This is an optimization exercise on Yosys and OpenROAD, whose aim is small area and a short achievable clock period, not a production implementation.
Where RTL was checked, it was by simulation tests only, not by an equivalence proof against the original.
Some runs may be left out. An edit can pass the tests and still lose a function that they never use.
For runs 2, 3, 5 and 6, only the layout was checked, not whether the RTL still works.
Power figures rest on the tool's default switching activity, not on a simulated workload.

===== flow/design.v =====
module control(
    input logic [6:0]op_cc, 
    input logic [2:0]fun3_c, 
    input logic [6:0]fun7_c, 
    input logic calu_br, 
    output logic cmem_wr, 
    output logic cbr, 
    output logic cmem_rd, 
    output logic creg_wr, 
    output logic cmem_reg, 
    output logic [5:0] calu_op, 
    output logic [2:0] cop_a, 
    output logic cop_b, 
    output logic i_type,  
    output logic r_type,
    output logic s_type,
    output logic sb_type,
    output logic u_type,
    output logic uj_type
);
    localparam  
                R_TYPE = 7'b0110011 , 
                R_TYPEW = 7'b0111011 , 
                I_TYPEL = 7'b0000011 , 
                I_TYPE = 7'b0010011 , 
                I_TYPEW = 7'b0011011 , 
                I_TYPEJ = 7'b1100111 , 
                I_TYPEE = 7'b1100111 , 
                S_TYPE = 7'b0100011 , 
                SB_TYPE = 7'b1100011 , 
                U_TYPE = 7'b0010111 , 
                UJ_TYPE = 7'b1101111 ; 
    assign creg_wr = ( (op_cc == R_TYPE) | (op_cc == R_TYPEW) | (op_cc == I_TYPE) | (op_cc == I_TYPEW)
                        | (op_cc == I_TYPEJ) | (op_cc == I_TYPEL) | (op_cc == U_TYPE) | (op_cc == UJ_TYPE)
                        | (op_cc == 7'h37)  
                      ) ? 1'b1 : 1'b0 ;
    assign cop_a = ( (op_cc == R_TYPE) | (op_cc == R_TYPEW) | (op_cc == I_TYPE) | (op_cc == I_TYPEW) | (op_cc == I_TYPEJ)
                        | (op_cc == I_TYPEL) | (op_cc == SB_TYPE)
                    ) ? 1'b1 : 1'b0 ;
    assign cop_b = ( (op_cc == R_TYPE) | (op_cc == R_TYPEW) | (op_cc == SB_TYPE) | (op_cc == S_TYPE)
                    ) ? 1'b1 : 1'b0 ;
    assign cmem_wr = (op_cc == S_TYPE) ? 1'b1 : 1'b0 ;
    assign cmem_rd = (op_cc == I_TYPEL) ? 1'b1 : 1'b0 ;
    assign cmem_reg = (op_cc == I_TYPEL) ? 1'b1 : 1'b0 ;
    assign cbr = (op_cc == SB_TYPE) && (calu_br == 1'b1) ? 1'b1 : 1'b0 ;
    assign i_type = ( (op_cc == I_TYPE) | (op_cc == I_TYPEE) | (op_cc == I_TYPEJ) | (op_cc == I_TYPEL)
                     | (op_cc == I_TYPEW) ) ? 1'b1 : 1'b0 ; 
    assign r_type = ( (op_cc == R_TYPE) | (op_cc == R_TYPEW) ) ? 1'b1 : 1'b0 ;
    assign s_type = (op_cc == S_TYPE) ? 1'b1 : 1'b0 ;
    assign sb_type = (op_cc == SB_TYPE) ? 1'b1 : 1'b0 ;
    assign u_type = (op_cc == U_TYPE) ? 1'b1 : 1'b0 ;
    assign uj_type = (op_cc == UJ_TYPE) ? 1'b1 : 1'b0 ;
    assign calu_op =   ((op_cc == 7'h03) && (fun3_c == 3'h0)) ? 6'd1 :  
                       ((op_cc == 7'h03) && (fun3_c == 3'h1)) ? 6'd2 :   
                       ((op_cc == 7'h03) && (fun3_c == 3'h2)) ? 6'd3 :   
                       ((op_cc == 7'h03) && (fun3_c == 3'h3)) ? 6'd4 :   
                       ((op_cc == 7'h03) && (fun3_c == 3'h4)) ? 6'd5 :   
                       ((op_cc == 7'h03) && (fun3_c == 3'h5)) ? 6'd6 :   
                       ((op_cc == 7'h03) && (fun3_c == 3'h6)) ? 6'd7 :   
                       ((op_cc == 7'h13) && (fun3_c == 3'h0)) ? 6'd8 :   
                       ((op_cc == 7'h13) && (fun3_c == 3'h1) && (fun7_c == 7'h0)) ? 6'd9 :   
                       ((op_cc == 7'h13) && (fun3_c == 3'h2)) ? 6'd10 :   
                       ((op_cc == 7'h13) && (fun3_c == 3'h3)) ? 6'd11 :   
                       ((op_cc == 7'h13) && (fun3_c == 3'h4)) ? 6'd12 :   
                       ((op_cc == 7'h13) && (fun3_c == 3'h5) && (fun7_c == 7'h00)) ? 6'd13 :   
                       ((op_cc == 7'h13) && (fun3_c == 3'h5) && (fun7_c == 7'h20)) ? 6'd14 :   
                       ((op_cc == 7'h13) && (fun3_c == 3'h6)) ? 6'd15 :   
                       ((op_cc == 7'h13) && (fun3_c == 3'h7)) ? 6'd16 :   
                       ((op_cc == 7'h17)) ? 6'd17 :   
                       ((op_cc == 7'h23) && (fun3_c == 3'h0)) ? 6'd18 :   
                       ((op_cc == 7'h23) && (fun3_c == 3'h1)) ? 6'd19 :   
                       ((op_cc == 7'h23) && (fun3_c == 3'h2)) ? 6'd20 :   
                       ((op_cc == 7'h23) && (fun3_c == 3'h3)) ? 6'd21 :   
                       ((op_cc == 7'h33) && (fun3_c == 3'h0) && (fun7_c == 7'h00)) ? 6'd22 :   
                       ((op_cc == 7'h33) && (fun3_c == 3'h0) && (fun7_c == 7'h20)) ? 6'd23 :   
                       ((op_cc == 7'h33) && (fun3_c == 3'h1) && (fun7_c == 7'h00)) ? 6'd24 :   
                       ((op_cc == 7'h33) && (fun3_c == 3'h2) && (fun7_c == 7'h00)) ? 6'd25 :   
                       ((op_cc == 7'h33) && (fun3_c == 3'h3) && (fun7_c == 7'h00)) ? 6'd26 :   
                       ((op_cc == 7'h33) && (fun3_c == 3'h4) && (fun7_c == 7'h00)) ? 6'd27 :   
                       ((op_cc == 7'h33) && (fun3_c == 3'h5) && (fun7_c == 7'h00)) ? 6'd28 :   
                       ((op_cc == 7'h33) && (fun3_c == 3'h5) && (fun7_c == 7'h20)) ? 6'd29 :   
                       ((op_cc == 7'h33) && (fun3_c == 3'h6) && (fun7_c == 7'h00)) ? 6'd30 :   
                       ((op_cc == 7'h33) && (fun3_c == 3'h7) && (fun7_c == 7'h00)) ? 6'd31 :   
                       ((op_cc == 7'h37)) ? 6'd32 :   
                       ((op_cc == 7'h63) && (fun3_c == 3'h0)) ? 6'd33 :   
                       ((op_cc == 7'h63) && (fun3_c == 3'h1)) ? 6'd34 :   
                       ((op_cc == 7'h63) && (fun3_c == 3'h4)) ? 6'd35 :   
                       ((op_cc == 7'h63) && (fun3_c == 3'h5)) ? 6'd36 :   
                       ((op_cc == 7'h63) && (fun3_c == 3'h6)) ? 6'd37 :   
                       ((op_cc == 7'h63) && (fun3_c == 3'h7)) ? 6'd38 :   
                       ((op_cc == 7'h67) && (fun3_c == 3'h0)) ? 6'd39 :   
                       ((op_cc == 7'h6F)) ? 6'd40 : 6'd0 ;  
endmodule
module imm_gen(
        input logic [31:0] instr,  
        output logic [31:0] imm  
    );
    always_comb begin
        imm = 32'd0;
        if (instr[6:0] == 7'h03 || instr[6:0] == 7'h13 || instr[6:0] == 7'h1B || instr[6:0] == 7'h67 || instr[6:0] == 7'h73)begin  
            imm = {{20{instr[31]}}, {instr [31:20]}};
        end
        else if (instr[6:0] == 7'h23)begin  
            imm = { {20{instr[31]}}, {instr [31:25],instr [11:7]}};
        end
        else if (instr[6:0] == 7'h63)begin  
            imm = { {19{instr[31]}},instr[31],instr[7],instr [30:25] ,instr[11:8],1'b0 };
        end
        else if (instr[6:0] == 7'h17 || instr[6:0] == 7'h37)begin  
            imm = {instr[31:12],12'b0};
        end
        else if (instr[6:0] == 7'h6F)begin  
            imm = { {11{instr[31]}}, instr[31], instr[19:12], instr[20], instr[30:21], 1'b0};
        end
    end
endmodule
module alu(
    input logic clk,
    input logic rst,  
    input logic [31:0] aop_a,
    input logic [31:0] aop_b,
    input logic [31:0] aimm,
    input logic [5:0] alu_op,
    input logic [31:0] apc,
    output logic cond,  
    output logic branch,
    output logic [31:0] result
);
always_comb begin
    cond = 1'b0;
    if (alu_op ==  6'd33)begin  
        if (aop_a == aop_b)begin
            cond = 1'b1;
        end 
    end
    if (alu_op ==  6'd34)begin  
        if (aop_a != aop_b)begin
            cond = 1'b1;
        end 
    end
    if (alu_op == 6'd35)begin  
        if ($signed(aop_a) < $signed(aop_b))begin
            cond = 1'b1;
        end 
    end
    if (alu_op == 6'd36)begin  
        if ($signed(aop_a) >= $signed(aop_b))begin
            cond = 1'b1;
        end     
    end
    if ($unsigned(alu_op) == $unsigned(6'd37))begin  
        if (aop_a < aop_b)begin
            cond = 1'b1;
        end 
    end
    if ($unsigned(alu_op) ==  $unsigned(6'd38))begin  
        if (aop_a >= aop_b)begin
            cond = 1'b1;
        end 
    end
end
always_ff @(posedge clk) begin
    if (rst == 1'b1)begin
        result <= 32'd0;
        branch <= 1'b0;
    end
    else begin
    branch <= cond;
    if (alu_op ==  6'd1)begin  
        result <= aop_a + aimm;
    end
    if (alu_op ==  6'd2)begin  
        result <= aop_a + aimm;
    end
    if (alu_op ==  6'd3)begin  
        result <= aop_a + aimm;
    end
    if (alu_op ==  6'd4)begin  
        result <= aop_a + aimm;
    end
    if (alu_op ==  6'd5)begin  
        result <= aop_a + aimm;
    end
    if (alu_op ==  6'd6)begin  
        result <= aop_a + aimm;
    end
    if (alu_op ==  6'd7)begin  
        result <= aop_a + aimm;
    end
    if (alu_op ==  6'd8)begin  
        result <= aop_a + aimm;
    end
    if (alu_op ==  6'd9)begin  
        result <= aop_a << aimm[4:0];
    end
    if (alu_op ==  6'd10)begin  
        result <= $signed(aop_a) < $signed(aimm) ? 32'd1 : 32'd0;
    end
    if ($unsigned(alu_op) == $unsigned(6'd11))begin  
        result <= aop_a < aimm ? 32'd1 : 32'd0;
    end
    if (alu_op ==  6'd12)begin  
        result <= aop_a ^ aimm;
    end
    if (alu_op ==  6'd13)begin  
        result <= aop_a >> aimm[4:0];
    end
    if (alu_op ==  6'd14)begin  
        result <= $signed(aop_a) >>> aimm[4:0];
    end
    if (alu_op ==  6'd15)begin  
        result <= aop_a | aimm;
    end
    if (alu_op ==  6'd16)begin  
        result <= aop_a & aimm;
    end
    if (alu_op ==  6'd17)begin  
        result <= apc + aimm;
    end
    if (alu_op ==  6'd18)begin  
        result <= aop_a + aimm;
    end
    if (alu_op ==  6'd19)begin  
        result <= aop_a + aimm;
    end
    if (alu_op ==  6'd20)begin  
        result <= aop_a + aimm;
    end
    if (alu_op ==  6'd21)begin  
        result <= aop_a + aimm;
    end
    if (alu_op ==  6'd22)begin  
        result <= aop_a + aop_b;
    end
    if (alu_op ==  6'd23)begin  
        result <= aop_a - aop_b;
    end
    if (alu_op ==  6'd24)begin  
        result <= aop_a << aop_b[4:0];
    end
    if (alu_op ==  6'd25)begin  
        result <= $signed(aop_a) < $signed(aop_b) ? 32'd1 : 32'd0;
    end
    if ($unsigned(alu_op) ==  $unsigned(6'd26))begin  
        result <= aop_a < aop_b ? 32'd1 : 32'd0;
    end
    if (alu_op ==  6'd27)begin  
        result <= aop_a ^ aop_b;
    end
    if (alu_op ==  6'd28)begin  
        result <= aop_a >> aop_b[4:0];
    end
    if (alu_op ==  6'd29)begin  
        result <= $signed(aop_a) >>> aop_b[4:0];
    end
    if (alu_op ==  6'd30)begin  
        result <= aop_a | aop_b;
    end
    if (alu_op ==  6'd31)begin  
        result <= aop_a & aop_b;
    end
    if (alu_op ==  6'd32)begin  
        result <= aimm;
    end
    if (alu_op ==  6'd39)begin  
        result <= apc + 32'd4;
    end
    if (alu_op ==  6'd40)begin  
        result <= apc + 32'd4;
    end
    end
end
endmodule
module ifu(
    input logic ibranch,  
    input logic i_typej,  
    input logic sb_type,  
    input logic uj_type,  
    input logic [31:0] iop_a,  
    input logic [31:0] imm,
    input logic [31:0] pci,  
    input logic clk, 
    input logic rst,  
    output logic [31:0] pc  
);
always_ff @(posedge clk) begin
    if (rst == 1'b1)begin
    pc <= 32'd0;
    end
    else if (sb_type == 1'b1 && ibranch == 1'b1)begin  
    pc <= pci + imm;
    end
    else if (i_typej == 1'b1)begin  
    pc <= (iop_a + imm) & 32'hFFFF_FFFE;
    end
    else if (uj_type == 1'b1)begin  
    pc <= pci + imm;
    end
    else begin
        pc <= pci + 32'd4;
    end
end
endmodule
module bolt_exec(
    input logic clk,
    input logic rst,  
    input logic [31:0] instr,  
    input logic [31:0] rs1,  
    input logic [31:0] rs2,  
    input logic [31:0] pc,  
    output logic [31:0] result,  
    output logic [31:0] next_pc,  
    output logic branch,  
    output logic reg_wr,  
    output logic mem_wr,  
    output logic mem_rd  
);
    logic cmem_wr, cbr, cmem_rd, creg_wr, cmem_reg, cop_b;
    logic [2:0] cop_a;
    logic [5:0] calu_op;
    logic i_type, r_type, s_type, sb_type, u_type, uj_type;
    logic [31:0] imm;
    logic cond;
    control u_control (
        .op_cc(instr[6:0]), .fun3_c(instr[14:12]), .fun7_c(instr[31:25]), .calu_br(cond),
        .cmem_wr(cmem_wr), .cbr(cbr), .cmem_rd(cmem_rd), .creg_wr(creg_wr), .cmem_reg(cmem_reg),
        .calu_op(calu_op), .cop_a(cop_a), .cop_b(cop_b),
        .i_type(i_type), .r_type(r_type), .s_type(s_type), .sb_type(sb_type), .u_type(u_type),
        .uj_type(uj_type)
    );
    imm_gen u_imm_gen (.instr(instr), .imm(imm));
    alu u_alu (
        .clk(clk), .rst(rst), .aop_a(rs1), .aop_b(rs2), .aimm(imm), .alu_op(calu_op), .apc(pc),
        .cond(cond), .branch(branch), .result(result)
    );
    ifu u_ifu (
        .ibranch(cbr), .i_typej(calu_op == 6'd39), .sb_type(sb_type), .uj_type(calu_op == 6'd40),
        .iop_a(rs1), .imm(imm), .pci(pc), .clk(clk), .rst(rst), .pc(next_pc)
    );
    always_ff @(posedge clk) begin
        if (rst == 1'b1)begin
            reg_wr <= 1'b0;
            mem_wr <= 1'b0;
            mem_rd <= 1'b0;
        end
        else begin
            reg_wr <= creg_wr;
            mem_wr <= cmem_wr;
            mem_rd <= cmem_rd;
        end
    end
endmodule

===== flow/constraint.sdc =====
create_clock -name core_clock -period 6.5 [get_ports {clk}]
set_input_delay 1.3000 -clock core_clock [delete_from_list [all_inputs] [get_ports {clk}]]
set_output_delay 1.3000 -clock core_clock [all_outputs]
set_load 0.01 [all_outputs]

===== flow/config.mk =====
export PLATFORM = sky130hd
export DESIGN_NAME = bolt_exec
export DESIGN_NICKNAME = bolt_exec
export VERILOG_FILES = /design/flow/design.v
export SDC_FILE = /design/flow/constraint.sdc
export NUM_CORES = 4
export LEC_CHECK = 0
export CAP_MARGIN = 20
export CORE_MARGIN = 2
export CORE_UTILIZATION = 28
export SETUP_SLACK_MARGIN = 0.5
export SLEW_MARGIN = 20

===== flow/run.sh =====
#!/bin/bash
# synth_recipe.tcl (not shown) runs the flow's synth.tcl, then flattens the netlist and writes it again
# the make line also repeats each setting of config.mk as NAME=value (left out here)
make -C /OpenROAD-flow-scripts/flow DESIGN_CONFIG=/design/flow/config.mk WORK_HOME=/design/flow/orfs CLKGATE_MAP_FILE= SYNTH_SCRIPT=/design/flow/synth_recipe.tcl finish

==> flow_metrics.py, run 1 <==
metrics = {
    "status": {
        "status": "no timing/DRC/antenna violations",
    },
    "global_route": {
        "grtUsageMet2_pct": 74.51,
        "grt_first_pass_wirelength_mm": 326.9,
        "gr-usage-all-layers_pct": 51.32,
        "grt_overflow": 0,
        "grt_use_met1_pct": 59.98,
        "grt_pass1_vias": 35870,
    },
    "critical_path": {
        "critPathLaunchType": "input port",
        "max_stage_delay_ps": 410,
        "worstPathArrival_ps": 6290,
        "required_ps": 6810,
        "setup.worst_path.class": "in -> reg",
        "r2r_cells": 4,
        "slowest_stage": "clkdlybuf4s50_1",
        "crit_path_start": "instr[5]",
        "setup.worst_path.end": "u_alu.result[30]",
        "cp-end-kind": "flip-flop",
        "critical_path_buf_inv_count": 10,
        "cp_common_cell": "buf_4",
        "r2r-end": "u_alu.result[31]",
        "crit_family": "compound AO/OA/AOI/OAI gates",
        "r2r-start": "u_alu.result[31]",
    },
    "route": {
        "wl_met3_mm": 29.34,
        "routed_wl_mm": 248.9,
        "drtAntennaViolNets": 0,
        "initialDrtViolationCount": 6428,
        "firstDrtPassIters": 7,
        "vias": 38430,
        "avgRoutedWirePerCell_um": 44.26,
        "top_layer_used": "met5",
        "drc": 0,
    },
    "die": {
        "tapCellCount": 1176,
        "fp.dieH_um": 305.7,
        "fp.dieW_um": 305.7,
        "core-area_mm2": 0.09015,
    },
    "pwr": {
        "p_sw_uw": 2056,
        "pg_seq_uw": 482,
        "seq_power_share_pct": 12.8,
        "p_comb_uw": 2690,
        "power_density_mw_per_mm2": 109.2,
        "total_leakage_power_uw": 0.01464,
        "intPower_uw": 1710,
        "maxPowerGroup": "combinational logic",
    },
    "synthesis": {
        "synth_common_cells": "nor2_1 (406), a21oi_1 (402), nand2_1 (322)",
        "synth_compound_area_share_pct": 37.28,
        "yosysSeqAreaShare_pct": 5.343,
        "synthMuxAreaShare_pct": 11.17,
        "yosysMostFrequentCell": "nor2_1",
        "yosys_warnings": 4,
        "synth_top_family_by_area": "compound AO/OA/AOI/OAI gates",
        "ys_top_cells_by_area": "ha_1 (12%), a21oi_1 (7.9%), nor2_1 (6.0%)",
        "synth-xor-area-share_pct": 3.884,
        "synth_flop_cell": "dfxtp_1",
        "synth_adder_area_share_pct": 12.35,
        "yosys.area_share.simple_pct": 22.80,
        "synth_top_cell_area_share_pct": 12.03,
        "syn_inst": 3769,
        "synth_async_sr_flop_share_pct": 0,
        "synth_seq_cells": 68,
    },
    "timing": {
        "hold_viol": 0,
        "skew_ps": 0,
        "period_share_pct": 91.86,
        "clock.fmax_ghz": 0.1675,
        "drv_slew": 0,
    },
    "clocking": {
        "clock_path_buffers": 2,
        "cts_tree": "done",
        "clkLatencyLatePin_ps": 400,
        "cts_hold_buf": 0,
        "cts-resized-gates": 44,
        "cts_made_buffers": 9,
        "cts_sinks": 68,
    },
    "placement": {
        "dp_cells": 5584,
    },
    "worst_hold_path": {
        "hold_depth": 2,
        "hp-class": "reg -> reg",
        "hold_path_end": "u_alu.result[4]",
    },
    "layout": {
        "clock_buffers": 9,
        "regArea_mm2": 0.001361,
        "fin_cells": 5624,
        "layout.area.top_class": "multi-input gates",
        "multi_input_area_mm2": 0.02287,
        "top_regs": "u_alu.result (32), u_ifu.pc (32)",
        "drive_gt1_share_pct": 23.09,
        "seq_cells": 68,
        "buf_share_pct": 22.80,
    },
    "job": {
        "maxCapViolations": 0,
    },
}
Figure 1. Metal 1 (run 1).
Bar = 100 um.
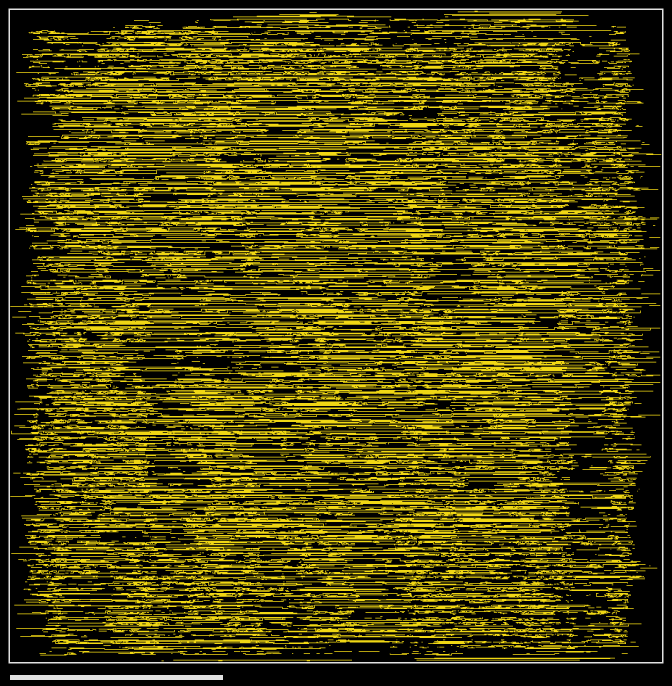
The layer holds 37% of the routed length. The longest straight run is 140 um.

Figure 2. Drive-strength map (run 1).
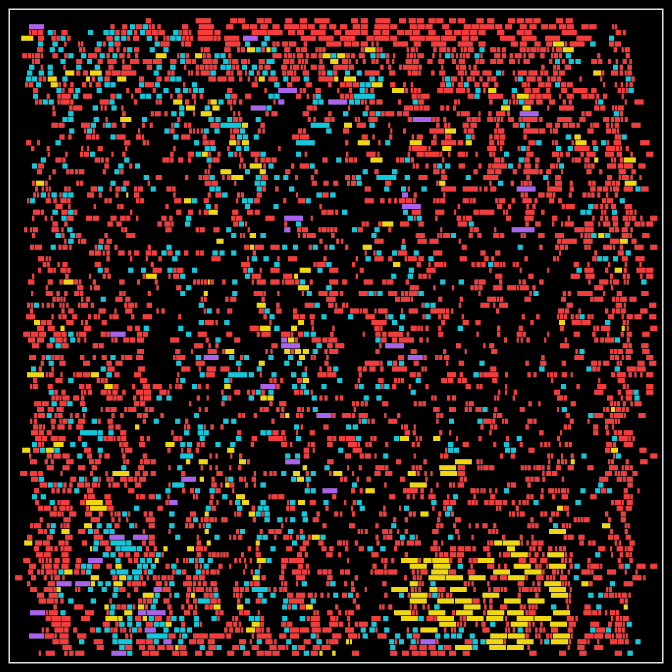
Key: cyan = drive 3 to 4 [cells 748, most used buf_4]; yellow = drive 2 [cells 236, most used mux4_2]; red = drive 1 or less [cells 3410, most used nor2_1]; purple = drive 6 and up [cells 40, most used buf_12]
final instance area: 0.03450 mm^2
Non-clock buffers: 947
Synth-to-Final Area Change: 35.41%
Final WS setup: 529.1 ps

Figure 3. Selected gate families (run 1).
Bar = 100 um.
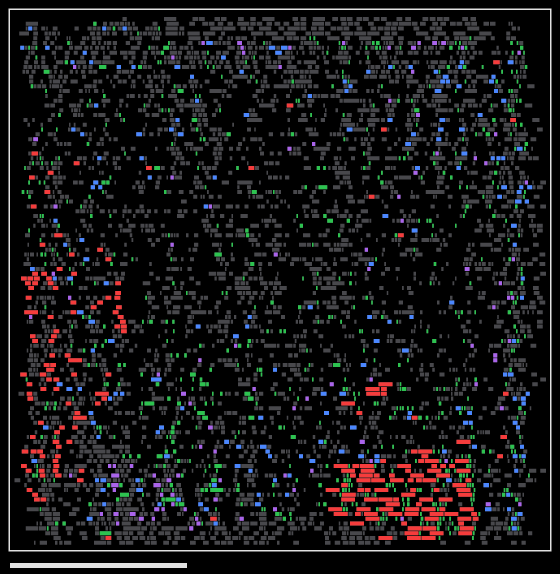
Key: blue = AND-OR and OR-AND gates [cells 192, where spread over the die]; purple = AND and OR gates [cells 104, where spread over the die]; green = NOR gates [cells 631, where spread over the die]; red = multiplexers [cells 202]

Figure 4. The whole layout, all layers (run 1).
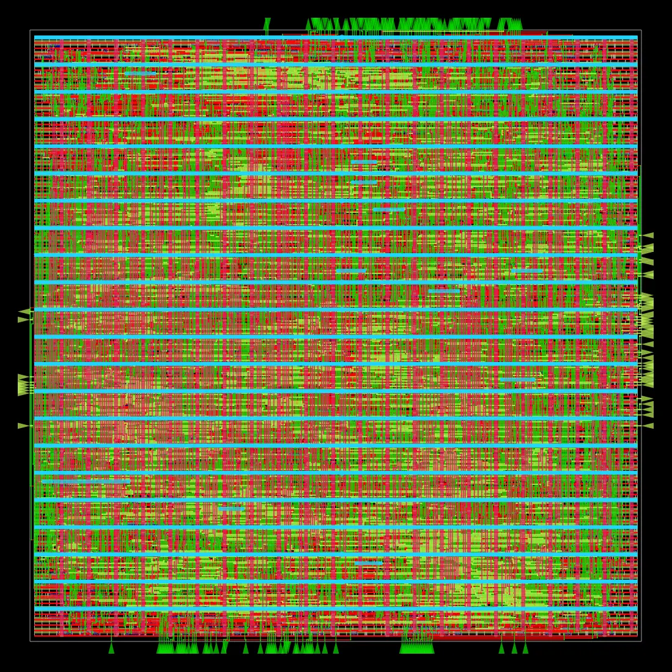

--- run 2 (changed files replaced; the others as in run 1) ---
==> flow/design.v <==
module pfx #(parameter int W = 32, parameter int ARCH = 0) (
    input  logic [W-1:0] g,
    input  logic [W-1:0] p,
    output logic [W-1:0] G
);
    localparam int L  = $clog2(W);
    localparam int NL = (ARCH == 1) ? 2 * L - 1 : L;
    function automatic int partner(input int lv, input int i);
        int s;
        partner = -1;
        if (ARCH == 0) begin
            if ((i >> lv) & 1) partner = ((i >> lv) << lv) - 1;
        end else if (ARCH == 2) begin
            if (i >= (1 << lv)) partner = i - (1 << lv);
        end else begin
            if (lv < L) begin
                s = 1 << lv;
                if ((i + 1) % (2 * s) == 0) partner = i - s;
            end else begin
                s = 1 << (2 * L - 2 - lv);
                if ((i + 1) % (2 * s) == s && i > s) partner = i - s;
            end
        end
    endfunction
    function automatic logic [W-1:0] prefix(input logic [W-1:0] gi, input logic [W-1:0] pi);
        logic [W-1:0] gc, pc, gn, pn;
        gc = gi;
        pc = pi;
        for (int lv = 0; lv < NL; lv++) begin
            gn = gc;
            pn = pc;
            for (int i = 0; i < W; i++) begin
                if (partner(lv, i) >= 0) begin
                    gn[i] = gc[i] | (pc[i] & gc[partner(lv, i)]);
                    pn[i] = pc[i] & pc[partner(lv, i)];
                end
            end
            gc = gn;
            pc = pn;
        end
        prefix = gc;
    endfunction
    assign G = prefix(g, p);
endmodule
module pfx_add #(parameter int W = 32, parameter int ARCH = 0) (
    input  logic [W-1:0] p,
    input  logic [W-1:0] g,
    input  logic         cin,
    output logic [W-1:0] s,
    output logic         cout
);
    logic [W-1:0] g0, G;
    assign g0 = {g[W-1:1], g[0] | (p[0] & cin)};
    pfx #(.W(W), .ARCH(ARCH)) u_pfx (.g(g0), .p(p), .G(G));
    assign s    = p ^ {G[W-2:0], cin};
    assign cout = G[W-1];
endmodule
module bolt_exec #(parameter int ADD_ARCH = 0, parameter int TGT_ARCH = 0, parameter int INC_ARCH = 0) (
    input  logic        clk,
    input  logic        rst,      
    input  logic [31:0] instr,    
    input  logic [31:0] rs1,      
    input  logic [31:0] rs2,      
    input  logic [31:0] pc,       
    output logic [31:0] result,   
    output logic [31:0] next_pc,  
    output logic        branch,   
    output logic        reg_wr,   
    output logic        mem_wr,   
    output logic        mem_rd    
);
    logic [6:0] op;
    logic [2:0] f3;
    logic [6:0] f7;
    assign op = instr[6:0];
    assign f3 = instr[14:12];
    assign f7 = instr[31:25];
    logic op03, op13, op17, op23, op33, op37, op63, op67, op6f, op1b, op3b;
    assign op03 = (op == 7'h03);
    assign op13 = (op == 7'h13);
    assign op17 = (op == 7'h17);
    assign op23 = (op == 7'h23);
    assign op33 = (op == 7'h33);
    assign op37 = (op == 7'h37);
    assign op63 = (op == 7'h63);
    assign op67 = (op == 7'h67);
    assign op6f = (op == 7'h6F);
    assign op1b = (op == 7'h1B);
    assign op3b = (op == 7'h3B);
    logic i31, f7z, f7s;
    assign i31 = instr[31];
    assign f7z = (f7 == 7'h00);
    assign f7s = (f7 == 7'h20);
    logic use_rs2, is_s, sub;
    assign use_rs2 = op[5] & (op[4] | (op[6] & ~op[2]));
    assign is_s    = ~op[6] & op[5] & ~op[4];
    assign sub     = (op[6] & ~op[2]) | (op[4] & ~f3[2] & f3[1])
                   | (op[4] & op[5] & ~f3[2] & ~f3[1] & ~f3[0] & instr[30]);
    logic [31:0] bv, bx, ap, ag, sum;
    logic        cout;
    assign bv = use_rs2 ? rs2 : {{20{i31}}, instr[31:25], is_s ? instr[11:7] : instr[24:20]};
    assign bx = bv ^ {32{sub}};
    assign ap = rs1 ^ bx;    
    assign ag = rs1 & bx;    
    pfx_add #(.W(32), .ARCH(ADD_ARCH)) u_add (.p(ap), .g(ag), .cin(sub), .s(sum), .cout(cout));
    logic ltu, lts, eq;
    assign ltu = ~cout;
    assign lts = ltu ^ rs1[31] ^ bv[31];
    assign eq  = &ap;        
    logic        left;
    logic [31:0] shin, sho;
    logic [4:0]  sh;
    assign left = ~f3[2];
    assign sh   = bv[4:0];
    for (genvar i = 0; i < 32; i++) begin : rev
        assign shin[i] = left ? rs1[31-i] : rs1[i];
    end
    assign sho = $signed({instr[30] & rs1[31] & ~left, shin}) >>> sh;
    logic [31:0] timm, tgt, pc4;
    logic        tco;
    assign timm[0]     = 1'b0;
    assign timm[4:1]   = ~op[6] ? 4'd0 : (op[3] ? instr[24:21] : instr[11:8]);
    assign timm[10:5]  = ~op[6] ? 6'd0 : instr[30:25];
    assign timm[11]    = ~op[6] ? 1'b0 : (op[3] ? instr[20] : instr[7]);
    assign timm[19:12] = (op[6] & ~op[3]) ? {8{i31}} : instr[19:12];
    assign timm[30:20] = ~op[6] ? instr[30:20] : {11{i31}};
    assign timm[31]    = i31;
    assign tgt[0] = pc[0];
    pfx_add #(.W(31), .ARCH(TGT_ARCH)) u_tgt (.p(pc[31:1] ^ timm[31:1]), .g(pc[31:1] & timm[31:1]),
                                             .cin(1'b0), .s(tgt[31:1]), .cout(tco));
    logic ico;
    assign pc4[1:0] = pc[1:0];
    pfx_add #(.W(30), .ARCH(INC_ARCH)) u_inc (.p(pc[31:2]), .g(30'd0), .cin(1'b1), .s(pc4[31:2]), .cout(ico));
    logic cond, taken;
    assign cond  = f3[2] ? ((f3[1] ? ltu : lts) ^ f3[0]) : (~f3[1] & (eq ^ f3[0]));
    assign taken = op63 & cond;
    logic alu_i, r_ok;
    logic s_sum, s_shl, s_shr, s_slt, s_sltu, s_xor, s_or, s_and, s_tgt, s_lui, s_pc4, s_hold;
    assign alu_i = op13 | op33;
    assign r_ok  = op13 | f7z;    
    assign s_sum  = ~rst & ((op03 & (f3 != 3'd7)) | (op23 & ~f3[2])
                          | (f3 == 3'd0 & (op13 | (op33 & (f7z | f7s))))) ;
    assign s_shl  = ~rst & alu_i & (f3 == 3'd1) & f7z;
    assign s_slt  = ~rst & alu_i & (f3 == 3'd2) & r_ok;
    assign s_sltu = ~rst & alu_i & (f3 == 3'd3) & r_ok;
    assign s_xor  = ~rst & alu_i & (f3 == 3'd4) & r_ok;
    assign s_shr  = ~rst & alu_i & (f3 == 3'd5) & (f7z | f7s);
    assign s_or   = ~rst & alu_i & (f3 == 3'd6) & r_ok;
    assign s_and  = ~rst & alu_i & (f3 == 3'd7) & r_ok;
    assign s_tgt  = ~rst & op17;
    assign s_lui  = ~rst & op37;
    assign s_pc4  = ~rst & (op6f | (op67 & (f3 == 3'd0)));
    assign s_hold = ~rst & ~(s_sum | s_shl | s_slt | s_sltu | s_xor | s_shr | s_or | s_and
                             | s_tgt | s_lui | s_pc4);
    logic [31:0] rval, luiv, shl;
    assign luiv = {instr[31:12], 12'd0};
    for (genvar i = 0; i < 32; i++) begin : rshl
        assign shl[i] = sho[31-i];
    end
    assign rval = ({32{s_sum}} & sum) | ({32{s_shl}} & shl) | ({32{s_shr}} & sho)
                | ({32{s_xor}} & ap) | ({32{s_or}} & (ap | ag)) | ({32{s_and}} & ag)
                | ({32{s_tgt}} & tgt) | ({32{s_lui}} & luiv) | ({32{s_pc4}} & pc4)
                | ({32{s_hold}} & result)
                | {31'd0, (s_slt & lts) | (s_sltu & ltu)};
    logic jalr, n_tgt, n_sum, n_pc4;
    logic [31:0] nval;
    assign jalr  = op67 & (f3 == 3'd0);
    assign n_tgt = ~rst & (taken | op6f);
    assign n_sum = ~rst & jalr;
    assign n_pc4 = ~rst & ~(taken | op6f | jalr);
    assign nval  = ({32{n_tgt}} & tgt) | ({32{n_sum}} & {sum[31:1], 1'b0}) | ({32{n_pc4}} & pc4);
    logic wr;
    assign wr = op33 | op3b | op13 | op1b | op67 | op03 | op17 | op6f | op37;
    always_ff @(posedge clk) begin
        result  <= rval;
        next_pc <= nval;
        branch  <= ~rst & taken;
        reg_wr  <= ~rst & wr;
        mem_wr  <= ~rst & op23;
        mem_rd  <= ~rst & op03;
    end
endmodule
Figure 5. The whole layout, all layers (run 2).
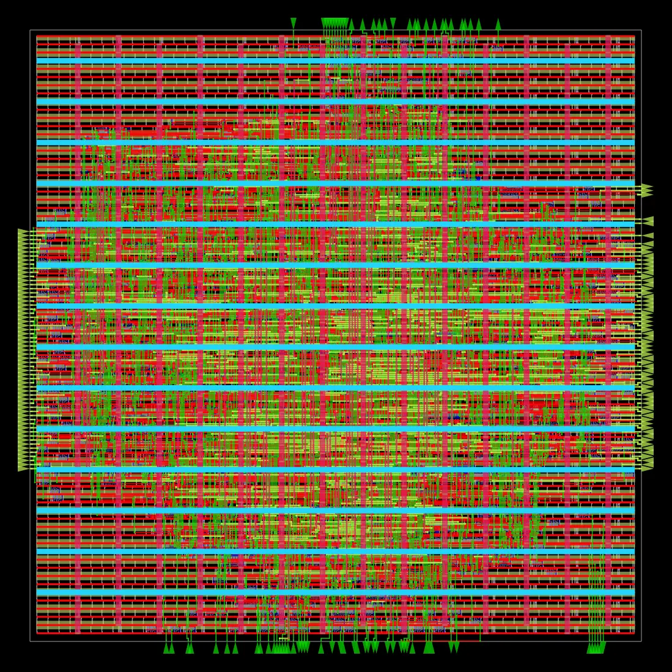
Post-Route Utilization: 36.35%
Die ar.: 0.04135 mm^2

==> flow_metrics.py, run 2 <==
metrics = {
    "status": {
        "status": "no timing/DRC/antenna violations",
    },
    "clocking": {
        "cts_tree": "done",
        "cts_setup_buffers": 0,
        "cts_made_buffers": 9,
        "cts_sinks": 68,
        "cts_hold_buf": 0,
        "cts-resized-gates": 2,
        "clkLatencyLatePin_ps": 340,
        "clock_path_buffers": 2,
    },
    "timing": {
        "layout_setup_ws_ps": 664.1,
        "period_share_pct": 89.78,
        "hold_viol": 0,
        "drv_slew": 0,
        "clock.fmax_ghz": 0.1714,
        "timing.hold.ws_ps": 519.6,
        "skew_ps": 0,
    },
    "layout": {
        "top_regs": "next_pc (32), result (32)",
        "regArea_mm2": 0.001361,
        "drive_gt1_share_pct": 9.107,
        "syn_to_final_growth_pct": 28.89,
        "n_all_buffers": 272,
        "stdcell_area_mm2": 0.01434,
        "clock_buffers": 13,
        "fin_cells": 2271,
        "seq_cells": 68,
        "sh_seq_area_pct": 9.492,
        "multi_input_area_mm2": 0.009069,
        "buf_share_pct": 17.89,
    },
    "synthesis": {
        "synth_common_cells": "nand2_1 (208), a21oi_1 (121), o21ai_0 (121)",
        "ys_top_cells_by_area": "dfxtp_1 (12%), ha_1 (11%), mux2i_1 (7.6%)",
        "synth_compound_area_share_pct": 28.73,
        "synthMuxAreaShare_pct": 11.12,
        "synth_seq_cells": 68,
        "yosysMostFrequentCell": "nand2_1",
        "synth_adder_area_share_pct": 12.82,
        "synth_top_cell_area_share_pct": 12.23,
        "synth_flop_cell": "dfxtp_1",
        "synth-xor-area-share_pct": 7.950,
        "synth_async_sr_flop_share_pct": 0,
        "yosys.area_share.simple_pct": 19.91,
        "syn_inst": 1558,
        "synth_top_family_by_area": "compound AO/OA/AOI/OAI gates",
        "synth_edf_count": 0,
        "yosys_warnings": 4,
        "yosysSeqAreaShare_pct": 12.23,
        "syn_nets": 1796,
    },
    "die": {
        "fp.dieH_um": 203.3,
        "core-area_mm2": 0.03946,
        "tapCellCount": 525,
    },
    "route": {
        "drc": 0,
        "initialDrtViolationCount": 1780,
        "top_layer_used": "met4",
        "vias": 13630,
        "wl_met3_mm": 7.484,
        "avgRoutedWirePerCell_um": 27.79,
        "routed_wl_mm": 63.11,
        "firstDrtPassIters": 8,
        "drtAntennaViolNets": 0,
    },
    "pwr": {
        "maxPowerGroup": "combinational logic",
        "intPower_uw": 1331,
        "total_leakage_power_uw": 0.005993,
        "p_comb_uw": 1540,
        "seq_power_share_pct": 17.9,
        "pg_seq_uw": 449,
        "p_sw_uw": 1181,
    },
    "critical_path": {
        "r2r_cells": 2,
        "r2r-start": "result[2]",
        "critical_path_buf_inv_count": 3,
        "setup.worst_path.class": "in -> reg",
        "cp-end-kind": "flip-flop",
        "required_ps": 6750,
        "crit_path_start": "instr[4]",
        "max_stage_delay_ps": 650,
        "crit_family": "simple AND/OR/NAND/NOR gates",
        "worstPathArrival_ps": 6090,
        "critPathLaunchType": "input port",
        "slowest_stage": "clkdlybuf4s50_1",
        "r2r-end": "result[2]",
    },
    "placement": {
        "dp_hpwl_mm": 52.00,
        "dp_cells": 2255,
        "dpl_worst_slack_ps": 100.1,
    },
    "global_route": {
        "antenna_found_initial": 0,
        "grt_overflow": 0,
        "grt_pass1_vias": 12720,
        "top_usage_layer": "met2",
        "gr-usage-all-layers_pct": 29.66,
        "grt_use_met1_pct": 41.85,
        "grtUsageMet2_pct": 42.32,
        "met3_usage_pct": 5.241,
        "grt_start_max_net_pins": 61,
        "grt_first_pass_wirelength_mm": 89.38,
    },
    "worst_hold_path": {
        "hp-class": "reg -> reg",
        "hold_depth": 2,
        "hold_path_end": "result[3]",
    },
    "job": {
        "maxCapViolations": 0,
    },
}
Figure 6. Selected gate families (run 2).
Bar = 50 um.
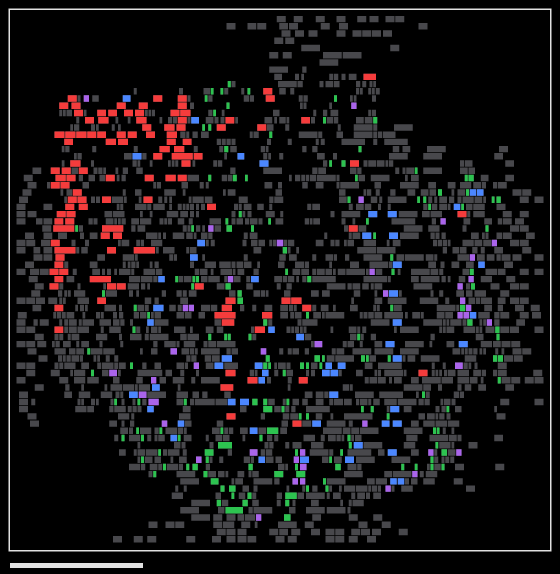
Key: red = multiplexers [cells 113]; blue = AND-OR and OR-AND gates [cells 57]; purple = AND and OR gates [cells 43]; green = NOR gates [cells 157]

Figure 7. M3 wires (run 2).
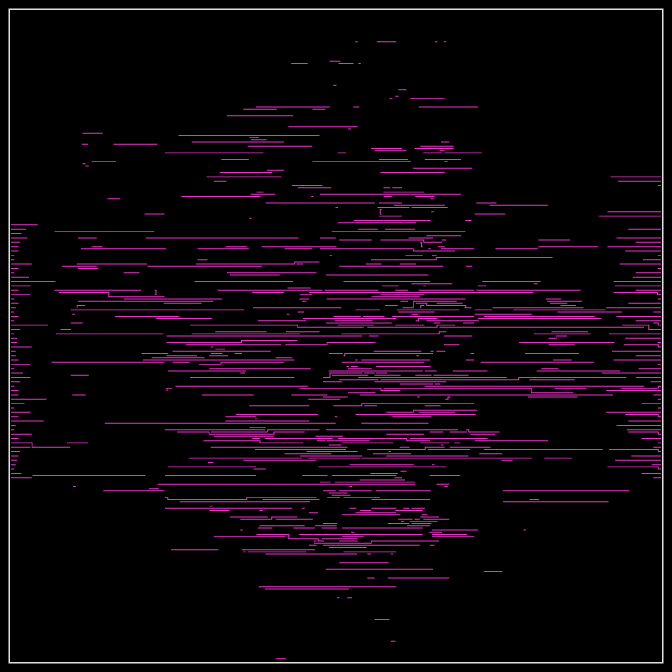

==> run 3: changes to the inputs <==
--- a/flow/config.mk
+++ b/flow/config.mk
@@ -8,5 +8,5 @@
 export CAP_MARGIN = 20
 export CORE_MARGIN = 2
 export CORE_UTILIZATION = 28
-export SETUP_SLACK_MARGIN = 0.5
+export SETUP_SLACK_MARGIN = 2.5
 export SLEW_MARGIN = 20
Figure 8. M3 wires (run 3).
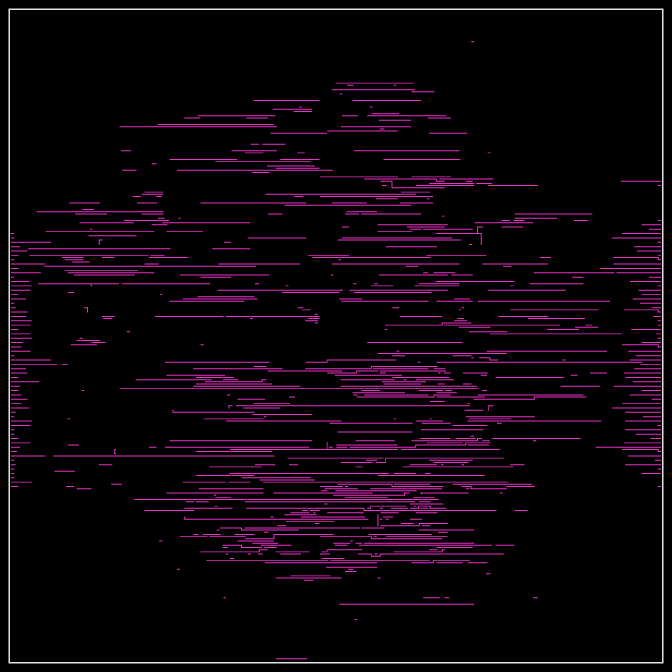
The longest straight run is 112 um. 432 nets have wire on it.

==> flow_metrics.py, run 3 <==
metrics = {
    "synthesis": {
        "synth_common_cells": "nand2_1 (208), a21oi_1 (121), o21ai_0 (121)",
        "yosys.area_share.simple_pct": 19.91,
        "synth_seq_cells": 68,
        "yosysMostFrequentCell": "nand2_1",
        "synth_compound_area_share_pct": 28.73,
        "synth_adder_area_share_pct": 12.82,
        "synth_top_family_by_area": "compound AO/OA/AOI/OAI gates",
        "yosys_warnings": 4,
        "synth_flop_cell": "dfxtp_1",
        "syn_nets": 1796,
        "synth_top_cell_area_share_pct": 12.23,
        "synth-xor-area-share_pct": 7.950,
        "synth_edf_count": 0,
    },
    "layout": {
        "multi_input_area_mm2": 0.01031,
        "n_all_buffers": 380,
        "top_regs": "next_pc (32), result (32)",
        "drive_gt1_share_pct": 25.61,
        "fin_cells": 2384,
        "regArea_mm2": 0.001361,
        "buf_share_pct": 21.94,
        "sh_seq_area_pct": 8.132,
        "syn_to_final_growth_pct": 50.46,
    },
    "clocking": {
        "cts_tree": "done",
        "clkLatencyLatePin_ps": 350,
        "cts-resized-gates": 282,
        "cts_hold_buf": 0,
        "cts_made_buffers": 9,
        "clock_path_buffers": 2,
    },
    "placement": {
        "dp_hpwl_mm": 53.49,
        "dpl_worst_slack_ps": 173.7,
        "dp_cells": 2267,
    },
    "pwr": {
        "maxPowerGroup": "combinational logic",
        "total_leakage_power_uw": 0.006910,
        "p_sw_uw": 1376,
        "pg_seq_uw": 449,
    },
    "route": {
        "avgRoutedWirePerCell_um": 28.53,
        "initialDrtViolationCount": 1703,
        "drtAntennaViolNets": 0,
        "top_layer_used": "met4",
        "routed_wl_mm": 68.01,
        "drc": 0,
    },
    "critical_path": {
        "critPathLaunchType": "input port",
        "r2r-end": "result[7]",
        "crit_path_start": "instr[12]",
        "crit_family": "compound AO/OA/AOI/OAI gates",
        "critical_path_buf_inv_count": 7,
    },
    "global_route": {
        "gr-usage-all-layers_pct": 31.89,
        "grt_overflow": 0,
        "top_usage_layer": "met2",
        "grt_use_met1_pct": 44.23,
        "grt_pass1_vias": 13510,
    },
    "timing": {
        "period_share_pct": 77.34,
        "hold_viol": 0,
    },
    "die": {
        "tapCellCount": 525,
        "fp.dieArea_mm2": 0.04135,
        "fp.dieH_um": 203.3,
    },
    "status": {
        "status": "no timing/DRC/antenna violations",
    },
    "job": {
        "maxCapViolations": 0,
    },
}
Figure 9. Drive-strength map (run 3).
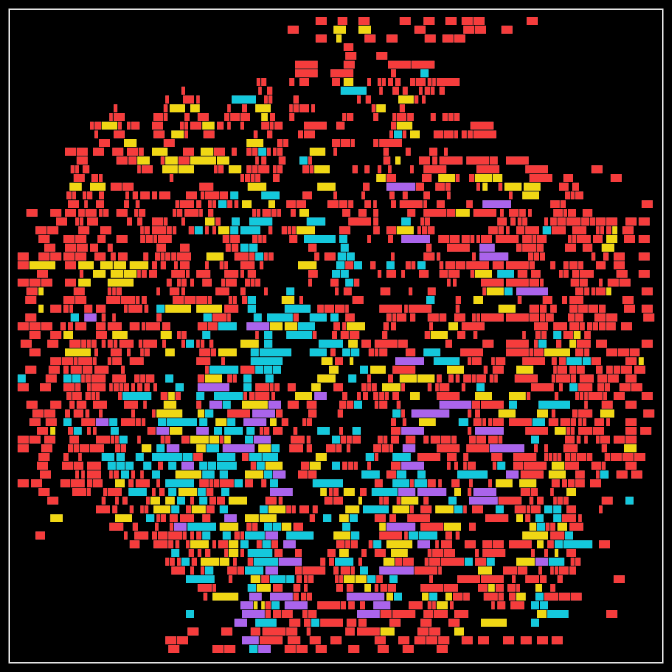
Key: red = drive 1 or less [cells 1383, most used nand2_1]; yellow = drive 2 [cells 200, most used a21oi_2]; purple = drive 6 and up [cells 57, most used buf_6]; cyan = drive 3 to 4 [cells 219, most used buf_4]

Figure 10. The whole layout, all layers (run 3).
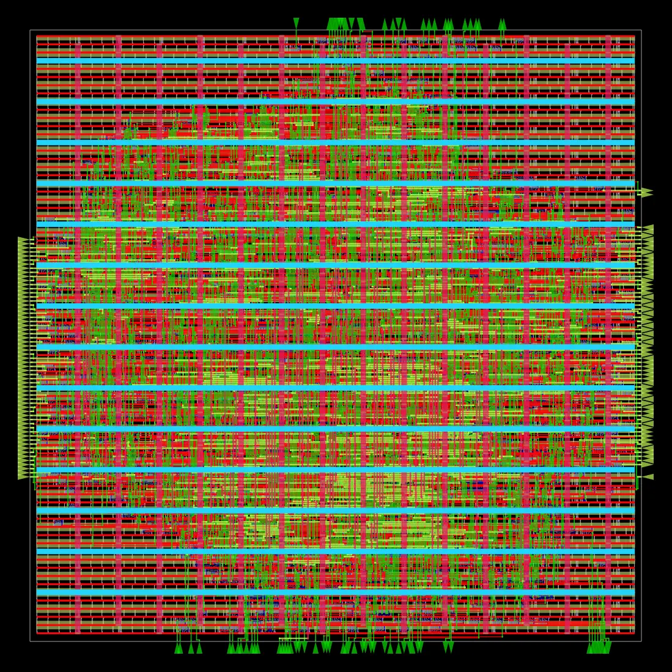

==> run 4: changes to the inputs <==
==> flow/design.v (replaced) <==
module bolt_exec(
    input  logic        clk,
    input  logic        rst,      
    input  logic [31:0] instr,    
    input  logic [31:0] rs1,      
    input  logic [31:0] rs2,      
    input  logic [31:0] pc,       
    output logic [31:0] result,   
    output logic [31:0] next_pc,  
    output logic        branch,   
    output logic        reg_wr,   
    output logic        mem_wr,   
    output logic        mem_rd    
);
    logic [6:0] op;
    logic [2:0] f3;
    logic [6:0] f7;
    assign op = instr[6:0];
    assign f3 = instr[14:12];
    assign f7 = instr[31:25];
    logic op03, op13, op17, op23, op33, op37, op63, op67, op6f, op1b, op3b;
    assign op03 = (op == 7'h03);
    assign op13 = (op == 7'h13);
    assign op17 = (op == 7'h17);
    assign op23 = (op == 7'h23);
    assign op33 = (op == 7'h33);
    assign op37 = (op == 7'h37);
    assign op63 = (op == 7'h63);
    assign op67 = (op == 7'h67);
    assign op6f = (op == 7'h6F);
    assign op1b = (op == 7'h1B);
    assign op3b = (op == 7'h3B);
    logic i31;
    assign i31 = instr[31];
    logic use_rs2, is_s, sub;
    assign use_rs2 = op[5] & (op[4] | (op[6] & ~op[2]));
    assign is_s    = ~op[6] & op[5] & ~op[4];
    assign sub     = (op[6] & ~op[2]) | (op[4] & ~f3[2] & f3[1])
                   | (op[4] & op[5] & ~f3[2] & ~f3[1] & ~f3[0] & instr[30]);
    logic [31:0] bv, bx;
    assign bv = use_rs2 ? rs2 : {{20{i31}}, instr[31:25], is_s ? instr[11:7] : instr[24:20]};
    assign bx = bv ^ {32{sub}};
    logic [32:0] sum;
    assign sum = {1'b0, rs1} + {1'b0, bx} + {32'd0, sub};
    logic ltu, lts, eq;
    assign ltu = ~sum[32];
    assign lts = (rs1[31] ^ bv[31]) ? rs1[31] : sum[31];
    assign eq  = (rs1 == rs2);
    logic [4:0]  sh;
    logic [31:0] shr, shl;
    assign sh  = bv[4:0];
    assign shr = $signed({instr[30] & rs1[31], rs1}) >>> sh;
    assign shl = rs1 << sh;
    logic [31:0] timm, tgt, pc4;
    assign timm[0]     = 1'b0;
    assign timm[4:1]   = ~op[6] ? 4'd0 : (op[3] ? instr[24:21] : instr[11:8]);
    assign timm[10:5]  = ~op[6] ? 6'd0 : instr[30:25];
    assign timm[11]    = ~op[6] ? 1'b0 : (op[3] ? instr[20] : instr[7]);
    assign timm[19:12] = (op[6] & ~op[3]) ? {8{i31}} : instr[19:12];
    assign timm[30:20] = ~op[6] ? instr[30:20] : {11{i31}};
    assign timm[31]    = i31;
    assign tgt = pc + timm;
    assign pc4 = pc + 32'd4;
    logic cond, taken;
    assign cond  = f3[2] ? ((f3[1] ? ltu : lts) ^ f3[0]) : (~f3[1] & (eq ^ f3[0]));
    assign taken = op63 & cond;
    logic alu_i, upd;
    assign alu_i = op13 | op33;
    always_comb begin
        upd = 1'b0;
        if (op03 && f3 != 3'd7) upd = 1'b1;
        if (op23 && !f3[2]) upd = 1'b1;
        if (op13 && (f3 != 3'd1 || f7 == 7'h00) && (f3 != 3'd5 || f7 == 7'h00 || f7 == 7'h20)) upd = 1'b1;
        if (op33 && (f7 == 7'h00 || (f7 == 7'h20 && (f3 == 3'd0 || f3 == 3'd5)))) upd = 1'b1;
        if (op17 || op37 || op6f || (op67 && f3 == 3'd0)) upd = 1'b1;
    end
    logic [31:0] rval;
    always_comb begin
        if (op17)                 rval = tgt;
        else if (op37)            rval = {instr[31:12], 12'd0};
        else if (op[6])           rval = pc4;
        else if (!alu_i)          rval = sum[31:0];
        else case (f3)
            3'd0: rval = sum[31:0];
            3'd1: rval = shl;
            3'd2: rval = {31'd0, lts};
            3'd3: rval = {31'd0, ltu};
            3'd4: rval = rs1 ^ bv;
            3'd5: rval = shr;
            3'd6: rval = rs1 | bv;
            default: rval = rs1 & bv;
        endcase
    end
    logic [31:0] npc;
    assign npc = (taken || op6f) ? tgt : (op67 && f3 == 3'd0) ? {sum[31:1], 1'b0} : pc4;
    logic wr;
    assign wr = op33 | op3b | op13 | op1b | op67 | op03 | op17 | op6f | op37;
    always_ff @(posedge clk) begin
        if (rst) begin
            result  <= 32'd0;
            next_pc <= 32'd0;
            branch  <= 1'b0;
            reg_wr  <= 1'b0;
            mem_wr  <= 1'b0;
            mem_rd  <= 1'b0;
        end else begin
            if (upd) result <= rval;
            next_pc <= npc;
            branch  <= taken;
            reg_wr  <= wr;
            mem_wr  <= op23;
            mem_rd  <= op03;
        end
    end
endmodule
--- a/flow/config.mk
+++ b/flow/config.mk
@@ -8,5 +8,5 @@
 export CAP_MARGIN = 20
 export CORE_MARGIN = 2
 export CORE_UTILIZATION = 28
-export SETUP_SLACK_MARGIN = 2.5
+export SETUP_SLACK_MARGIN = 0.5
 export SLEW_MARGIN = 20
Figure 11. The whole layout, all layers (run 4).
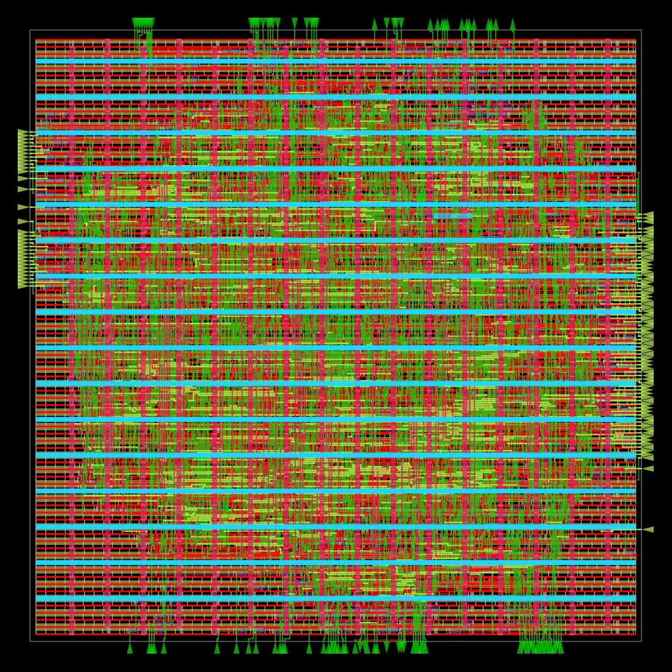
Die Y: 232.2 um
final instance area: 0.01825 mm^2

==> flow_metrics.py, run 4 <==
metrics = {
    "status": {
        "status": "no timing/DRC/antenna violations",
    },
    "route": {
        "avgRoutedWirePerCell_um": 30.20,
        "drtAntennaViolNets": 0,
        "top_layer_used": "met5",
        "initialDrtViolationCount": 2427,
        "wl_met3_mm": 8.357,
        "drc": 0,
    },
    "pwr": {
        "total_leakage_power_uw": 0.007726,
        "ir_drop_mv": 0.1011,
        "p_clk_share_pct": 16.4,
        "pg_seq_uw": 448,
        "maxPowerGroup": "combinational logic",
        "p_comb_uw": 2010,
        "p_sw_uw": 1507,
    },
    "layout": {
        "utilization_pct": 35.50,
        "regArea_mm2": 0.001361,
        "top_regs": "next_pc (32), result (32)",
        "multi_input_area_mm2": 0.01235,
        "sh_seq_area_pct": 7.459,
        "drive_gt1_share_pct": 10.44,
        "fin_cells": 2951,
        "n_all_buffers": 325,
        "buf_share_pct": 16.56,
        "syn_to_final_growth_pct": 25.19,
    },
    "synthesis": {
        "synth_edf_count": 0,
        "yosys_warnings": 1,
        "synth_compound_area_share_pct": 32.15,
        "synth_flop_cell": "dfxtp_1",
        "synth-xor-area-share_pct": 8.891,
        "yosys.area_share.simple_pct": 18.43,
        "synth_top_cell_area_share_pct": 10.99,
        "syn_nets": 2320,
        "synth_common_cells": "nand2_1 (215), a21oi_1 (202), nor2_1 (191)",
        "synth_adder_area_share_pct": 11.26,
        "synth_seq_cells": 68,
        "yosysMostFrequentCell": "nand2_1",
        "synth_top_family_by_area": "compound AO/OA/AOI/OAI gates",
    },
    "critical_path": {
        "setup.worst_path.end": "next_pc[30]",
        "crit_family": "compound AO/OA/AOI/OAI gates",
        "crit_path_start": "instr[2]",
        "critPathLaunchType": "input port",
        "slowest_stage": "or4b_4",
        "cp-end-kind": "flip-flop",
        "r2r-end": "result[26]",
        "critical_path_buf_inv_count": 6,
    },
    "clocking": {
        "clkLatencyLatePin_ps": 360,
        "cts_hold_buf": 0,
        "cts_made_buffers": 9,
        "cts_sinks": 68,
        "cts-resized-gates": 0,
        "cts_tree": "done",
        "clock_path_buffers": 2,
    },
    "die": {
        "tapCellCount": 680,
        "fp.dieArea_mm2": 0.05391,
    },
    "global_route": {
        "gr-usage-all-layers_pct": 31.65,
        "top_usage_layer": "met2",
        "grt_pass1_vias": 17380,
        "grt_overflow": 0,
    },
    "timing": {
        "period_share_pct": 90.12,
        "clock.fmax_ghz": 0.1707,
        "hold_viol": 0,
        "max_slew_margin_pct": 23.43,
    },
    "placement": {
        "dpl_worst_slack_ps": 213.5,
        "dp_cells": 2926,
        "dpl_cell_area_mm2": 0.01776,
        "dp_hpwl_mm": 70.87,
    },
    "job": {
        "maxCapViolations": 0,
    },
}
Figure 12. Metal 1 (run 4).
Bar = 50 um.
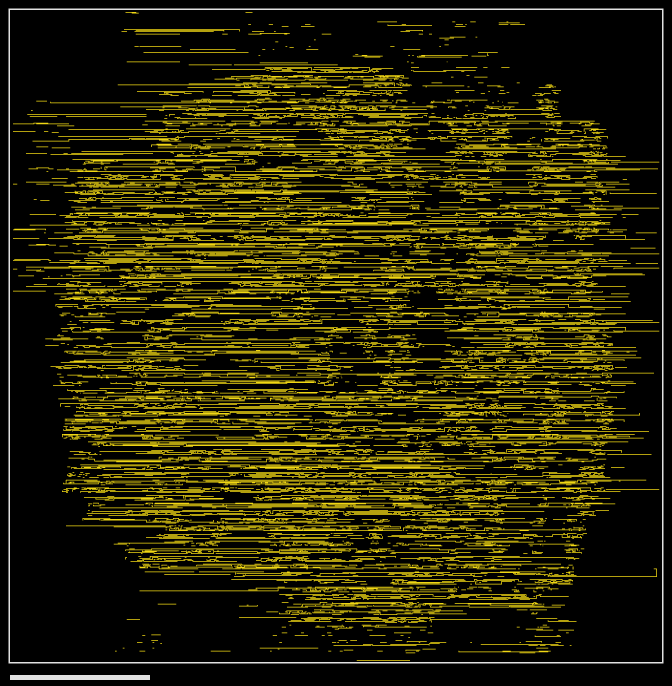
2325 nets have wire on it. The layer holds 41% of the routed length.
Vias: 18250
final WL: 89.11 mm
GR Util met1: 41.21%

Figure 13. Drive-strength map (run 4).
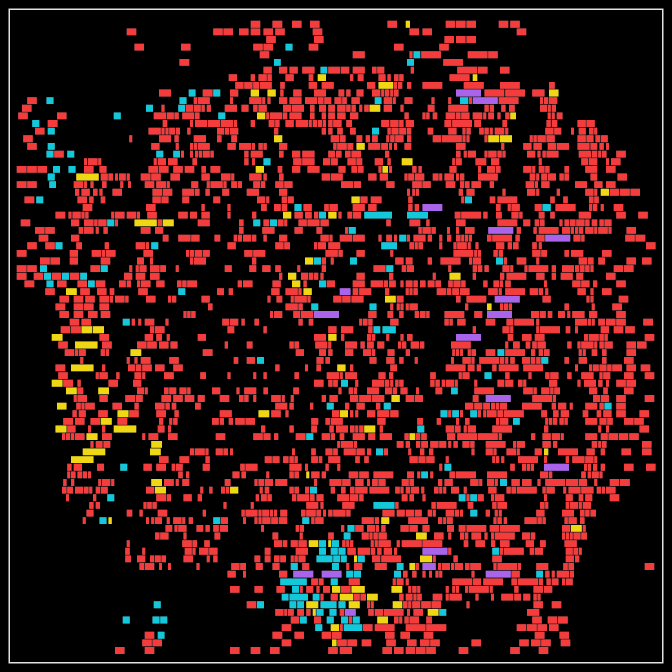

==> run 5: a larger rewrite; changed files in full <==
==> flow/design.v <==
module pfx_main (
    input  logic [31:0] g,
    input  logic [31:0] p,
    output logic [31:0] G
);
    wire g1_1 = g[1] | (p[1] & g[0]);
    wire p1_1 = p[1] & p[0];
    wire g1_3 = g[3] | (p[3] & g[2]);
    wire p1_3 = p[3] & p[2];
    wire g1_5 = g[5] | (p[5] & g[4]);
    wire p1_5 = p[5] & p[4];
    wire g1_7 = g[7] | (p[7] & g[6]);
    wire p1_7 = p[7] & p[6];
    wire g1_9 = g[9] | (p[9] & g[8]);
    wire p1_9 = p[9] & p[8];
    wire g1_11 = g[11] | (p[11] & g[10]);
    wire p1_11 = p[11] & p[10];
    wire g1_13 = g[13] | (p[13] & g[12]);
    wire p1_13 = p[13] & p[12];
    wire g1_15 = g[15] | (p[15] & g[14]);
    wire p1_15 = p[15] & p[14];
    wire g1_17 = g[17] | (p[17] & g[16]);
    wire p1_17 = p[17] & p[16];
    wire g1_19 = g[19] | (p[19] & g[18]);
    wire p1_19 = p[19] & p[18];
    wire g1_21 = g[21] | (p[21] & g[20]);
    wire p1_21 = p[21] & p[20];
    wire g1_23 = g[23] | (p[23] & g[22]);
    wire p1_23 = p[23] & p[22];
    wire g1_25 = g[25] | (p[25] & g[24]);
    wire p1_25 = p[25] & p[24];
    wire g1_27 = g[27] | (p[27] & g[26]);
    wire p1_27 = p[27] & p[26];
    wire g1_29 = g[29] | (p[29] & g[28]);
    wire p1_29 = p[29] & p[28];
    wire g1_31 = g[31] | (p[31] & g[30]);
    wire p1_31 = p[31] & p[30];
    wire g2_2 = g[2] | (p[2] & g1_1);
    wire p2_2 = p[2] & p1_1;
    wire g2_3 = g1_3 | (p1_3 & g1_1);
    wire p2_3 = p1_3 & p1_1;
    wire g2_6 = g[6] | (p[6] & g1_5);
    wire p2_6 = p[6] & p1_5;
    wire g2_7 = g1_7 | (p1_7 & g1_5);
    wire p2_7 = p1_7 & p1_5;
    wire g2_10 = g[10] | (p[10] & g1_9);
    wire p2_10 = p[10] & p1_9;
    wire g2_11 = g1_11 | (p1_11 & g1_9);
    wire p2_11 = p1_11 & p1_9;
    wire g2_14 = g[14] | (p[14] & g1_13);
    wire p2_14 = p[14] & p1_13;
    wire g2_15 = g1_15 | (p1_15 & g1_13);
    wire p2_15 = p1_15 & p1_13;
    wire g2_18 = g[18] | (p[18] & g1_17);
    wire p2_18 = p[18] & p1_17;
    wire g2_19 = g1_19 | (p1_19 & g1_17);
    wire p2_19 = p1_19 & p1_17;
    wire g2_22 = g[22] | (p[22] & g1_21);
    wire p2_22 = p[22] & p1_21;
    wire g2_23 = g1_23 | (p1_23 & g1_21);
    wire p2_23 = p1_23 & p1_21;
    wire g2_26 = g[26] | (p[26] & g1_25);
    wire p2_26 = p[26] & p1_25;
    wire g2_27 = g1_27 | (p1_27 & g1_25);
    wire p2_27 = p1_27 & p1_25;
    wire g2_30 = g[30] | (p[30] & g1_29);
    wire p2_30 = p[30] & p1_29;
    wire g2_31 = g1_31 | (p1_31 & g1_29);
    wire p2_31 = p1_31 & p1_29;
    wire g3_4 = g[4] | (p[4] & g2_3);
    wire p3_4 = p[4] & p2_3;
    wire g3_5 = g1_5 | (p1_5 & g2_3);
    wire p3_5 = p1_5 & p2_3;
    wire g3_6 = g2_6 | (p2_6 & g2_3);
    wire p3_6 = p2_6 & p2_3;
    wire g3_7 = g2_7 | (p2_7 & g2_3);
    wire p3_7 = p2_7 & p2_3;
    wire g3_12 = g[12] | (p[12] & g2_11);
    wire p3_12 = p[12] & p2_11;
    wire g3_13 = g1_13 | (p1_13 & g2_11);
    wire p3_13 = p1_13 & p2_11;
    wire g3_14 = g2_14 | (p2_14 & g2_11);
    wire p3_14 = p2_14 & p2_11;
    wire g3_15 = g2_15 | (p2_15 & g2_11);
    wire p3_15 = p2_15 & p2_11;
    wire g3_20 = g[20] | (p[20] & g2_19);
    wire p3_20 = p[20] & p2_19;
    wire g3_21 = g1_21 | (p1_21 & g2_19);
    wire p3_21 = p1_21 & p2_19;
    wire g3_22 = g2_22 | (p2_22 & g2_19);
    wire p3_22 = p2_22 & p2_19;
    wire g3_23 = g2_23 | (p2_23 & g2_19);
    wire p3_23 = p2_23 & p2_19;
    wire g3_28 = g[28] | (p[28] & g2_27);
    wire p3_28 = p[28] & p2_27;
    wire g3_29 = g1_29 | (p1_29 & g2_27);
    wire p3_29 = p1_29 & p2_27;
    wire g3_30 = g2_30 | (p2_30 & g2_27);
    wire p3_30 = p2_30 & p2_27;
    wire g3_31 = g2_31 | (p2_31 & g2_27);
    wire p3_31 = p2_31 & p2_27;
    wire g4_8 = g[8] | (p[8] & g3_7);
    wire p4_8 = p[8] & p3_7;
    wire g4_9 = g1_9 | (p1_9 & g3_7);
    wire p4_9 = p1_9 & p3_7;
    wire g4_10 = g2_10 | (p2_10 & g3_7);
    wire p4_10 = p2_10 & p3_7;
    wire g4_11 = g2_11 | (p2_11 & g3_7);
    wire p4_11 = p2_11 & p3_7;
    wire g4_12 = g3_12 | (p3_12 & g3_7);
    wire p4_12 = p3_12 & p3_7;
    wire g4_13 = g3_13 | (p3_13 & g3_7);
    wire p4_13 = p3_13 & p3_7;
    wire g4_14 = g3_14 | (p3_14 & g3_7);
    wire p4_14 = p3_14 & p3_7;
    wire g4_15 = g3_15 | (p3_15 & g3_7);
    wire p4_15 = p3_15 & p3_7;
    wire g4_24 = g[24] | (p[24] & g3_23);
    wire p4_24 = p[24] & p3_23;
    wire g4_25 = g1_25 | (p1_25 & g3_23);
    wire p4_25 = p1_25 & p3_23;
    wire g4_26 = g2_26 | (p2_26 & g3_23);
    wire p4_26 = p2_26 & p3_23;
    wire g4_27 = g2_27 | (p2_27 & g3_23);
    wire p4_27 = p2_27 & p3_23;
    wire g4_28 = g3_28 | (p3_28 & g3_23);
    wire p4_28 = p3_28 & p3_23;
    wire g4_29 = g3_29 | (p3_29 & g3_23);
    wire p4_29 = p3_29 & p3_23;
    wire g4_30 = g3_30 | (p3_30 & g3_23);
    wire p4_30 = p3_30 & p3_23;
    wire g4_31 = g3_31 | (p3_31 & g3_23);
    wire p4_31 = p3_31 & p3_23;
    wire g5_16 = g[16] | (p[16] & g4_15);
    wire p5_16 = p[16] & p4_15;
    wire g5_17 = g1_17 | (p1_17 & g4_15);
    wire p5_17 = p1_17 & p4_15;
    wire g5_18 = g2_18 | (p2_18 & g4_15);
    wire p5_18 = p2_18 & p4_15;
    wire g5_19 = g2_19 | (p2_19 & g4_15);
    wire p5_19 = p2_19 & p4_15;
    wire g5_20 = g3_20 | (p3_20 & g4_15);
    wire p5_20 = p3_20 & p4_15;
    wire g5_21 = g3_21 | (p3_21 & g4_15);
    wire p5_21 = p3_21 & p4_15;
    wire g5_22 = g3_22 | (p3_22 & g4_15);
    wire p5_22 = p3_22 & p4_15;
    wire g5_23 = g3_23 | (p3_23 & g4_15);
    wire p5_23 = p3_23 & p4_15;
    wire g5_24 = g4_24 | (p4_24 & g4_15);
    wire p5_24 = p4_24 & p4_15;
    wire g5_25 = g4_25 | (p4_25 & g4_15);
    wire p5_25 = p4_25 & p4_15;
    wire g5_26 = g4_26 | (p4_26 & g4_15);
    wire p5_26 = p4_26 & p4_15;
    wire g5_27 = g4_27 | (p4_27 & g4_15);
    wire p5_27 = p4_27 & p4_15;
    wire g5_28 = g4_28 | (p4_28 & g4_15);
    wire p5_28 = p4_28 & p4_15;
    wire g5_29 = g4_29 | (p4_29 & g4_15);
    wire p5_29 = p4_29 & p4_15;
    wire g5_30 = g4_30 | (p4_30 & g4_15);
    wire p5_30 = p4_30 & p4_15;
    wire g5_31 = g4_31 | (p4_31 & g4_15);
    wire p5_31 = p4_31 & p4_15;
    assign G[0] = g[0];
    assign G[1] = g1_1;
    assign G[2] = g2_2;
    assign G[3] = g2_3;
    assign G[4] = g3_4;
    assign G[5] = g3_5;
    assign G[6] = g3_6;
    assign G[7] = g3_7;
    assign G[8] = g4_8;
    assign G[9] = g4_9;
    assign G[10] = g4_10;
    assign G[11] = g4_11;
    assign G[12] = g4_12;
    assign G[13] = g4_13;
    assign G[14] = g4_14;
    assign G[15] = g4_15;
    assign G[16] = g5_16;
    assign G[17] = g5_17;
    assign G[18] = g5_18;
    assign G[19] = g5_19;
    assign G[20] = g5_20;
    assign G[21] = g5_21;
    assign G[22] = g5_22;
    assign G[23] = g5_23;
    assign G[24] = g5_24;
    assign G[25] = g5_25;
    assign G[26] = g5_26;
    assign G[27] = g5_27;
    assign G[28] = g5_28;
    assign G[29] = g5_29;
    assign G[30] = g5_30;
    assign G[31] = g5_31;
endmodule
module pfx_tgt (
    input  logic [30:0] g,
    input  logic [30:0] p,
    output logic [30:0] G
);
    wire g1_1 = g[1] | (p[1] & g[0]);
    wire p1_1 = p[1] & p[0];
    wire g1_3 = g[3] | (p[3] & g[2]);
    wire p1_3 = p[3] & p[2];
    wire g1_5 = g[5] | (p[5] & g[4]);
    wire p1_5 = p[5] & p[4];
    wire g1_7 = g[7] | (p[7] & g[6]);
    wire p1_7 = p[7] & p[6];
    wire g1_9 = g[9] | (p[9] & g[8]);
    wire p1_9 = p[9] & p[8];
    wire g1_11 = g[11] | (p[11] & g[10]);
    wire p1_11 = p[11] & p[10];
    wire g1_13 = g[13] | (p[13] & g[12]);
    wire p1_13 = p[13] & p[12];
    wire g1_15 = g[15] | (p[15] & g[14]);
    wire p1_15 = p[15] & p[14];
    wire g1_17 = g[17] | (p[17] & g[16]);
    wire p1_17 = p[17] & p[16];
    wire g1_19 = g[19] | (p[19] & g[18]);
    wire p1_19 = p[19] & p[18];
    wire g1_21 = g[21] | (p[21] & g[20]);
    wire p1_21 = p[21] & p[20];
    wire g1_23 = g[23] | (p[23] & g[22]);
    wire p1_23 = p[23] & p[22];
    wire g1_25 = g[25] | (p[25] & g[24]);
    wire p1_25 = p[25] & p[24];
    wire g1_27 = g[27] | (p[27] & g[26]);
    wire p1_27 = p[27] & p[26];
    wire g1_29 = g[29] | (p[29] & g[28]);
    wire p1_29 = p[29] & p[28];
    wire g2_3 = g1_3 | (p1_3 & g1_1);
    wire p2_3 = p1_3 & p1_1;
    wire g2_7 = g1_7 | (p1_7 & g1_5);
    wire p2_7 = p1_7 & p1_5;
    wire g2_11 = g1_11 | (p1_11 & g1_9);
    wire p2_11 = p1_11 & p1_9;
    wire g2_15 = g1_15 | (p1_15 & g1_13);
    wire p2_15 = p1_15 & p1_13;
    wire g2_19 = g1_19 | (p1_19 & g1_17);
    wire p2_19 = p1_19 & p1_17;
    wire g2_23 = g1_23 | (p1_23 & g1_21);
    wire p2_23 = p1_23 & p1_21;
    wire g2_27 = g1_27 | (p1_27 & g1_25);
    wire p2_27 = p1_27 & p1_25;
    wire g3_7 = g2_7 | (p2_7 & g2_3);
    wire p3_7 = p2_7 & p2_3;
    wire g3_15 = g2_15 | (p2_15 & g2_11);
    wire p3_15 = p2_15 & p2_11;
    wire g3_23 = g2_23 | (p2_23 & g2_19);
    wire p3_23 = p2_23 & p2_19;
    wire g4_15 = g3_15 | (p3_15 & g3_7);
    wire p4_15 = p3_15 & p3_7;
    wire g6_23 = g3_23 | (p3_23 & g4_15);
    wire p6_23 = p3_23 & p4_15;
    wire g7_11 = g2_11 | (p2_11 & g3_7);
    wire p7_11 = p2_11 & p3_7;
    wire g7_19 = g2_19 | (p2_19 & g4_15);
    wire p7_19 = p2_19 & p4_15;
    wire g7_27 = g2_27 | (p2_27 & g6_23);
    wire p7_27 = p2_27 & p6_23;
    wire g8_5 = g1_5 | (p1_5 & g2_3);
    wire p8_5 = p1_5 & p2_3;
    wire g8_9 = g1_9 | (p1_9 & g3_7);
    wire p8_9 = p1_9 & p3_7;
    wire g8_13 = g1_13 | (p1_13 & g7_11);
    wire p8_13 = p1_13 & p7_11;
    wire g8_17 = g1_17 | (p1_17 & g4_15);
    wire p8_17 = p1_17 & p4_15;
    wire g8_21 = g1_21 | (p1_21 & g7_19);
    wire p8_21 = p1_21 & p7_19;
    wire g8_25 = g1_25 | (p1_25 & g6_23);
    wire p8_25 = p1_25 & p6_23;
    wire g8_29 = g1_29 | (p1_29 & g7_27);
    wire p8_29 = p1_29 & p7_27;
    wire g9_2 = g[2] | (p[2] & g1_1);
    wire p9_2 = p[2] & p1_1;
    wire g9_4 = g[4] | (p[4] & g2_3);
    wire p9_4 = p[4] & p2_3;
    wire g9_6 = g[6] | (p[6] & g8_5);
    wire p9_6 = p[6] & p8_5;
    wire g9_8 = g[8] | (p[8] & g3_7);
    wire p9_8 = p[8] & p3_7;
    wire g9_10 = g[10] | (p[10] & g8_9);
    wire p9_10 = p[10] & p8_9;
    wire g9_12 = g[12] | (p[12] & g7_11);
    wire p9_12 = p[12] & p7_11;
    wire g9_14 = g[14] | (p[14] & g8_13);
    wire p9_14 = p[14] & p8_13;
    wire g9_16 = g[16] | (p[16] & g4_15);
    wire p9_16 = p[16] & p4_15;
    wire g9_18 = g[18] | (p[18] & g8_17);
    wire p9_18 = p[18] & p8_17;
    wire g9_20 = g[20] | (p[20] & g7_19);
    wire p9_20 = p[20] & p7_19;
    wire g9_22 = g[22] | (p[22] & g8_21);
    wire p9_22 = p[22] & p8_21;
    wire g9_24 = g[24] | (p[24] & g6_23);
    wire p9_24 = p[24] & p6_23;
    wire g9_26 = g[26] | (p[26] & g8_25);
    wire p9_26 = p[26] & p8_25;
    wire g9_28 = g[28] | (p[28] & g7_27);
    wire p9_28 = p[28] & p7_27;
    wire g9_30 = g[30] | (p[30] & g8_29);
    wire p9_30 = p[30] & p8_29;
    assign G[0] = g[0];
    assign G[1] = g1_1;
    assign G[2] = g9_2;
    assign G[3] = g2_3;
    assign G[4] = g9_4;
    assign G[5] = g8_5;
    assign G[6] = g9_6;
    assign G[7] = g3_7;
    assign G[8] = g9_8;
    assign G[9] = g8_9;
    assign G[10] = g9_10;
    assign G[11] = g7_11;
    assign G[12] = g9_12;
    assign G[13] = g8_13;
    assign G[14] = g9_14;
    assign G[15] = g4_15;
    assign G[16] = g9_16;
    assign G[17] = g8_17;
    assign G[18] = g9_18;
    assign G[19] = g7_19;
    assign G[20] = g9_20;
    assign G[21] = g8_21;
    assign G[22] = g9_22;
    assign G[23] = g6_23;
    assign G[24] = g9_24;
    assign G[25] = g8_25;
    assign G[26] = g9_26;
    assign G[27] = g7_27;
    assign G[28] = g9_28;
    assign G[29] = g8_29;
    assign G[30] = g9_30;
endmodule
module pfx_inc (
    input  logic [29:0] g,
    input  logic [29:0] p,
    output logic [29:0] G
);
    wire g1_1 = g[1] | (p[1] & g[0]);
    wire p1_1 = p[1] & p[0];
    wire g1_3 = g[3] | (p[3] & g[2]);
    wire p1_3 = p[3] & p[2];
    wire g1_5 = g[5] | (p[5] & g[4]);
    wire p1_5 = p[5] & p[4];
    wire g1_7 = g[7] | (p[7] & g[6]);
    wire p1_7 = p[7] & p[6];
    wire g1_9 = g[9] | (p[9] & g[8]);
    wire p1_9 = p[9] & p[8];
    wire g1_11 = g[11] | (p[11] & g[10]);
    wire p1_11 = p[11] & p[10];
    wire g1_13 = g[13] | (p[13] & g[12]);
    wire p1_13 = p[13] & p[12];
    wire g1_15 = g[15] | (p[15] & g[14]);
    wire p1_15 = p[15] & p[14];
    wire g1_17 = g[17] | (p[17] & g[16]);
    wire p1_17 = p[17] & p[16];
    wire g1_19 = g[19] | (p[19] & g[18]);
    wire p1_19 = p[19] & p[18];
    wire g1_21 = g[21] | (p[21] & g[20]);
    wire p1_21 = p[21] & p[20];
    wire g1_23 = g[23] | (p[23] & g[22]);
    wire p1_23 = p[23] & p[22];
    wire g1_25 = g[25] | (p[25] & g[24]);
    wire p1_25 = p[25] & p[24];
    wire g1_27 = g[27] | (p[27] & g[26]);
    wire p1_27 = p[27] & p[26];
    wire g1_29 = g[29] | (p[29] & g[28]);
    wire p1_29 = p[29] & p[28];
    wire g2_3 = g1_3 | (p1_3 & g1_1);
    wire p2_3 = p1_3 & p1_1;
    wire g2_7 = g1_7 | (p1_7 & g1_5);
    wire p2_7 = p1_7 & p1_5;
    wire g2_11 = g1_11 | (p1_11 & g1_9);
    wire p2_11 = p1_11 & p1_9;
    wire g2_15 = g1_15 | (p1_15 & g1_13);
    wire p2_15 = p1_15 & p1_13;
    wire g2_19 = g1_19 | (p1_19 & g1_17);
    wire p2_19 = p1_19 & p1_17;
    wire g2_23 = g1_23 | (p1_23 & g1_21);
    wire p2_23 = p1_23 & p1_21;
    wire g2_27 = g1_27 | (p1_27 & g1_25);
    wire p2_27 = p1_27 & p1_25;
    wire g3_7 = g2_7 | (p2_7 & g2_3);
    wire p3_7 = p2_7 & p2_3;
    wire g3_15 = g2_15 | (p2_15 & g2_11);
    wire p3_15 = p2_15 & p2_11;
    wire g3_23 = g2_23 | (p2_23 & g2_19);
    wire p3_23 = p2_23 & p2_19;
    wire g4_15 = g3_15 | (p3_15 & g3_7);
    wire p4_15 = p3_15 & p3_7;
    wire g6_23 = g3_23 | (p3_23 & g4_15);
    wire p6_23 = p3_23 & p4_15;
    wire g7_11 = g2_11 | (p2_11 & g3_7);
    wire p7_11 = p2_11 & p3_7;
    wire g7_19 = g2_19 | (p2_19 & g4_15);
    wire p7_19 = p2_19 & p4_15;
    wire g7_27 = g2_27 | (p2_27 & g6_23);
    wire p7_27 = p2_27 & p6_23;
    wire g8_5 = g1_5 | (p1_5 & g2_3);
    wire p8_5 = p1_5 & p2_3;
    wire g8_9 = g1_9 | (p1_9 & g3_7);
    wire p8_9 = p1_9 & p3_7;
    wire g8_13 = g1_13 | (p1_13 & g7_11);
    wire p8_13 = p1_13 & p7_11;
    wire g8_17 = g1_17 | (p1_17 & g4_15);
    wire p8_17 = p1_17 & p4_15;
    wire g8_21 = g1_21 | (p1_21 & g7_19);
    wire p8_21 = p1_21 & p7_19;
    wire g8_25 = g1_25 | (p1_25 & g6_23);
    wire p8_25 = p1_25 & p6_23;
    wire g8_29 = g1_29 | (p1_29 & g7_27);
    wire p8_29 = p1_29 & p7_27;
    wire g9_2 = g[2] | (p[2] & g1_1);
    wire p9_2 = p[2] & p1_1;
    wire g9_4 = g[4] | (p[4] & g2_3);
    wire p9_4 = p[4] & p2_3;
    wire g9_6 = g[6] | (p[6] & g8_5);
    wire p9_6 = p[6] & p8_5;
    wire g9_8 = g[8] | (p[8] & g3_7);
    wire p9_8 = p[8] & p3_7;
    wire g9_10 = g[10] | (p[10] & g8_9);
    wire p9_10 = p[10] & p8_9;
    wire g9_12 = g[12] | (p[12] & g7_11);
    wire p9_12 = p[12] & p7_11;
    wire g9_14 = g[14] | (p[14] & g8_13);
    wire p9_14 = p[14] & p8_13;
    wire g9_16 = g[16] | (p[16] & g4_15);
    wire p9_16 = p[16] & p4_15;
    wire g9_18 = g[18] | (p[18] & g8_17);
    wire p9_18 = p[18] & p8_17;
    wire g9_20 = g[20] | (p[20] & g7_19);
    wire p9_20 = p[20] & p7_19;
    wire g9_22 = g[22] | (p[22] & g8_21);
    wire p9_22 = p[22] & p8_21;
    wire g9_24 = g[24] | (p[24] & g6_23);
    wire p9_24 = p[24] & p6_23;
    wire g9_26 = g[26] | (p[26] & g8_25);
    wire p9_26 = p[26] & p8_25;
    wire g9_28 = g[28] | (p[28] & g7_27);
    wire p9_28 = p[28] & p7_27;
    assign G[0] = g[0];
    assign G[1] = g1_1;
    assign G[2] = g9_2;
    assign G[3] = g2_3;
    assign G[4] = g9_4;
    assign G[5] = g8_5;
    assign G[6] = g9_6;
    assign G[7] = g3_7;
    assign G[8] = g9_8;
    assign G[9] = g8_9;
    assign G[10] = g9_10;
    assign G[11] = g7_11;
    assign G[12] = g9_12;
    assign G[13] = g8_13;
    assign G[14] = g9_14;
    assign G[15] = g4_15;
    assign G[16] = g9_16;
    assign G[17] = g8_17;
    assign G[18] = g9_18;
    assign G[19] = g7_19;
    assign G[20] = g9_20;
    assign G[21] = g8_21;
    assign G[22] = g9_22;
    assign G[23] = g6_23;
    assign G[24] = g9_24;
    assign G[25] = g8_25;
    assign G[26] = g9_26;
    assign G[27] = g7_27;
    assign G[28] = g9_28;
    assign G[29] = g8_29;
endmodule
module bolt_exec (
    input  logic        clk,
    input  logic        rst,      
    input  logic [31:0] instr,    
    input  logic [31:0] rs1,      
    input  logic [31:0] rs2,      
    input  logic [31:0] pc,       
    output logic [31:0] result,   
    output logic [31:0] next_pc,  
    output logic        branch,   
    output logic        reg_wr,   
    output logic        mem_wr,   
    output logic        mem_rd    
);
    logic [6:0] op;
    logic [2:0] f3;
    logic [6:0] f7;
    assign op = instr[6:0];
    assign f3 = instr[14:12];
    assign f7 = instr[31:25];
    logic op03, op13, op17, op23, op33, op37, op63, op67, op6f, op1b, op3b;
    assign op03 = (op == 7'h03);
    assign op13 = (op == 7'h13);
    assign op17 = (op == 7'h17);
    assign op23 = (op == 7'h23);
    assign op33 = (op == 7'h33);
    assign op37 = (op == 7'h37);
    assign op63 = (op == 7'h63);
    assign op67 = (op == 7'h67);
    assign op6f = (op == 7'h6F);
    assign op1b = (op == 7'h1B);
    assign op3b = (op == 7'h3B);
    logic i31, f7z, f7s;
    assign i31 = instr[31];
    assign f7z = (f7 == 7'h00);
    assign f7s = (f7 == 7'h20);
    logic use_rs2, is_s, sub;
    assign use_rs2 = op[5] & (op[4] | (op[6] & ~op[2]));
    assign is_s    = ~op[6] & op[5] & ~op[4];
    assign sub     = (op[6] & ~op[2]) | (op[4] & ~f3[2] & f3[1])
                   | (op[4] & op[5] & ~f3[2] & ~f3[1] & ~f3[0] & instr[30]);
    logic [31:0] bv, bx, ap, ag, sum;
    logic        cout;
    assign bv = use_rs2 ? rs2 : {{20{i31}}, instr[31:25], is_s ? instr[11:7] : instr[24:20]};
    assign bx = bv ^ {32{sub}};
    assign ap = rs1 ^ bx;    
    assign ag = rs1 & bx;    
    logic [31:0] aG;
    pfx_main u_add (.g({ag[31:1], ag[0] | (ap[0] & sub)}), .p(ap), .G(aG));
    assign sum  = ap ^ {aG[30:0], sub};
    assign cout = aG[31];
    logic ltu, lts, eq;
    assign ltu = ~cout;
    assign lts = ltu ^ rs1[31] ^ bv[31];
    assign eq  = &ap;        
    logic        left;
    logic [31:0] shin, sho;
    logic [4:0]  sh;
    assign left = ~f3[2];
    assign sh   = bv[4:0];
    for (genvar i = 0; i < 32; i++) begin : rev
        assign shin[i] = left ? rs1[31-i] : rs1[i];
    end
    assign sho = $signed({instr[30] & rs1[31] & ~left, shin}) >>> sh;
    logic [31:0] timm, tgt, pc4;
    assign timm[0]     = 1'b0;
    assign timm[4:1]   = ~op[6] ? 4'd0 : (op[3] ? instr[24:21] : instr[11:8]);
    assign timm[10:5]  = ~op[6] ? 6'd0 : instr[30:25];
    assign timm[11]    = ~op[6] ? 1'b0 : (op[3] ? instr[20] : instr[7]);
    assign timm[19:12] = (op[6] & ~op[3]) ? {8{i31}} : instr[19:12];
    assign timm[30:20] = ~op[6] ? instr[30:20] : {11{i31}};
    assign timm[31]    = i31;
    assign tgt[0] = pc[0];
    logic [30:0] tp, tG;
    assign tp = pc[31:1] ^ timm[31:1];
    pfx_tgt u_tgt (.g(pc[31:1] & timm[31:1]), .p(tp), .G(tG));
    assign tgt[31:1] = tp ^ {tG[29:0], 1'b0};
    logic [29:0] iG;
    assign pc4[1:0] = pc[1:0];
    pfx_inc u_inc (.g({29'd0, pc[2]}), .p(pc[31:2]), .G(iG));
    assign pc4[31:2] = pc[31:2] ^ {iG[28:0], 1'b1};
    logic cond, taken;
    assign cond  = f3[2] ? ((f3[1] ? ltu : lts) ^ f3[0]) : (~f3[1] & (eq ^ f3[0]));
    assign taken = op63 & cond;
    logic alu_i, r_ok;
    logic s_sum, s_shl, s_shr, s_slt, s_sltu, s_xor, s_or, s_and, s_tgt, s_lui, s_pc4, s_hold;
    assign alu_i = op13 | op33;
    assign r_ok  = op13 | f7z;    
    assign s_sum  = ~rst & ((op03 & (f3 != 3'd7)) | (op23 & ~f3[2])
                          | (f3 == 3'd0 & (op13 | (op33 & (f7z | f7s))))) ;
    assign s_shl  = ~rst & alu_i & (f3 == 3'd1) & f7z;
    assign s_slt  = ~rst & alu_i & (f3 == 3'd2) & r_ok;
    assign s_sltu = ~rst & alu_i & (f3 == 3'd3) & r_ok;
    assign s_xor  = ~rst & alu_i & (f3 == 3'd4) & r_ok;
    assign s_shr  = ~rst & alu_i & (f3 == 3'd5) & (f7z | f7s);
    assign s_or   = ~rst & alu_i & (f3 == 3'd6) & r_ok;
    assign s_and  = ~rst & alu_i & (f3 == 3'd7) & r_ok;
    assign s_tgt  = ~rst & op17;
    assign s_lui  = ~rst & op37;
    assign s_pc4  = ~rst & (op6f | (op67 & (f3 == 3'd0)));
    assign s_hold = ~rst & ~(s_sum | s_shl | s_slt | s_sltu | s_xor | s_shr | s_or | s_and
                             | s_tgt | s_lui | s_pc4);
    logic [31:0] rval, luiv, shl;
    assign luiv = {instr[31:12], 12'd0};
    for (genvar i = 0; i < 32; i++) begin : rshl
        assign shl[i] = sho[31-i];
    end
    assign rval = ({32{s_sum}} & sum) | ({32{s_shl}} & shl) | ({32{s_shr}} & sho)
                | ({32{s_xor}} & ap) | ({32{s_or}} & (ap | ag)) | ({32{s_and}} & ag)
                | ({32{s_tgt}} & tgt) | ({32{s_lui}} & luiv) | ({32{s_pc4}} & pc4)
                | ({32{s_hold}} & result)
                | {31'd0, (s_slt & lts) | (s_sltu & ltu)};
    logic jalr, n_tgt, n_sum, n_pc4;
    logic [31:0] nval;
    assign jalr  = op67 & (f3 == 3'd0);
    assign n_tgt = ~rst & (taken | op6f);
    assign n_sum = ~rst & jalr;
    assign n_pc4 = ~rst & ~(taken | op6f | jalr);
    assign nval  = ({32{n_tgt}} & tgt) | ({32{n_sum}} & {sum[31:1], 1'b0}) | ({32{n_pc4}} & pc4);
    logic wr;
    assign wr = op33 | op3b | op13 | op1b | op67 | op03 | op17 | op6f | op37;
    always_ff @(posedge clk) begin
        result  <= rval;
        next_pc <= nval;
        branch  <= ~rst & taken;
        reg_wr  <= ~rst & wr;
        mem_wr  <= ~rst & op23;
        mem_rd  <= ~rst & op03;
    end
endmodule
==> flow/config.mk <==
export PLATFORM = sky130hd
export DESIGN_NAME = bolt_exec
export DESIGN_NICKNAME = bolt_exec
export VERILOG_FILES = /design/flow/design.v
export SDC_FILE = /design/flow/constraint.sdc
export NUM_CORES = 4
export LEC_CHECK = 0
export ABC_AREA = 1
export CAP_MARGIN = 20
export CORE_MARGIN = 2
export CORE_UTILIZATION = 28
export HOLD_SLACK_MARGIN = 0
export SETUP_SLACK_MARGIN = 2.0
export SLEW_MARGIN = 20
Figure 14. Drive-strength map (run 5).
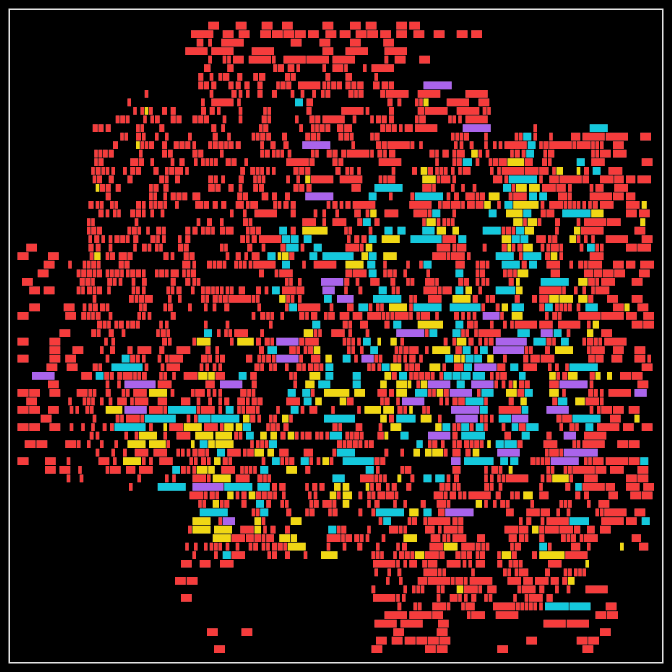
Key: cyan = drive 3 to 4 [cells 174, most used buf_4]; yellow = drive 2 [cells 176, most used nand2_2]; red = drive 1 or less [cells 1877, most used nand2_1]; purple = drive 6 and up [cells 39, most used buf_12]

==> flow_metrics.py, run 5 <==
metrics = {
    "route": {
        "wl_met3_mm": 5.504,
        "drtAntennaViolNets": 0,
        "initialDrtViolationCount": 1850,
        "top_layer_used": "met5",
        "routed_wl_mm": 60.75,
        "vias": 14830,
        "drc": 0,
    },
    "placement": {
        "dpl_worst_slack_ps": 197.2,
        "dp_hpwl_mm": 47.45,
        "dpl_cell_area_mm2": 0.01411,
    },
    "synthesis": {
        "synth_top_cell_area_share_pct": 20.51,
        "synth_seq_cells": 68,
        "synth_flop_cell": "dfxtp_1",
        "synth_top_family_by_area": "simple AND/OR/NAND/NOR gates",
        "yosys_warnings": 1,
        "synth_area_mm2": 0.01160,
        "yosysMostFrequentCell": "nand2_1",
        "synth_adder_area_share_pct": 15.09,
        "synth_compound_area_share_pct": 13.29,
        "syn_nets": 2270,
    },
    "timing": {
        "max_slew_margin_pct": 30.21,
        "clock.fmax_ghz": 0.2246,
        "hold_viol": 0,
        "period_share_pct": 68.50,
    },
    "critical_path": {
        "cp-end-kind": "flip-flop",
        "crit_family": "simple AND/OR/NAND/NOR gates",
        "critPathLaunchType": "input port",
        "critical_path_buf_inv_count": 6,
        "setup.worst_path.end": "result[9]",
        "crit_path_start": "instr[12]",
        "slowest_stage": "fa_2",
        "r2r-end": "result[24]",
    },
    "pwr": {
        "p_comb_uw": 1570,
        "p_clk_share_pct": 21.0,
        "ir_drop_mv": 0.1336,
        "pg_seq_uw": 442,
        "p_sw_uw": 1190,
    },
    "clocking": {
        "cts-resized-gates": 185,
        "clock_path_buffers": 2,
        "cts_made_buffers": 9,
        "clkLatencyLatePin_ps": 350,
        "cts_hold_buf": 0,
    },
    "global_route": {
        "top_usage_layer": "met2",
        "grt_use_met1_pct": 38.37,
        "grt_pass1_vias": 14260,
    },
    "layout": {
        "n_all_buffers": 326,
        "regArea_mm2": 0.001361,
        "drive_gt1_share_pct": 17.17,
        "stdcell_area_mm2": 0.01644,
        "top_regs": "next_pc (32), result (32)",
        "utilization_pct": 40.27,
        "multi_input_area_mm2": 0.009819,
    },
    "die": {
        "fp.dieArea_mm2": 0.04309,
    },
    "status": {
        "status": "no timing/DRC/antenna violations",
    },
}
Figure 15. Placement view (run 5).
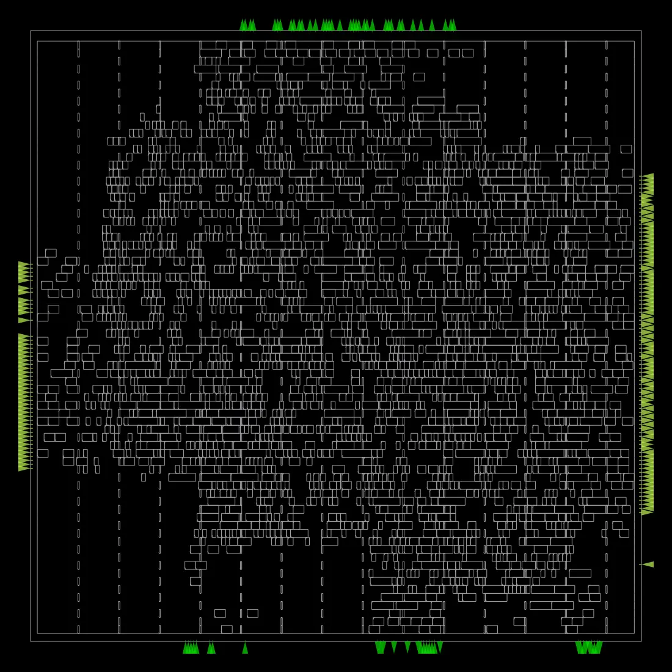
fillcell total: 4319
Seq area share: 8.279%

Figure 16. The whole layout, all layers (run 5).
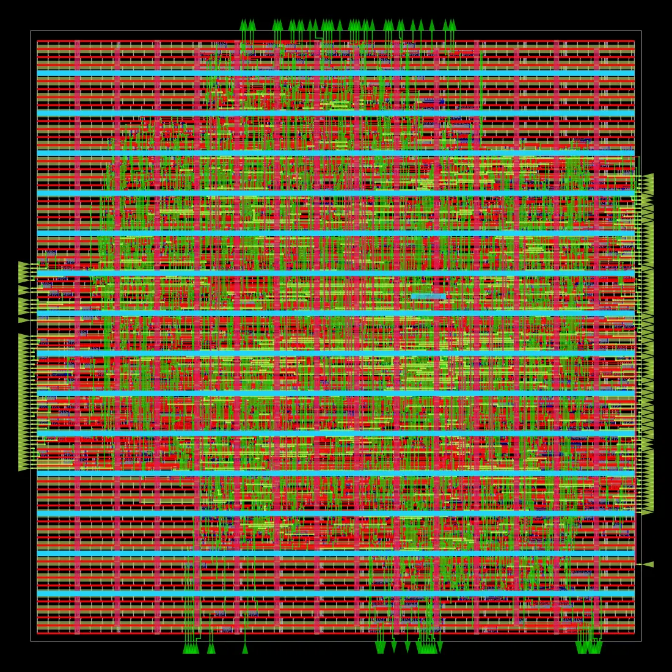

==> run 6: changes to the inputs <==
--- a/flow/config.mk
+++ b/flow/config.mk
@@ -10,5 +10,5 @@
 export CORE_MARGIN = 2
 export CORE_UTILIZATION = 28
 export HOLD_SLACK_MARGIN = 0
-export SETUP_SLACK_MARGIN = 2.0
+export SETUP_SLACK_MARGIN = 0.5
 export SLEW_MARGIN = 20
Figure 17. The whole layout, all layers (run 6).
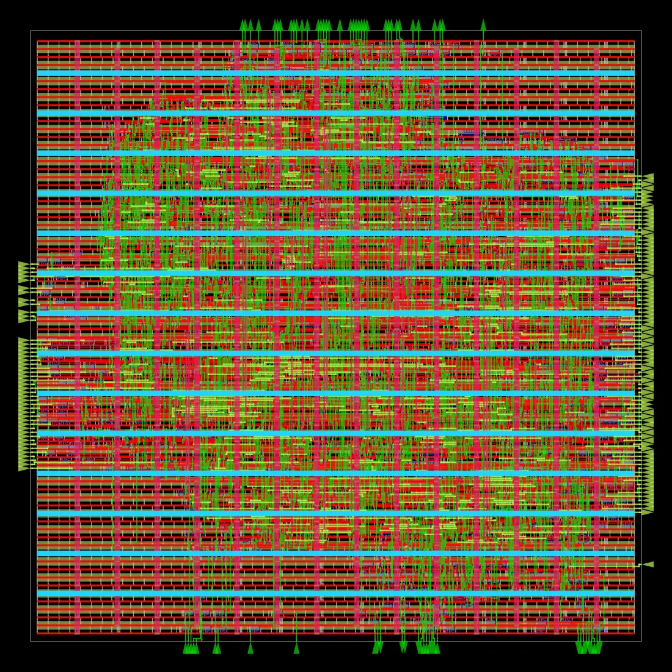
Post-Route Utilization: 35.21%
Die ar.: 0.04309 mm^2
Ports: 198
Core Rows: 74
DIE WIDTH: 207.6 um

==> flow_metrics.py, run 6 <==
metrics = {
    "status": {
        "status": "no timing/DRC/antenna violations",
    },
    "layout": {
        "top_regs": "next_pc (32), result (32)",
        "nFillCells": 4538,
        "sh_seq_area_pct": 9.469,
        "drive_gt1_share_pct": 5.067,
        "layout.area.top_class": "multi-input gates",
        "stdcell_area_mm2": 0.01438,
        "n_all_buffers": 233,
        "nonClockInverterCount": 287,
        "multi_input_area_mm2": 0.008717,
        "syn_to_final_growth_pct": 23.88,
        "buf_share_pct": 15.84,
        "regArea_mm2": 0.001361,
    },
    "critical_path": {
        "crit_path_start": "instr[6]",
        "cp_max_fo": 10,
        "slowest_stage": "clkdlybuf4s50_1",
        "setup.worst_path.end": "result[17]",
        "crit_family": "simple AND/OR/NAND/NOR gates",
        "critical_path_buf_inv_count": 3,
        "required_ps": 6730,
        "r2r-end": "result[0]",
        "r2r_cells": 4,
        "cp-end-kind": "flip-flop",
        "r2r_slack_ps": 5230,
        "worstPathArrival_ps": 5970,
        "max_stage_delay_ps": 800,
        "critPathLaunchType": "input port",
    },
    "synthesis": {
        "yosysMostFrequentCell": "nand2_1",
        "synth_flop_cell": "dfxtp_1",
        "synth_adder_area_share_pct": 15.09,
        "synth_area_mm2": 0.01160,
        "synth_cell_types": 50,
        "synth_common_cells": "nand2_1 (634), nand3_1 (274), inv_1 (272)",
        "synth_compound_area_share_pct": 13.29,
        "synth_top_cell_area_share_pct": 20.51,
        "yosys.area_share.simple_pct": 40.89,
        "yosys_warnings": 1,
        "syn_nets": 2270,
        "synth_top_family_by_area": "simple AND/OR/NAND/NOR gates",
        "synth_seq_cells": 68,
        "yosys.area.top_type": "nand2_1",
    },
    "timing": {
        "hold_viol": 0,
        "max_slew_margin_pct": 30.78,
        "clock.fmax_ghz": 0.1741,
        "worst_pin_slew_ps": 1037,
        "post-route-min-period_ps": 5743,
        "period_share_pct": 88.35,
        "finalSetupTns_ps": 0,
    },
    "route": {
        "vias": 14530,
        "firstDrtPassIters": 7,
        "drc": 0,
        "top_layer_used": "met4",
        "wl_met1_mm": 27.08,
        "avgRoutedWirePerCell_um": 21.85,
        "drtAntennaViolNets": 0,
        "routed_wl_mm": 59.06,
        "wl_met3_mm": 4.896,
        "initialDrtViolationCount": 1690,
    },
    "clocking": {
        "clock_path_buffers": 2,
        "cts_tree": "done",
        "cts_hold_buf": 0,
        "cts_sinks": 68,
        "clkLatencyLatePin_ps": 350,
        "cts_setup_buffers": 0,
        "cts-resized-gates": 0,
        "cts_made_buffers": 9,
    },
    "global_route": {
        "grt_pass1_vias": 13640,
        "grt_use_met1_pct": 38.56,
        "met3_usage_pct": 3.177,
        "top_usage_layer": "met2",
    },
    "pwr": {
        "ir_drop_mv": 0.1012,
        "p_sw_uw": 1083,
        "p_clk_share_pct": 21.9,
        "switching_share_pct": 48.44,
        "pg_seq_uw": 443,
        "p_comb_uw": 1300,
    },
    "die": {
        "core-area_mm2": 0.04083,
    },
    "placement": {
        "dp_hpwl_mm": 48.44,
        "dpl_worst_slack_ps": 409.4,
        "place_congestion": 0.9673,
        "dpl_cell_area_mm2": 0.01409,
    },
    "job": {
        "maxCapViolations": 0,
    },
    "worst_hold_path": {
        "hold_path_end": "result[9]",
        "hold_depth": 2,
    },
}
Figure 18. Drive-strength map (run 6).
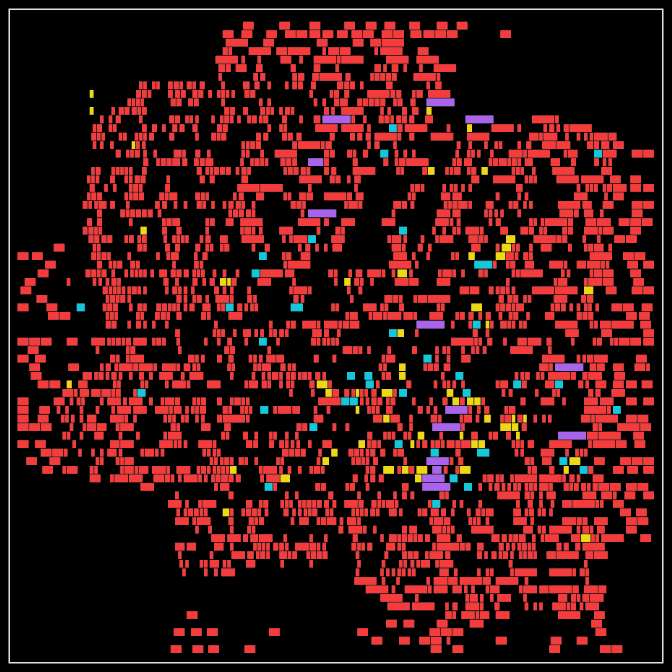
Key: purple = drive 6 and up [cells 14, most used clkbuf_16]; yellow = drive 2 [cells 58, most used or2_2]; red = drive 1 or less [cells 2061, most used nand2_1]; cyan = drive 3 to 4 [cells 38, most used buf_4]

Figure 19. Placement view (run 6).
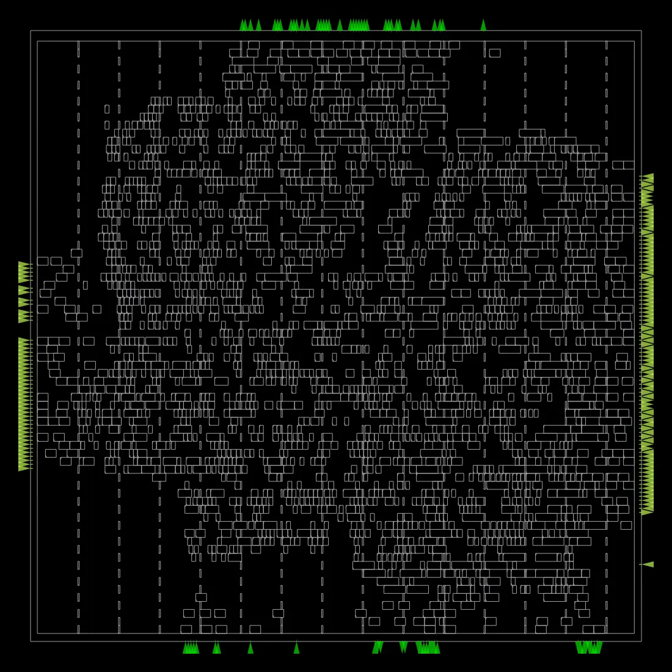

==> run 7: changes to the inputs <==
--- a/flow/design.v
+++ b/flow/design.v
@@ -583,7 +583,7 @@
         assign shl[i] = sho[31-i];
     end
     assign rval = ({32{s_sum}} & sum) | ({32{s_shl}} & shl) | ({32{s_shr}} & sho)
-                | ({32{s_xor}} & ap) | ({32{s_or}} & (ap | ag)) | ({32{s_and}} & ag)
+                | ({32{s_xor | s_or}} & ap) | ({32{s_or | s_and}} & ag)
                 | ({32{s_tgt}} & tgt) | ({32{s_lui}} & luiv) | ({32{s_pc4}} & pc4)
                 | ({32{s_hold}} & result)
                 | {31'd0, (s_slt & lts) | (s_sltu & ltu)};
==> flow/flow/run.sh (new file) <==
#!/bin/bash
# Layout flow: the standard layout (standard.sh), with two changes to how the
# cells are chosen:
#  - the full and half adder cells are not used, so Yosys does not pre-map adder
#    bits to them and abc maps the whole datapath itself;
#  - the buffer that buffer_ports puts on every input and output port is buf_2.
# Every tool's full output goes to standard.log (make) and the ORFS logs under orfs/logs.
set -euo pipefail
cat >> config.mk <<'CFG'
export DONT_USE_CELLS += sky130_fd_sc_hd__fa_1 sky130_fd_sc_hd__fa_2 sky130_fd_sc_hd__fa_4 sky130_fd_sc_hd__ha_1 sky130_fd_sc_hd__ha_2 sky130_fd_sc_hd__ha_4
export BUFFER_PORTS_ARGS = -buffer_cell sky130_fd_sc_hd__buf_2
CFG
bash standard.sh > standard.log 2>&1
==> flow/standard.sh (new file) <==
#!/bin/bash
# synth_recipe.tcl (not shown) runs the flow's synth.tcl, then flattens the netlist and writes it again
# the make line also repeats each setting of config.mk as NAME=value (left out here)
make -C /OpenROAD-flow-scripts/flow DESIGN_CONFIG=/design/flow/config.mk WORK_HOME=/design/flow/orfs CLKGATE_MAP_FILE= SYNTH_SCRIPT=/design/flow/synth_recipe.tcl "${@:-finish}"
--- a/flow/config.mk
+++ b/flow/config.mk
@@ -8,7 +8,9 @@
 export ABC_AREA = 1
 export CAP_MARGIN = 20
 export CORE_MARGIN = 2
-export CORE_UTILIZATION = 28
+export CORE_UTILIZATION = 40
 export HOLD_SLACK_MARGIN = 0
-export SETUP_SLACK_MARGIN = 0.5
+export SETUP_SLACK_MARGIN = 2.0
 export SLEW_MARGIN = 20
+export DONT_USE_CELLS += sky130_fd_sc_hd__fa_1 sky130_fd_sc_hd__fa_2 sky130_fd_sc_hd__fa_4 sky130_fd_sc_hd__ha_1 sky130_fd_sc_hd__ha_2 sky130_fd_sc_hd__ha_4
+export BUFFER_PORTS_ARGS = -buffer_cell sky130_fd_sc_hd__buf_2
removed: flow/run.sh
Figure 20. Placement view (run 7).
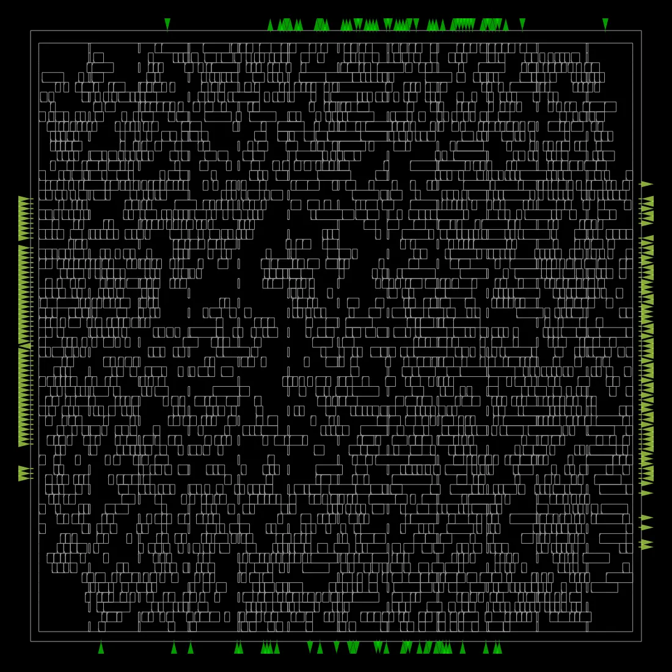
Seq area share: 10.41%
Core Rows: 60
final cell count without fillers: 2655
fillcell total: 3030

Figure 21. The whole layout, all layers (run 7).
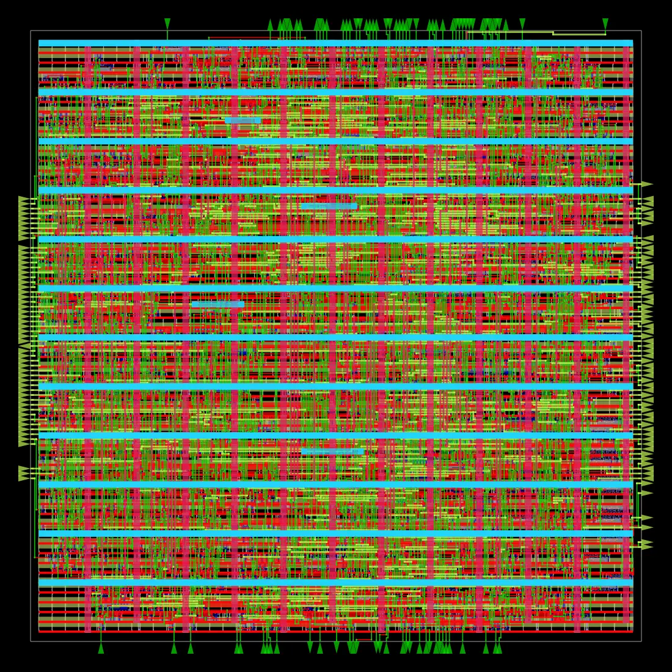
DIE WIDTH: 169.4 um
Post-Route Utilization: 48.66%

==> flow_metrics.py, run 7 <==
metrics = {
    "status": {
        "status": "no timing/DRC/antenna violations",
    },
    "global_route": {
        "met3_usage_pct": 6.903,
        "grt_use_met1_pct": 54.11,
        "grt_pass1_vias": 13420,
    },
    "synthesis": {
        "syn_nets": 2249,
        "yosys_warnings": 1,
        "synth_seq_cells": 68,
        "avgSynthCellArea_um2": 5.164,
        "synth_adder_area_share_pct": 0,
        "synth_cell_types": 54,
        "synth_common_cells": "nand2_1 (774), inv_1 (305), o21ai_0 (190)",
        "yosysMostFrequentCell": "nand2_1",
        "synth_top_family_by_area": "simple AND/OR/NAND/NOR gates",
        "synth_compound_area_share_pct": 22.24,
        "yosys.area.top_type": "nand2_1",
        "synth_flop_cell": "dfxtp_1",
        "yosys.area_share.simple_pct": 44.52,
        "synth-xor-area-share_pct": 5.420,
        "ys_top_cells_by_area": "nand2_1 (27%), dfxtp_1 (12%), inv_1 (10%)",
        "synth_top_cell_area_share_pct": 26.55,
        "synth_area_mm2": 0.01094,
    },
    "route": {
        "firstDrtPassIters": 6,
        "drc": 0,
        "avgRoutedWirePerCell_um": 21.64,
        "wl_met1_mm": 24.60,
        "routed_wl_mm": 57.45,
        "drtAntennaViolNets": 0,
        "vias": 15140,
        "initialDrtViolationCount": 1868,
    },
    "pwr": {
        "pg_seq_uw": 441,
        "p_sw_uw": 1079,
        "p_clk_share_pct": 24.1,
        "ir_drop_mv": 0.09480,
        "pwr-share-comb_pct": 55.5,
        "switching_share_pct": 49.78,
    },
    "critical_path": {
        "cp-end-kind": "flip-flop",
        "slowest_stage": "o21ai_0",
        "critical_path_buf_inv_count": 3,
        "r2r_cells": 3,
        "crit_path_start": "instr[6]",
        "worstPathArrival_ps": 4680,
        "r2r-end": "result[1]",
        "cp_common_cell": "o21ai_0",
        "crit_family": "compound AO/OA/AOI/OAI gates",
        "r2r_slack_ps": 5200,
        "required_ps": 6790,
        "setup.worst_path.end": "result[26]",
        "cp_max_fo": 17,
        "max_stage_delay_ps": 770,
    },
    "layout": {
        "top_regs": "next_pc (32), result (32)",
        "buf_share_pct": 11.95,
        "n_all_buffers": 263,
        "syn_to_final_growth_pct": 19.52,
        "stdcell_area_mm2": 0.01308,
        "regArea_mm2": 0.001361,
        "multi_input_area_mm2": 0.008205,
        "layout.area.top_class": "multi-input gates",
        "drive_gt1_share_pct": 16.64,
    },
    "placement": {
        "dp_cells": 2610,
        "place_congestion": 1.130,
        "dpl_cell_area_mm2": 0.01229,
        "dp_hpwl_mm": 46.49,
        "dpl_worst_slack_ps": 935.7,
    },
    "die": {
        "core-area_mm2": 0.02688,
        "tapCellCount": 341,
        "fp.dieArea_mm2": 0.02870,
    },
    "clocking": {
        "cts_made_buffers": 9,
        "clock_path_buffers": 2,
        "cts_setup_buffers": 15,
        "cts_sinks": 68,
        "cts_tree": "done",
        "cts_hold_buf": 0,
    },
    "worst_hold_path": {
        "hold_path_end": "result[5]",
        "hold_depth": 2,
    },
    "timing": {
        "finalSetupTns_ps": 0,
        "clock.fmax_ghz": 0.2280,
        "hold_viol": 0,
        "max_slew_margin_pct": 37.46,
        "post-route-min-period_ps": 4386,
        "period_share_pct": 67.47,
    },
}
Figure 22. Metal 1 (run 7).
Bar = 50 um.
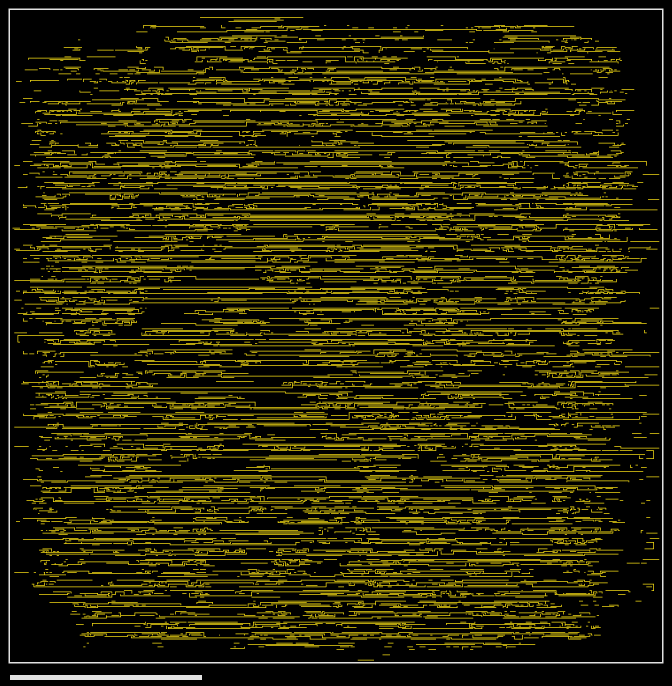

==> run 8: changes to the inputs <==
--- a/flow/config.mk
+++ b/flow/config.mk
@@ -10,7 +10,7 @@
 export CORE_MARGIN = 2
 export CORE_UTILIZATION = 40
 export HOLD_SLACK_MARGIN = 0
-export SETUP_SLACK_MARGIN = 2.0
+export SETUP_SLACK_MARGIN = 2.5
 export SLEW_MARGIN = 20
 export DONT_USE_CELLS += sky130_fd_sc_hd__fa_1 sky130_fd_sc_hd__fa_2 sky130_fd_sc_hd__fa_4 sky130_fd_sc_hd__ha_1 sky130_fd_sc_hd__ha_2 sky130_fd_sc_hd__ha_4
 export BUFFER_PORTS_ARGS = -buffer_cell sky130_fd_sc_hd__buf_2
Figure 23. Metal 1 (run 8).
Bar = 50 um.
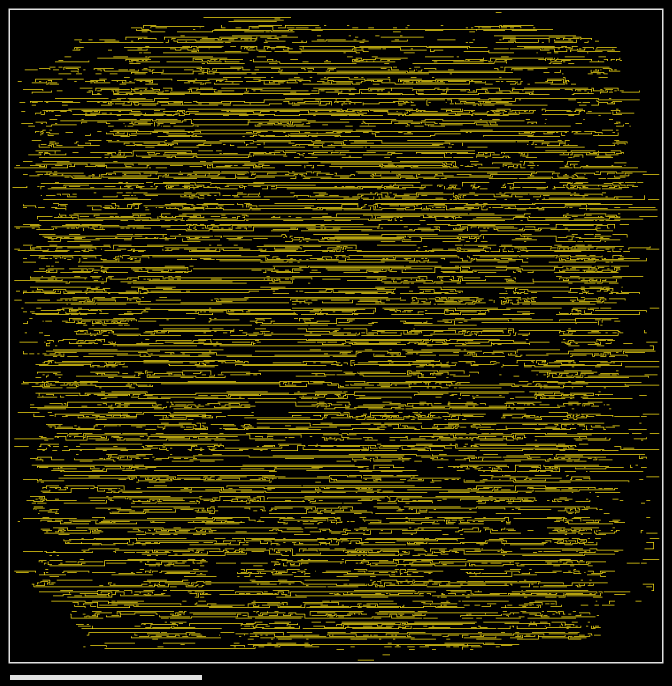
The longest straight run is 68.5 um. The layer holds 40% of the routed length.
GR Util met1: 55.21%
final WL: 62.43 mm

==> flow_metrics.py, run 8 <==
metrics = {
    "critical_path": {
        "crit_family": "simple AND/OR/NAND/NOR gates",
        "r2r_cells": 3,
        "required_ps": 6750,
        "cp_common_cell": "nand2_2",
        "path_depth": 28,
        "cp-end-kind": "flip-flop",
        "setup.worst_path.end": "next_pc[22]",
        "critPathLaunchType": "input port",
        "r2r-end": "result[1]",
        "slowest_stage": "nand3_4",
        "crit_path_start": "instr[14]",
        "cp_max_fo": 7,
        "worstPathArrival_ps": 4450,
        "r2r_slack_ps": 5170,
        "max_stage_delay_ps": 250,
        "critical_path_buf_inv_count": 7,
    },
    "layout": {
        "nFillCells": 2824,
        "top_regs": "next_pc (32), result (32)",
        "stdcell_area_mm2": 0.01536,
        "drive_gt1_share_pct": 28.77,
        "n_all_buffers": 368,
        "sh_seq_area_pct": 8.864,
        "multi_input_area_mm2": 0.009275,
        "syn_to_final_growth_pct": 40.34,
        "regArea_mm2": 0.001361,
        "buf_share_pct": 17.65,
        "utilization_pct": 57.14,
        "fin_cells": 2768,
        "layout.area.top_class": "multi-input gates",
        "seq_cells": 68,
    },
    "die": {
        "fp.dieArea_mm2": 0.02870,
        "core-area_mm2": 0.02688,
        "row_count": 60,
        "tapCellCount": 341,
        "fp.dieW_um": 169.4,
    },
    "synthesis": {
        "synth-xor-area-share_pct": 5.420,
        "syn_nets": 2249,
        "synth_cell_types": 54,
        "yosys_warnings": 1,
        "synth_adder_area_share_pct": 0,
        "synth_edf_count": 0,
        "synth_compound_area_share_pct": 22.24,
        "synth_flop_cell": "dfxtp_1",
        "yosysSeqAreaShare_pct": 12.44,
        "yosys.area_share.simple_pct": 44.52,
        "avgSynthCellArea_um2": 5.164,
        "yosys.area.top_type": "nand2_1",
        "synth_common_cells": "nand2_1 (774), inv_1 (305), o21ai_0 (190)",
        "synth_top_family_by_area": "simple AND/OR/NAND/NOR gates",
        "synth_top_cell_area_share_pct": 26.55,
        "yosysMostFrequentCell": "nand2_1",
        "synth_area_mm2": 0.01094,
        "ys_top_cells_by_area": "nand2_1 (27%), dfxtp_1 (12%), inv_1 (10%)",
        "synth_seq_cells": 68,
    },
    "global_route": {
        "grt_pass1_vias": 13720,
        "top_usage_layer": "met2",
        "antenna_found_initial": 3,
    },
    "timing": {
        "post-route-min-period_ps": 4202,
        "hold_viol": 0,
        "finalSetupTns_ps": 0,
        "period_share_pct": 64.64,
        "clock.fmax_ghz": 0.2380,
        "layout_setup_ws_ps": 2298,
        "max_slew_margin_pct": 53.28,
    },
    "status": {
        "status": "no timing/DRC/antenna violations",
    },
    "placement": {
        "dpl_cell_area_mm2": 0.01229,
        "place_congestion": 1.130,
        "dpl_worst_slack_ps": 935.7,
        "dp_hpwl_mm": 46.49,
        "dp_cells": 2610,
        "port_buffers": 197,
    },
    "route": {
        "avgRoutedWirePerCell_um": 22.55,
        "initialDrtViolationCount": 2118,
        "drtAntennaViolNets": 0,
        "wl_met2_mm": 26.16,
        "drc": 0,
        "firstDrtPassIters": 6,
        "wl_met1_mm": 25.23,
    },
    "pwr": {
        "pg_seq_uw": 442,
        "switching_share_pct": 49.41,
        "ir_drop_mv": 0.1041,
        "intPower_uw": 1246,
        "pwr-share-comb_pct": 60.8,
        "p_sw_uw": 1217,
        "p_clk_share_pct": 21.3,
    },
    "clocking": {
        "path_clk_slew_ps": 70,
        "cts_setup_buffers": 41,
        "cts_made_buffers": 9,
        "cts_sinks": 68,
        "cts_tree": "done",
        "cts_hold_buf": 0,
        "clock_path_buffers": 2,
    },
    "worst_hold_path": {
        "hold_depth": 2,
        "hold_path_end": "result[5]",
    },
}
Figure 24. M3 wires (run 8).
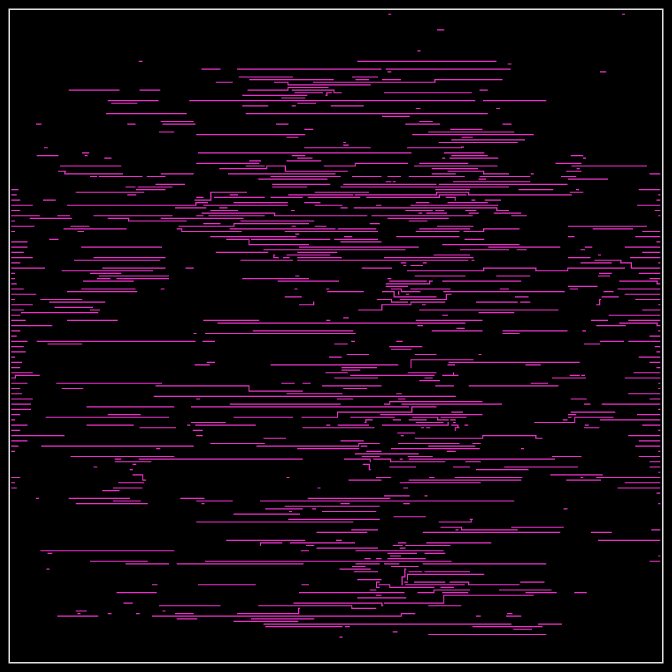
The layer carries 6980 um of wire. 479 nets have wire on it. The layer holds 11% of the routed length. The longest straight run is 78.2 um.
met3 Track Usage GR: 6.856%
Vias: 16200

Figure 25. Selected gate families (run 8).
Bar = 50 um.
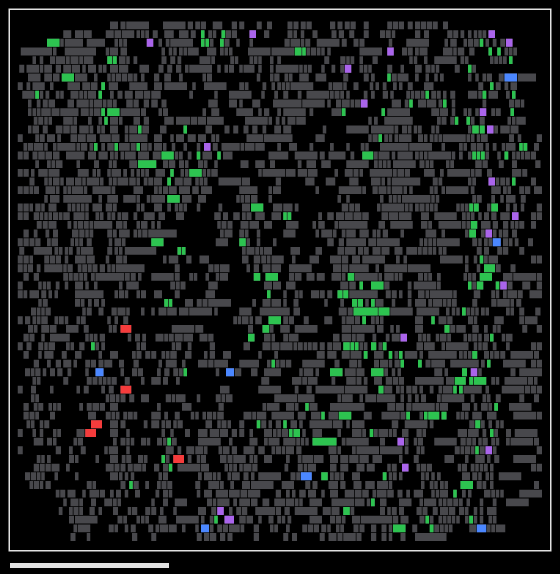

==> run 9: changes to the inputs <==
--- a/flow/config.mk
+++ b/flow/config.mk
@@ -10,7 +10,7 @@
 export CORE_MARGIN = 2
 export CORE_UTILIZATION = 40
 export HOLD_SLACK_MARGIN = 0
-export SETUP_SLACK_MARGIN = 2.5
+export SETUP_SLACK_MARGIN = 1.5
 export SLEW_MARGIN = 20
 export DONT_USE_CELLS += sky130_fd_sc_hd__fa_1 sky130_fd_sc_hd__fa_2 sky130_fd_sc_hd__fa_4 sky130_fd_sc_hd__ha_1 sky130_fd_sc_hd__ha_2 sky130_fd_sc_hd__ha_4
 export BUFFER_PORTS_ARGS = -buffer_cell sky130_fd_sc_hd__buf_2
Figure 26. Selected gate families (run 9).
Bar = 50 um.
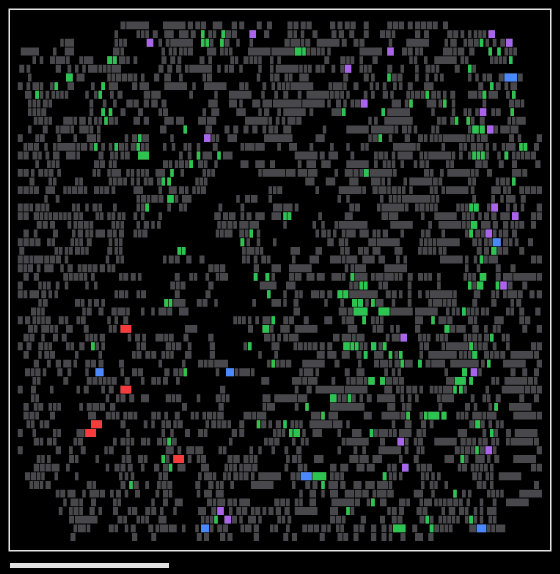
Key: blue = AND-OR and OR-AND gates [cells 7, where spread over the die]; red = multiplexers [cells 5, where bottom left]; green = NOR gates [cells 154, where spread over the die]; purple = AND and OR gates [cells 21]

Figure 27. M3 wires (run 9).
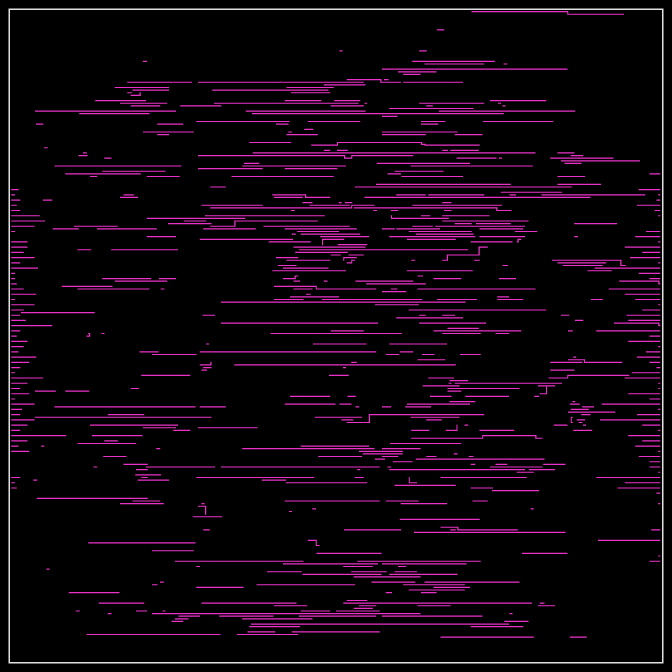
394 nets have wire on it. The wires run mostly horizontal. The longest straight run is 73.1 um. The layer holds 10% of the routed length. The layer carries 5850 um of wire.
final WL: 56.31 mm
met3 Track Usage GR: 6.320%

==> flow_metrics.py, run 9 <==
metrics = {
    "layout": {
        "n_all_buffers": 241,
        "fin_cells": 2631,
        "drive_gt1_share_pct": 14.94,
        "layout.area.top_class": "multi-input gates",
        "stdcell_area_mm2": 0.01268,
        "top_regs": "next_pc (32), result (32)",
        "utilization_pct": 47.18,
        "buf_share_pct": 10.73,
        "regArea_mm2": 0.001361,
        "nonClockInverterCount": 322,
        "seq_cells": 68,
        "sh_seq_area_pct": 10.74,
        "syn_to_final_growth_pct": 15.88,
        "multi_input_area_mm2": 0.008019,
    },
    "placement": {
        "port_buffers": 197,
        "dp_hpwl_mm": 46.49,
        "dp_cells": 2610,
        "place_congestion": 1.130,
        "dpl_worst_slack_ps": 935.7,
        "dpl_cell_area_mm2": 0.01229,
    },
    "critical_path": {
        "setup.worst_path.end": "result[10]",
        "slowest_stage": "o21ai_0",
        "crit_path_start": "instr[6]",
        "r2r-end": "result[1]",
        "path_depth": 20,
        "cp_common_cell": "o21ai_0",
        "r2r_slack_ps": 5200,
        "required_ps": 6700,
        "crit_family": "compound AO/OA/AOI/OAI gates",
        "critical_path_buf_inv_count": 5,
        "r2r_cells": 3,
        "critPathLaunchType": "input port",
        "cp-end-kind": "flip-flop",
        "cp_max_fo": 19,
    },
    "status": {
        "status": "no timing/DRC/antenna violations",
    },
    "synthesis": {
        "yosysSeqAreaShare_pct": 12.44,
        "synth_seq_cells": 68,
        "yosysMostFrequentCell": "nand2_1",
        "ys_top_cells_by_area": "nand2_1 (27%), dfxtp_1 (12%), inv_1 (10%)",
        "yosys.area_share.simple_pct": 44.52,
        "avgSynthCellArea_um2": 5.164,
        "synth_top_cell_area_share_pct": 26.55,
        "synth_area_mm2": 0.01094,
        "synth_compound_area_share_pct": 22.24,
        "yosys.area.top_type": "nand2_1",
        "synth_flop_cell": "dfxtp_1",
        "synth_common_cells": "nand2_1 (774), inv_1 (305), o21ai_0 (190)",
        "syn_nets": 2249,
        "synth-xor-area-share_pct": 5.420,
        "synth_adder_area_share_pct": 0,
        "synth_top_family_by_area": "simple AND/OR/NAND/NOR gates",
        "synth_edf_count": 0,
        "synth_cell_types": 54,
    },
    "route": {
        "drc": 0,
        "avgRoutedWirePerCell_um": 21.40,
        "drtAntennaViolNets": 0,
        "initialDrtViolationCount": 1891,
        "wl_met1_mm": 24.61,
        "vias": 14960,
        "firstDrtPassIters": 6,
    },
    "global_route": {
        "antenna_found_initial": 4,
        "grt_use_met1_pct": 54.11,
        "top_usage_layer": "met2",
    },
    "die": {
        "core-area_mm2": 0.02688,
        "row_count": 60,
        "tapCellCount": 341,
        "fp.dieW_um": 169.4,
        "fp.dieArea_mm2": 0.02870,
    },
    "timing": {
        "max_slew_margin_pct": 38.12,
        "finalSetupTns_ps": 0,
        "layout_setup_ws_ps": 1748,
        "skew_ps": 0,
        "period_share_pct": 73.11,
        "hold_viol": 0,
        "post-route-min-period_ps": 4752,
    },
    "pwr": {
        "p_clk_share_pct": 24.6,
        "p_clk_uw": 518,
        "p_sw_uw": 1048,
        "switching_share_pct": 49.69,
        "intPower_uw": 1062,
        "pwr-share-comb_pct": 54.5,
        "ir_drop_mv": 0.09361,
        "pg_seq_uw": 441,
    },
    "clocking": {
        "clock_path_buffers": 2,
        "cts_hold_buf": 0,
        "cts_setup_buffers": 4,
        "path_clk_slew_ps": 60,
        "cts_made_buffers": 9,
    },
    "worst_hold_path": {
        "hold_path_end": "result[5]",
        "hp-class": "reg -> reg",
    },
}
Figure 28. The whole layout, all layers (run 9).
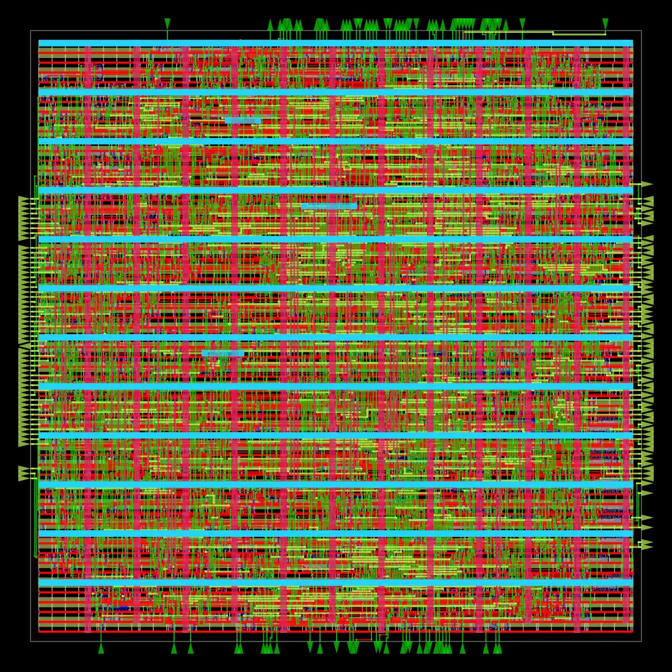

==> run 10: changes to the inputs <==
--- a/flow/design.v
+++ b/flow/design.v
@@ -514,8 +514,7 @@
     logic use_rs2, is_s, sub;
     assign use_rs2 = op[5] & (op[4] | (op[6] & ~op[2]));
     assign is_s    = ~op[6] & op[5] & ~op[4];
-    assign sub     = (op[6] & ~op[2]) | (op[4] & ~f3[2] & f3[1])
-                   | (op[4] & op[5] & ~f3[2] & ~f3[1] & ~f3[0] & instr[30]);
+    assign sub     = (op[6] & ~op[2]) | (op[4] & ~f3[2] & f3[1]) | (op[4] & op[5] & instr[30]);
     logic [31:0] bv, bx, ap, ag, sum;
     logic        cout;
     assign bv = use_rs2 ? rs2 : {{20{i31}}, instr[31:25], is_s ? instr[11:7] : instr[24:20]};
--- a/flow/config.mk
+++ b/flow/config.mk
@@ -10,7 +10,7 @@
 export CORE_MARGIN = 2
 export CORE_UTILIZATION = 40
 export HOLD_SLACK_MARGIN = 0
-export SETUP_SLACK_MARGIN = 1.5
+export SETUP_SLACK_MARGIN = 2.0
 export SLEW_MARGIN = 20
 export DONT_USE_CELLS += sky130_fd_sc_hd__fa_1 sky130_fd_sc_hd__fa_2 sky130_fd_sc_hd__fa_4 sky130_fd_sc_hd__ha_1 sky130_fd_sc_hd__ha_2 sky130_fd_sc_hd__ha_4
 export BUFFER_PORTS_ARGS = -buffer_cell sky130_fd_sc_hd__buf_2
Figure 29. The whole layout, all layers (run 10).
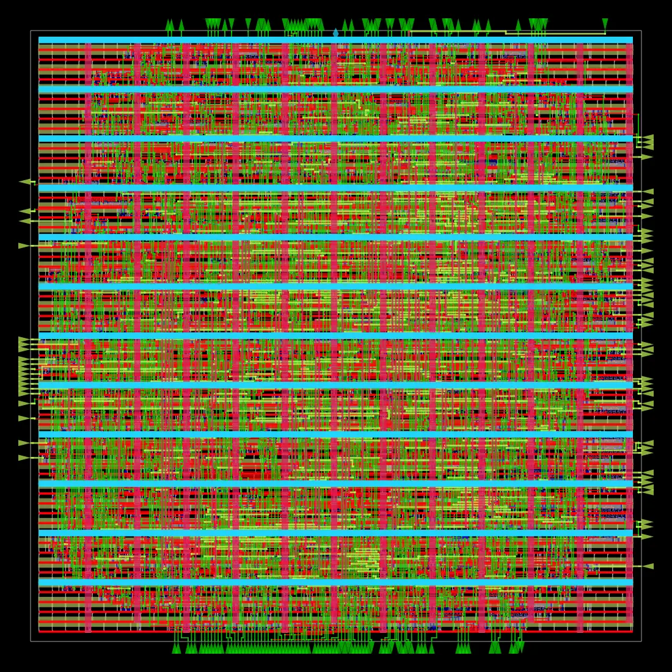
final cell count without fillers: 2610
Die ar.: 0.02839 mm^2

==> flow_metrics.py, run 10 <==
metrics = {
    "status": {
        "status": "no timing/DRC/antenna violations",
    },
    "route": {
        "initialDrtViolationCount": 1701,
        "routed_wl_mm": 55.15,
        "avgRoutedWirePerCell_um": 21.13,
        "drc": 0,
        "vias": 14790,
        "firstDrtPassIters": 6,
        "drtAntennaViolNets": 0,
    },
    "synthesis": {
        "yosysSeqAreaShare_pct": 12.58,
        "synth_flop_cell": "dfxtp_1",
        "synth_edf_count": 0,
        "synth_seq_cells": 68,
        "synth_top_cell_area_share_pct": 26.70,
        "synth_compound_area_share_pct": 22.82,
        "avgSynthCellArea_um2": 5.157,
        "syn_nets": 2229,
        "synth-xor-area-share_pct": 5.421,
        "synth_top_family_by_area": "simple AND/OR/NAND/NOR gates",
        "synth_adder_area_share_pct": 0,
        "yosysMostFrequentCell": "nand2_1",
        "ys_top_cells_by_area": "nand2_1 (27%), dfxtp_1 (13%), inv_1 (11%)",
        "synth_common_cells": "nand2_1 (770), inv_1 (309), o21ai_0 (187)",
        "yosys.area_share.simple_pct": 43.66,
        "yosys.area.top_type": "nand2_1",
        "synth_area_mm2": 0.01082,
    },
    "critical_path": {
        "path_depth": 14,
        "r2r_cells": 4,
        "setup.worst_path.class": "in -> reg",
        "slowest_stage": "inv_1",
        "required_ps": 6710,
        "cp-end-kind": "flip-flop",
        "crit_family": "buffers and inverters",
        "crit_path_start": "instr[27]",
        "r2r-end": "result[0]",
        "critPathLaunchType": "input port",
        "cp_max_fo": 24,
        "setup.worst_path.end": "result[0]",
        "critical_path_buf_inv_count": 3,
    },
    "layout": {
        "nonClockInverterCount": 323,
        "stdcell_area_mm2": 0.01267,
        "multi_input_area_mm2": 0.007988,
        "regArea_mm2": 0.001361,
        "drive_gt1_share_pct": 15.07,
        "n_all_buffers": 240,
        "buf_share_pct": 10.75,
        "top_regs": "next_pc (32), result (32)",
        "syn_to_final_growth_pct": 17.04,
        "utilization_pct": 47.40,
        "layout.area.top_class": "multi-input gates",
        "seq_cells": 68,
    },
    "die": {
        "fp.dieW_um": 168.5,
        "core-area_mm2": 0.02673,
        "tapCellCount": 341,
        "row_count": 60,
    },
    "timing": {
        "max_slew_margin_pct": 28.16,
        "skew_ps": 0,
        "period_share_pct": 68.78,
        "post-route-min-period_ps": 4471,
        "hold_viol": 0,
        "layout_setup_ws_ps": 2029,
        "finalSetupTns_ps": 0,
    },
    "pwr": {
        "p_clk_uw": 551,
        "pwr-share-comb_pct": 53.7,
        "p_sw_uw": 1070,
        "pg_seq_uw": 440,
        "ir_drop_mv": 0.1430,
        "switching_share_pct": 49.99,
        "p_clk_share_pct": 25.7,
    },
    "clocking": {
        "cts_hold_buf": 0,
        "path_clk_slew_ps": 70,
        "cts_setup_buffers": 2,
        "clock_path_buffers": 2,
        "cts_made_buffers": 9,
        "cts_root_buf": "clkbuf_16",
    },
    "placement": {
        "port_buffers": 197,
        "dp_hpwl_mm": 44.92,
        "dpl_cell_area_mm2": 0.01207,
        "place_congestion": 1.115,
        "dpl_worst_slack_ps": 1242,
    },
    "global_route": {
        "antenna_found_initial": 1,
        "top_usage_layer": "met2",
        "grt_use_met1_pct": 48.46,
    },
    "worst_hold_path": {
        "hp-class": "reg -> reg",
        "hold_path_end": "result[8]",
    },
}
Figure 30. M3 wires (run 10).
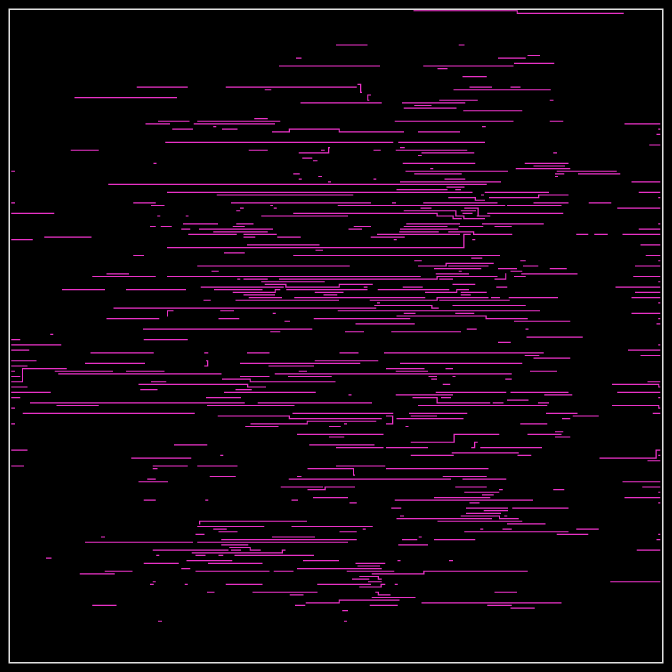
326 nets have wire on it. The layer carries 5210 um of wire.

==> afterwards: timing with drivers on the ports <==
In the flow no input, the clock included, has a driving cell. The finished layouts below were timed again as built, in two steps. Step 1 assumes that a clkbuf_16 drives the clock port and a buf_2 every other input. Step 2, shift: input delay + t, output delay - t, t = (earliest + latest rising clock arrival at the registers) / 2. This alone moves slack from input paths to output paths. a / b / c = ideal / step 1 / step 2; a / b = the first two.
run	t, ns	slack for setup (ns)
run 1	0.456	0.529 / 0.564 / 0.108
run 2	0.389	0.664 / 0.685 / 0.296
run 3	0.391	1.473 / 1.487 / 1.096
run 4	0.402	0.642 / 0.669 / 0.267
run 5	0.411	2.047 / 2.067 / 1.656
run 6	0.407	0.757 / 0.763 / 0.356
run 7	0.391	2.114 / 2.123 / 1.732
run 8	0.394	2.298 / 2.278 / 1.885
run 9	0.388	1.748 / 1.770 / 1.382
run 10	0.402	2.029 / 2.058 / 1.656
After both steps every run listed still meets setup and hold.
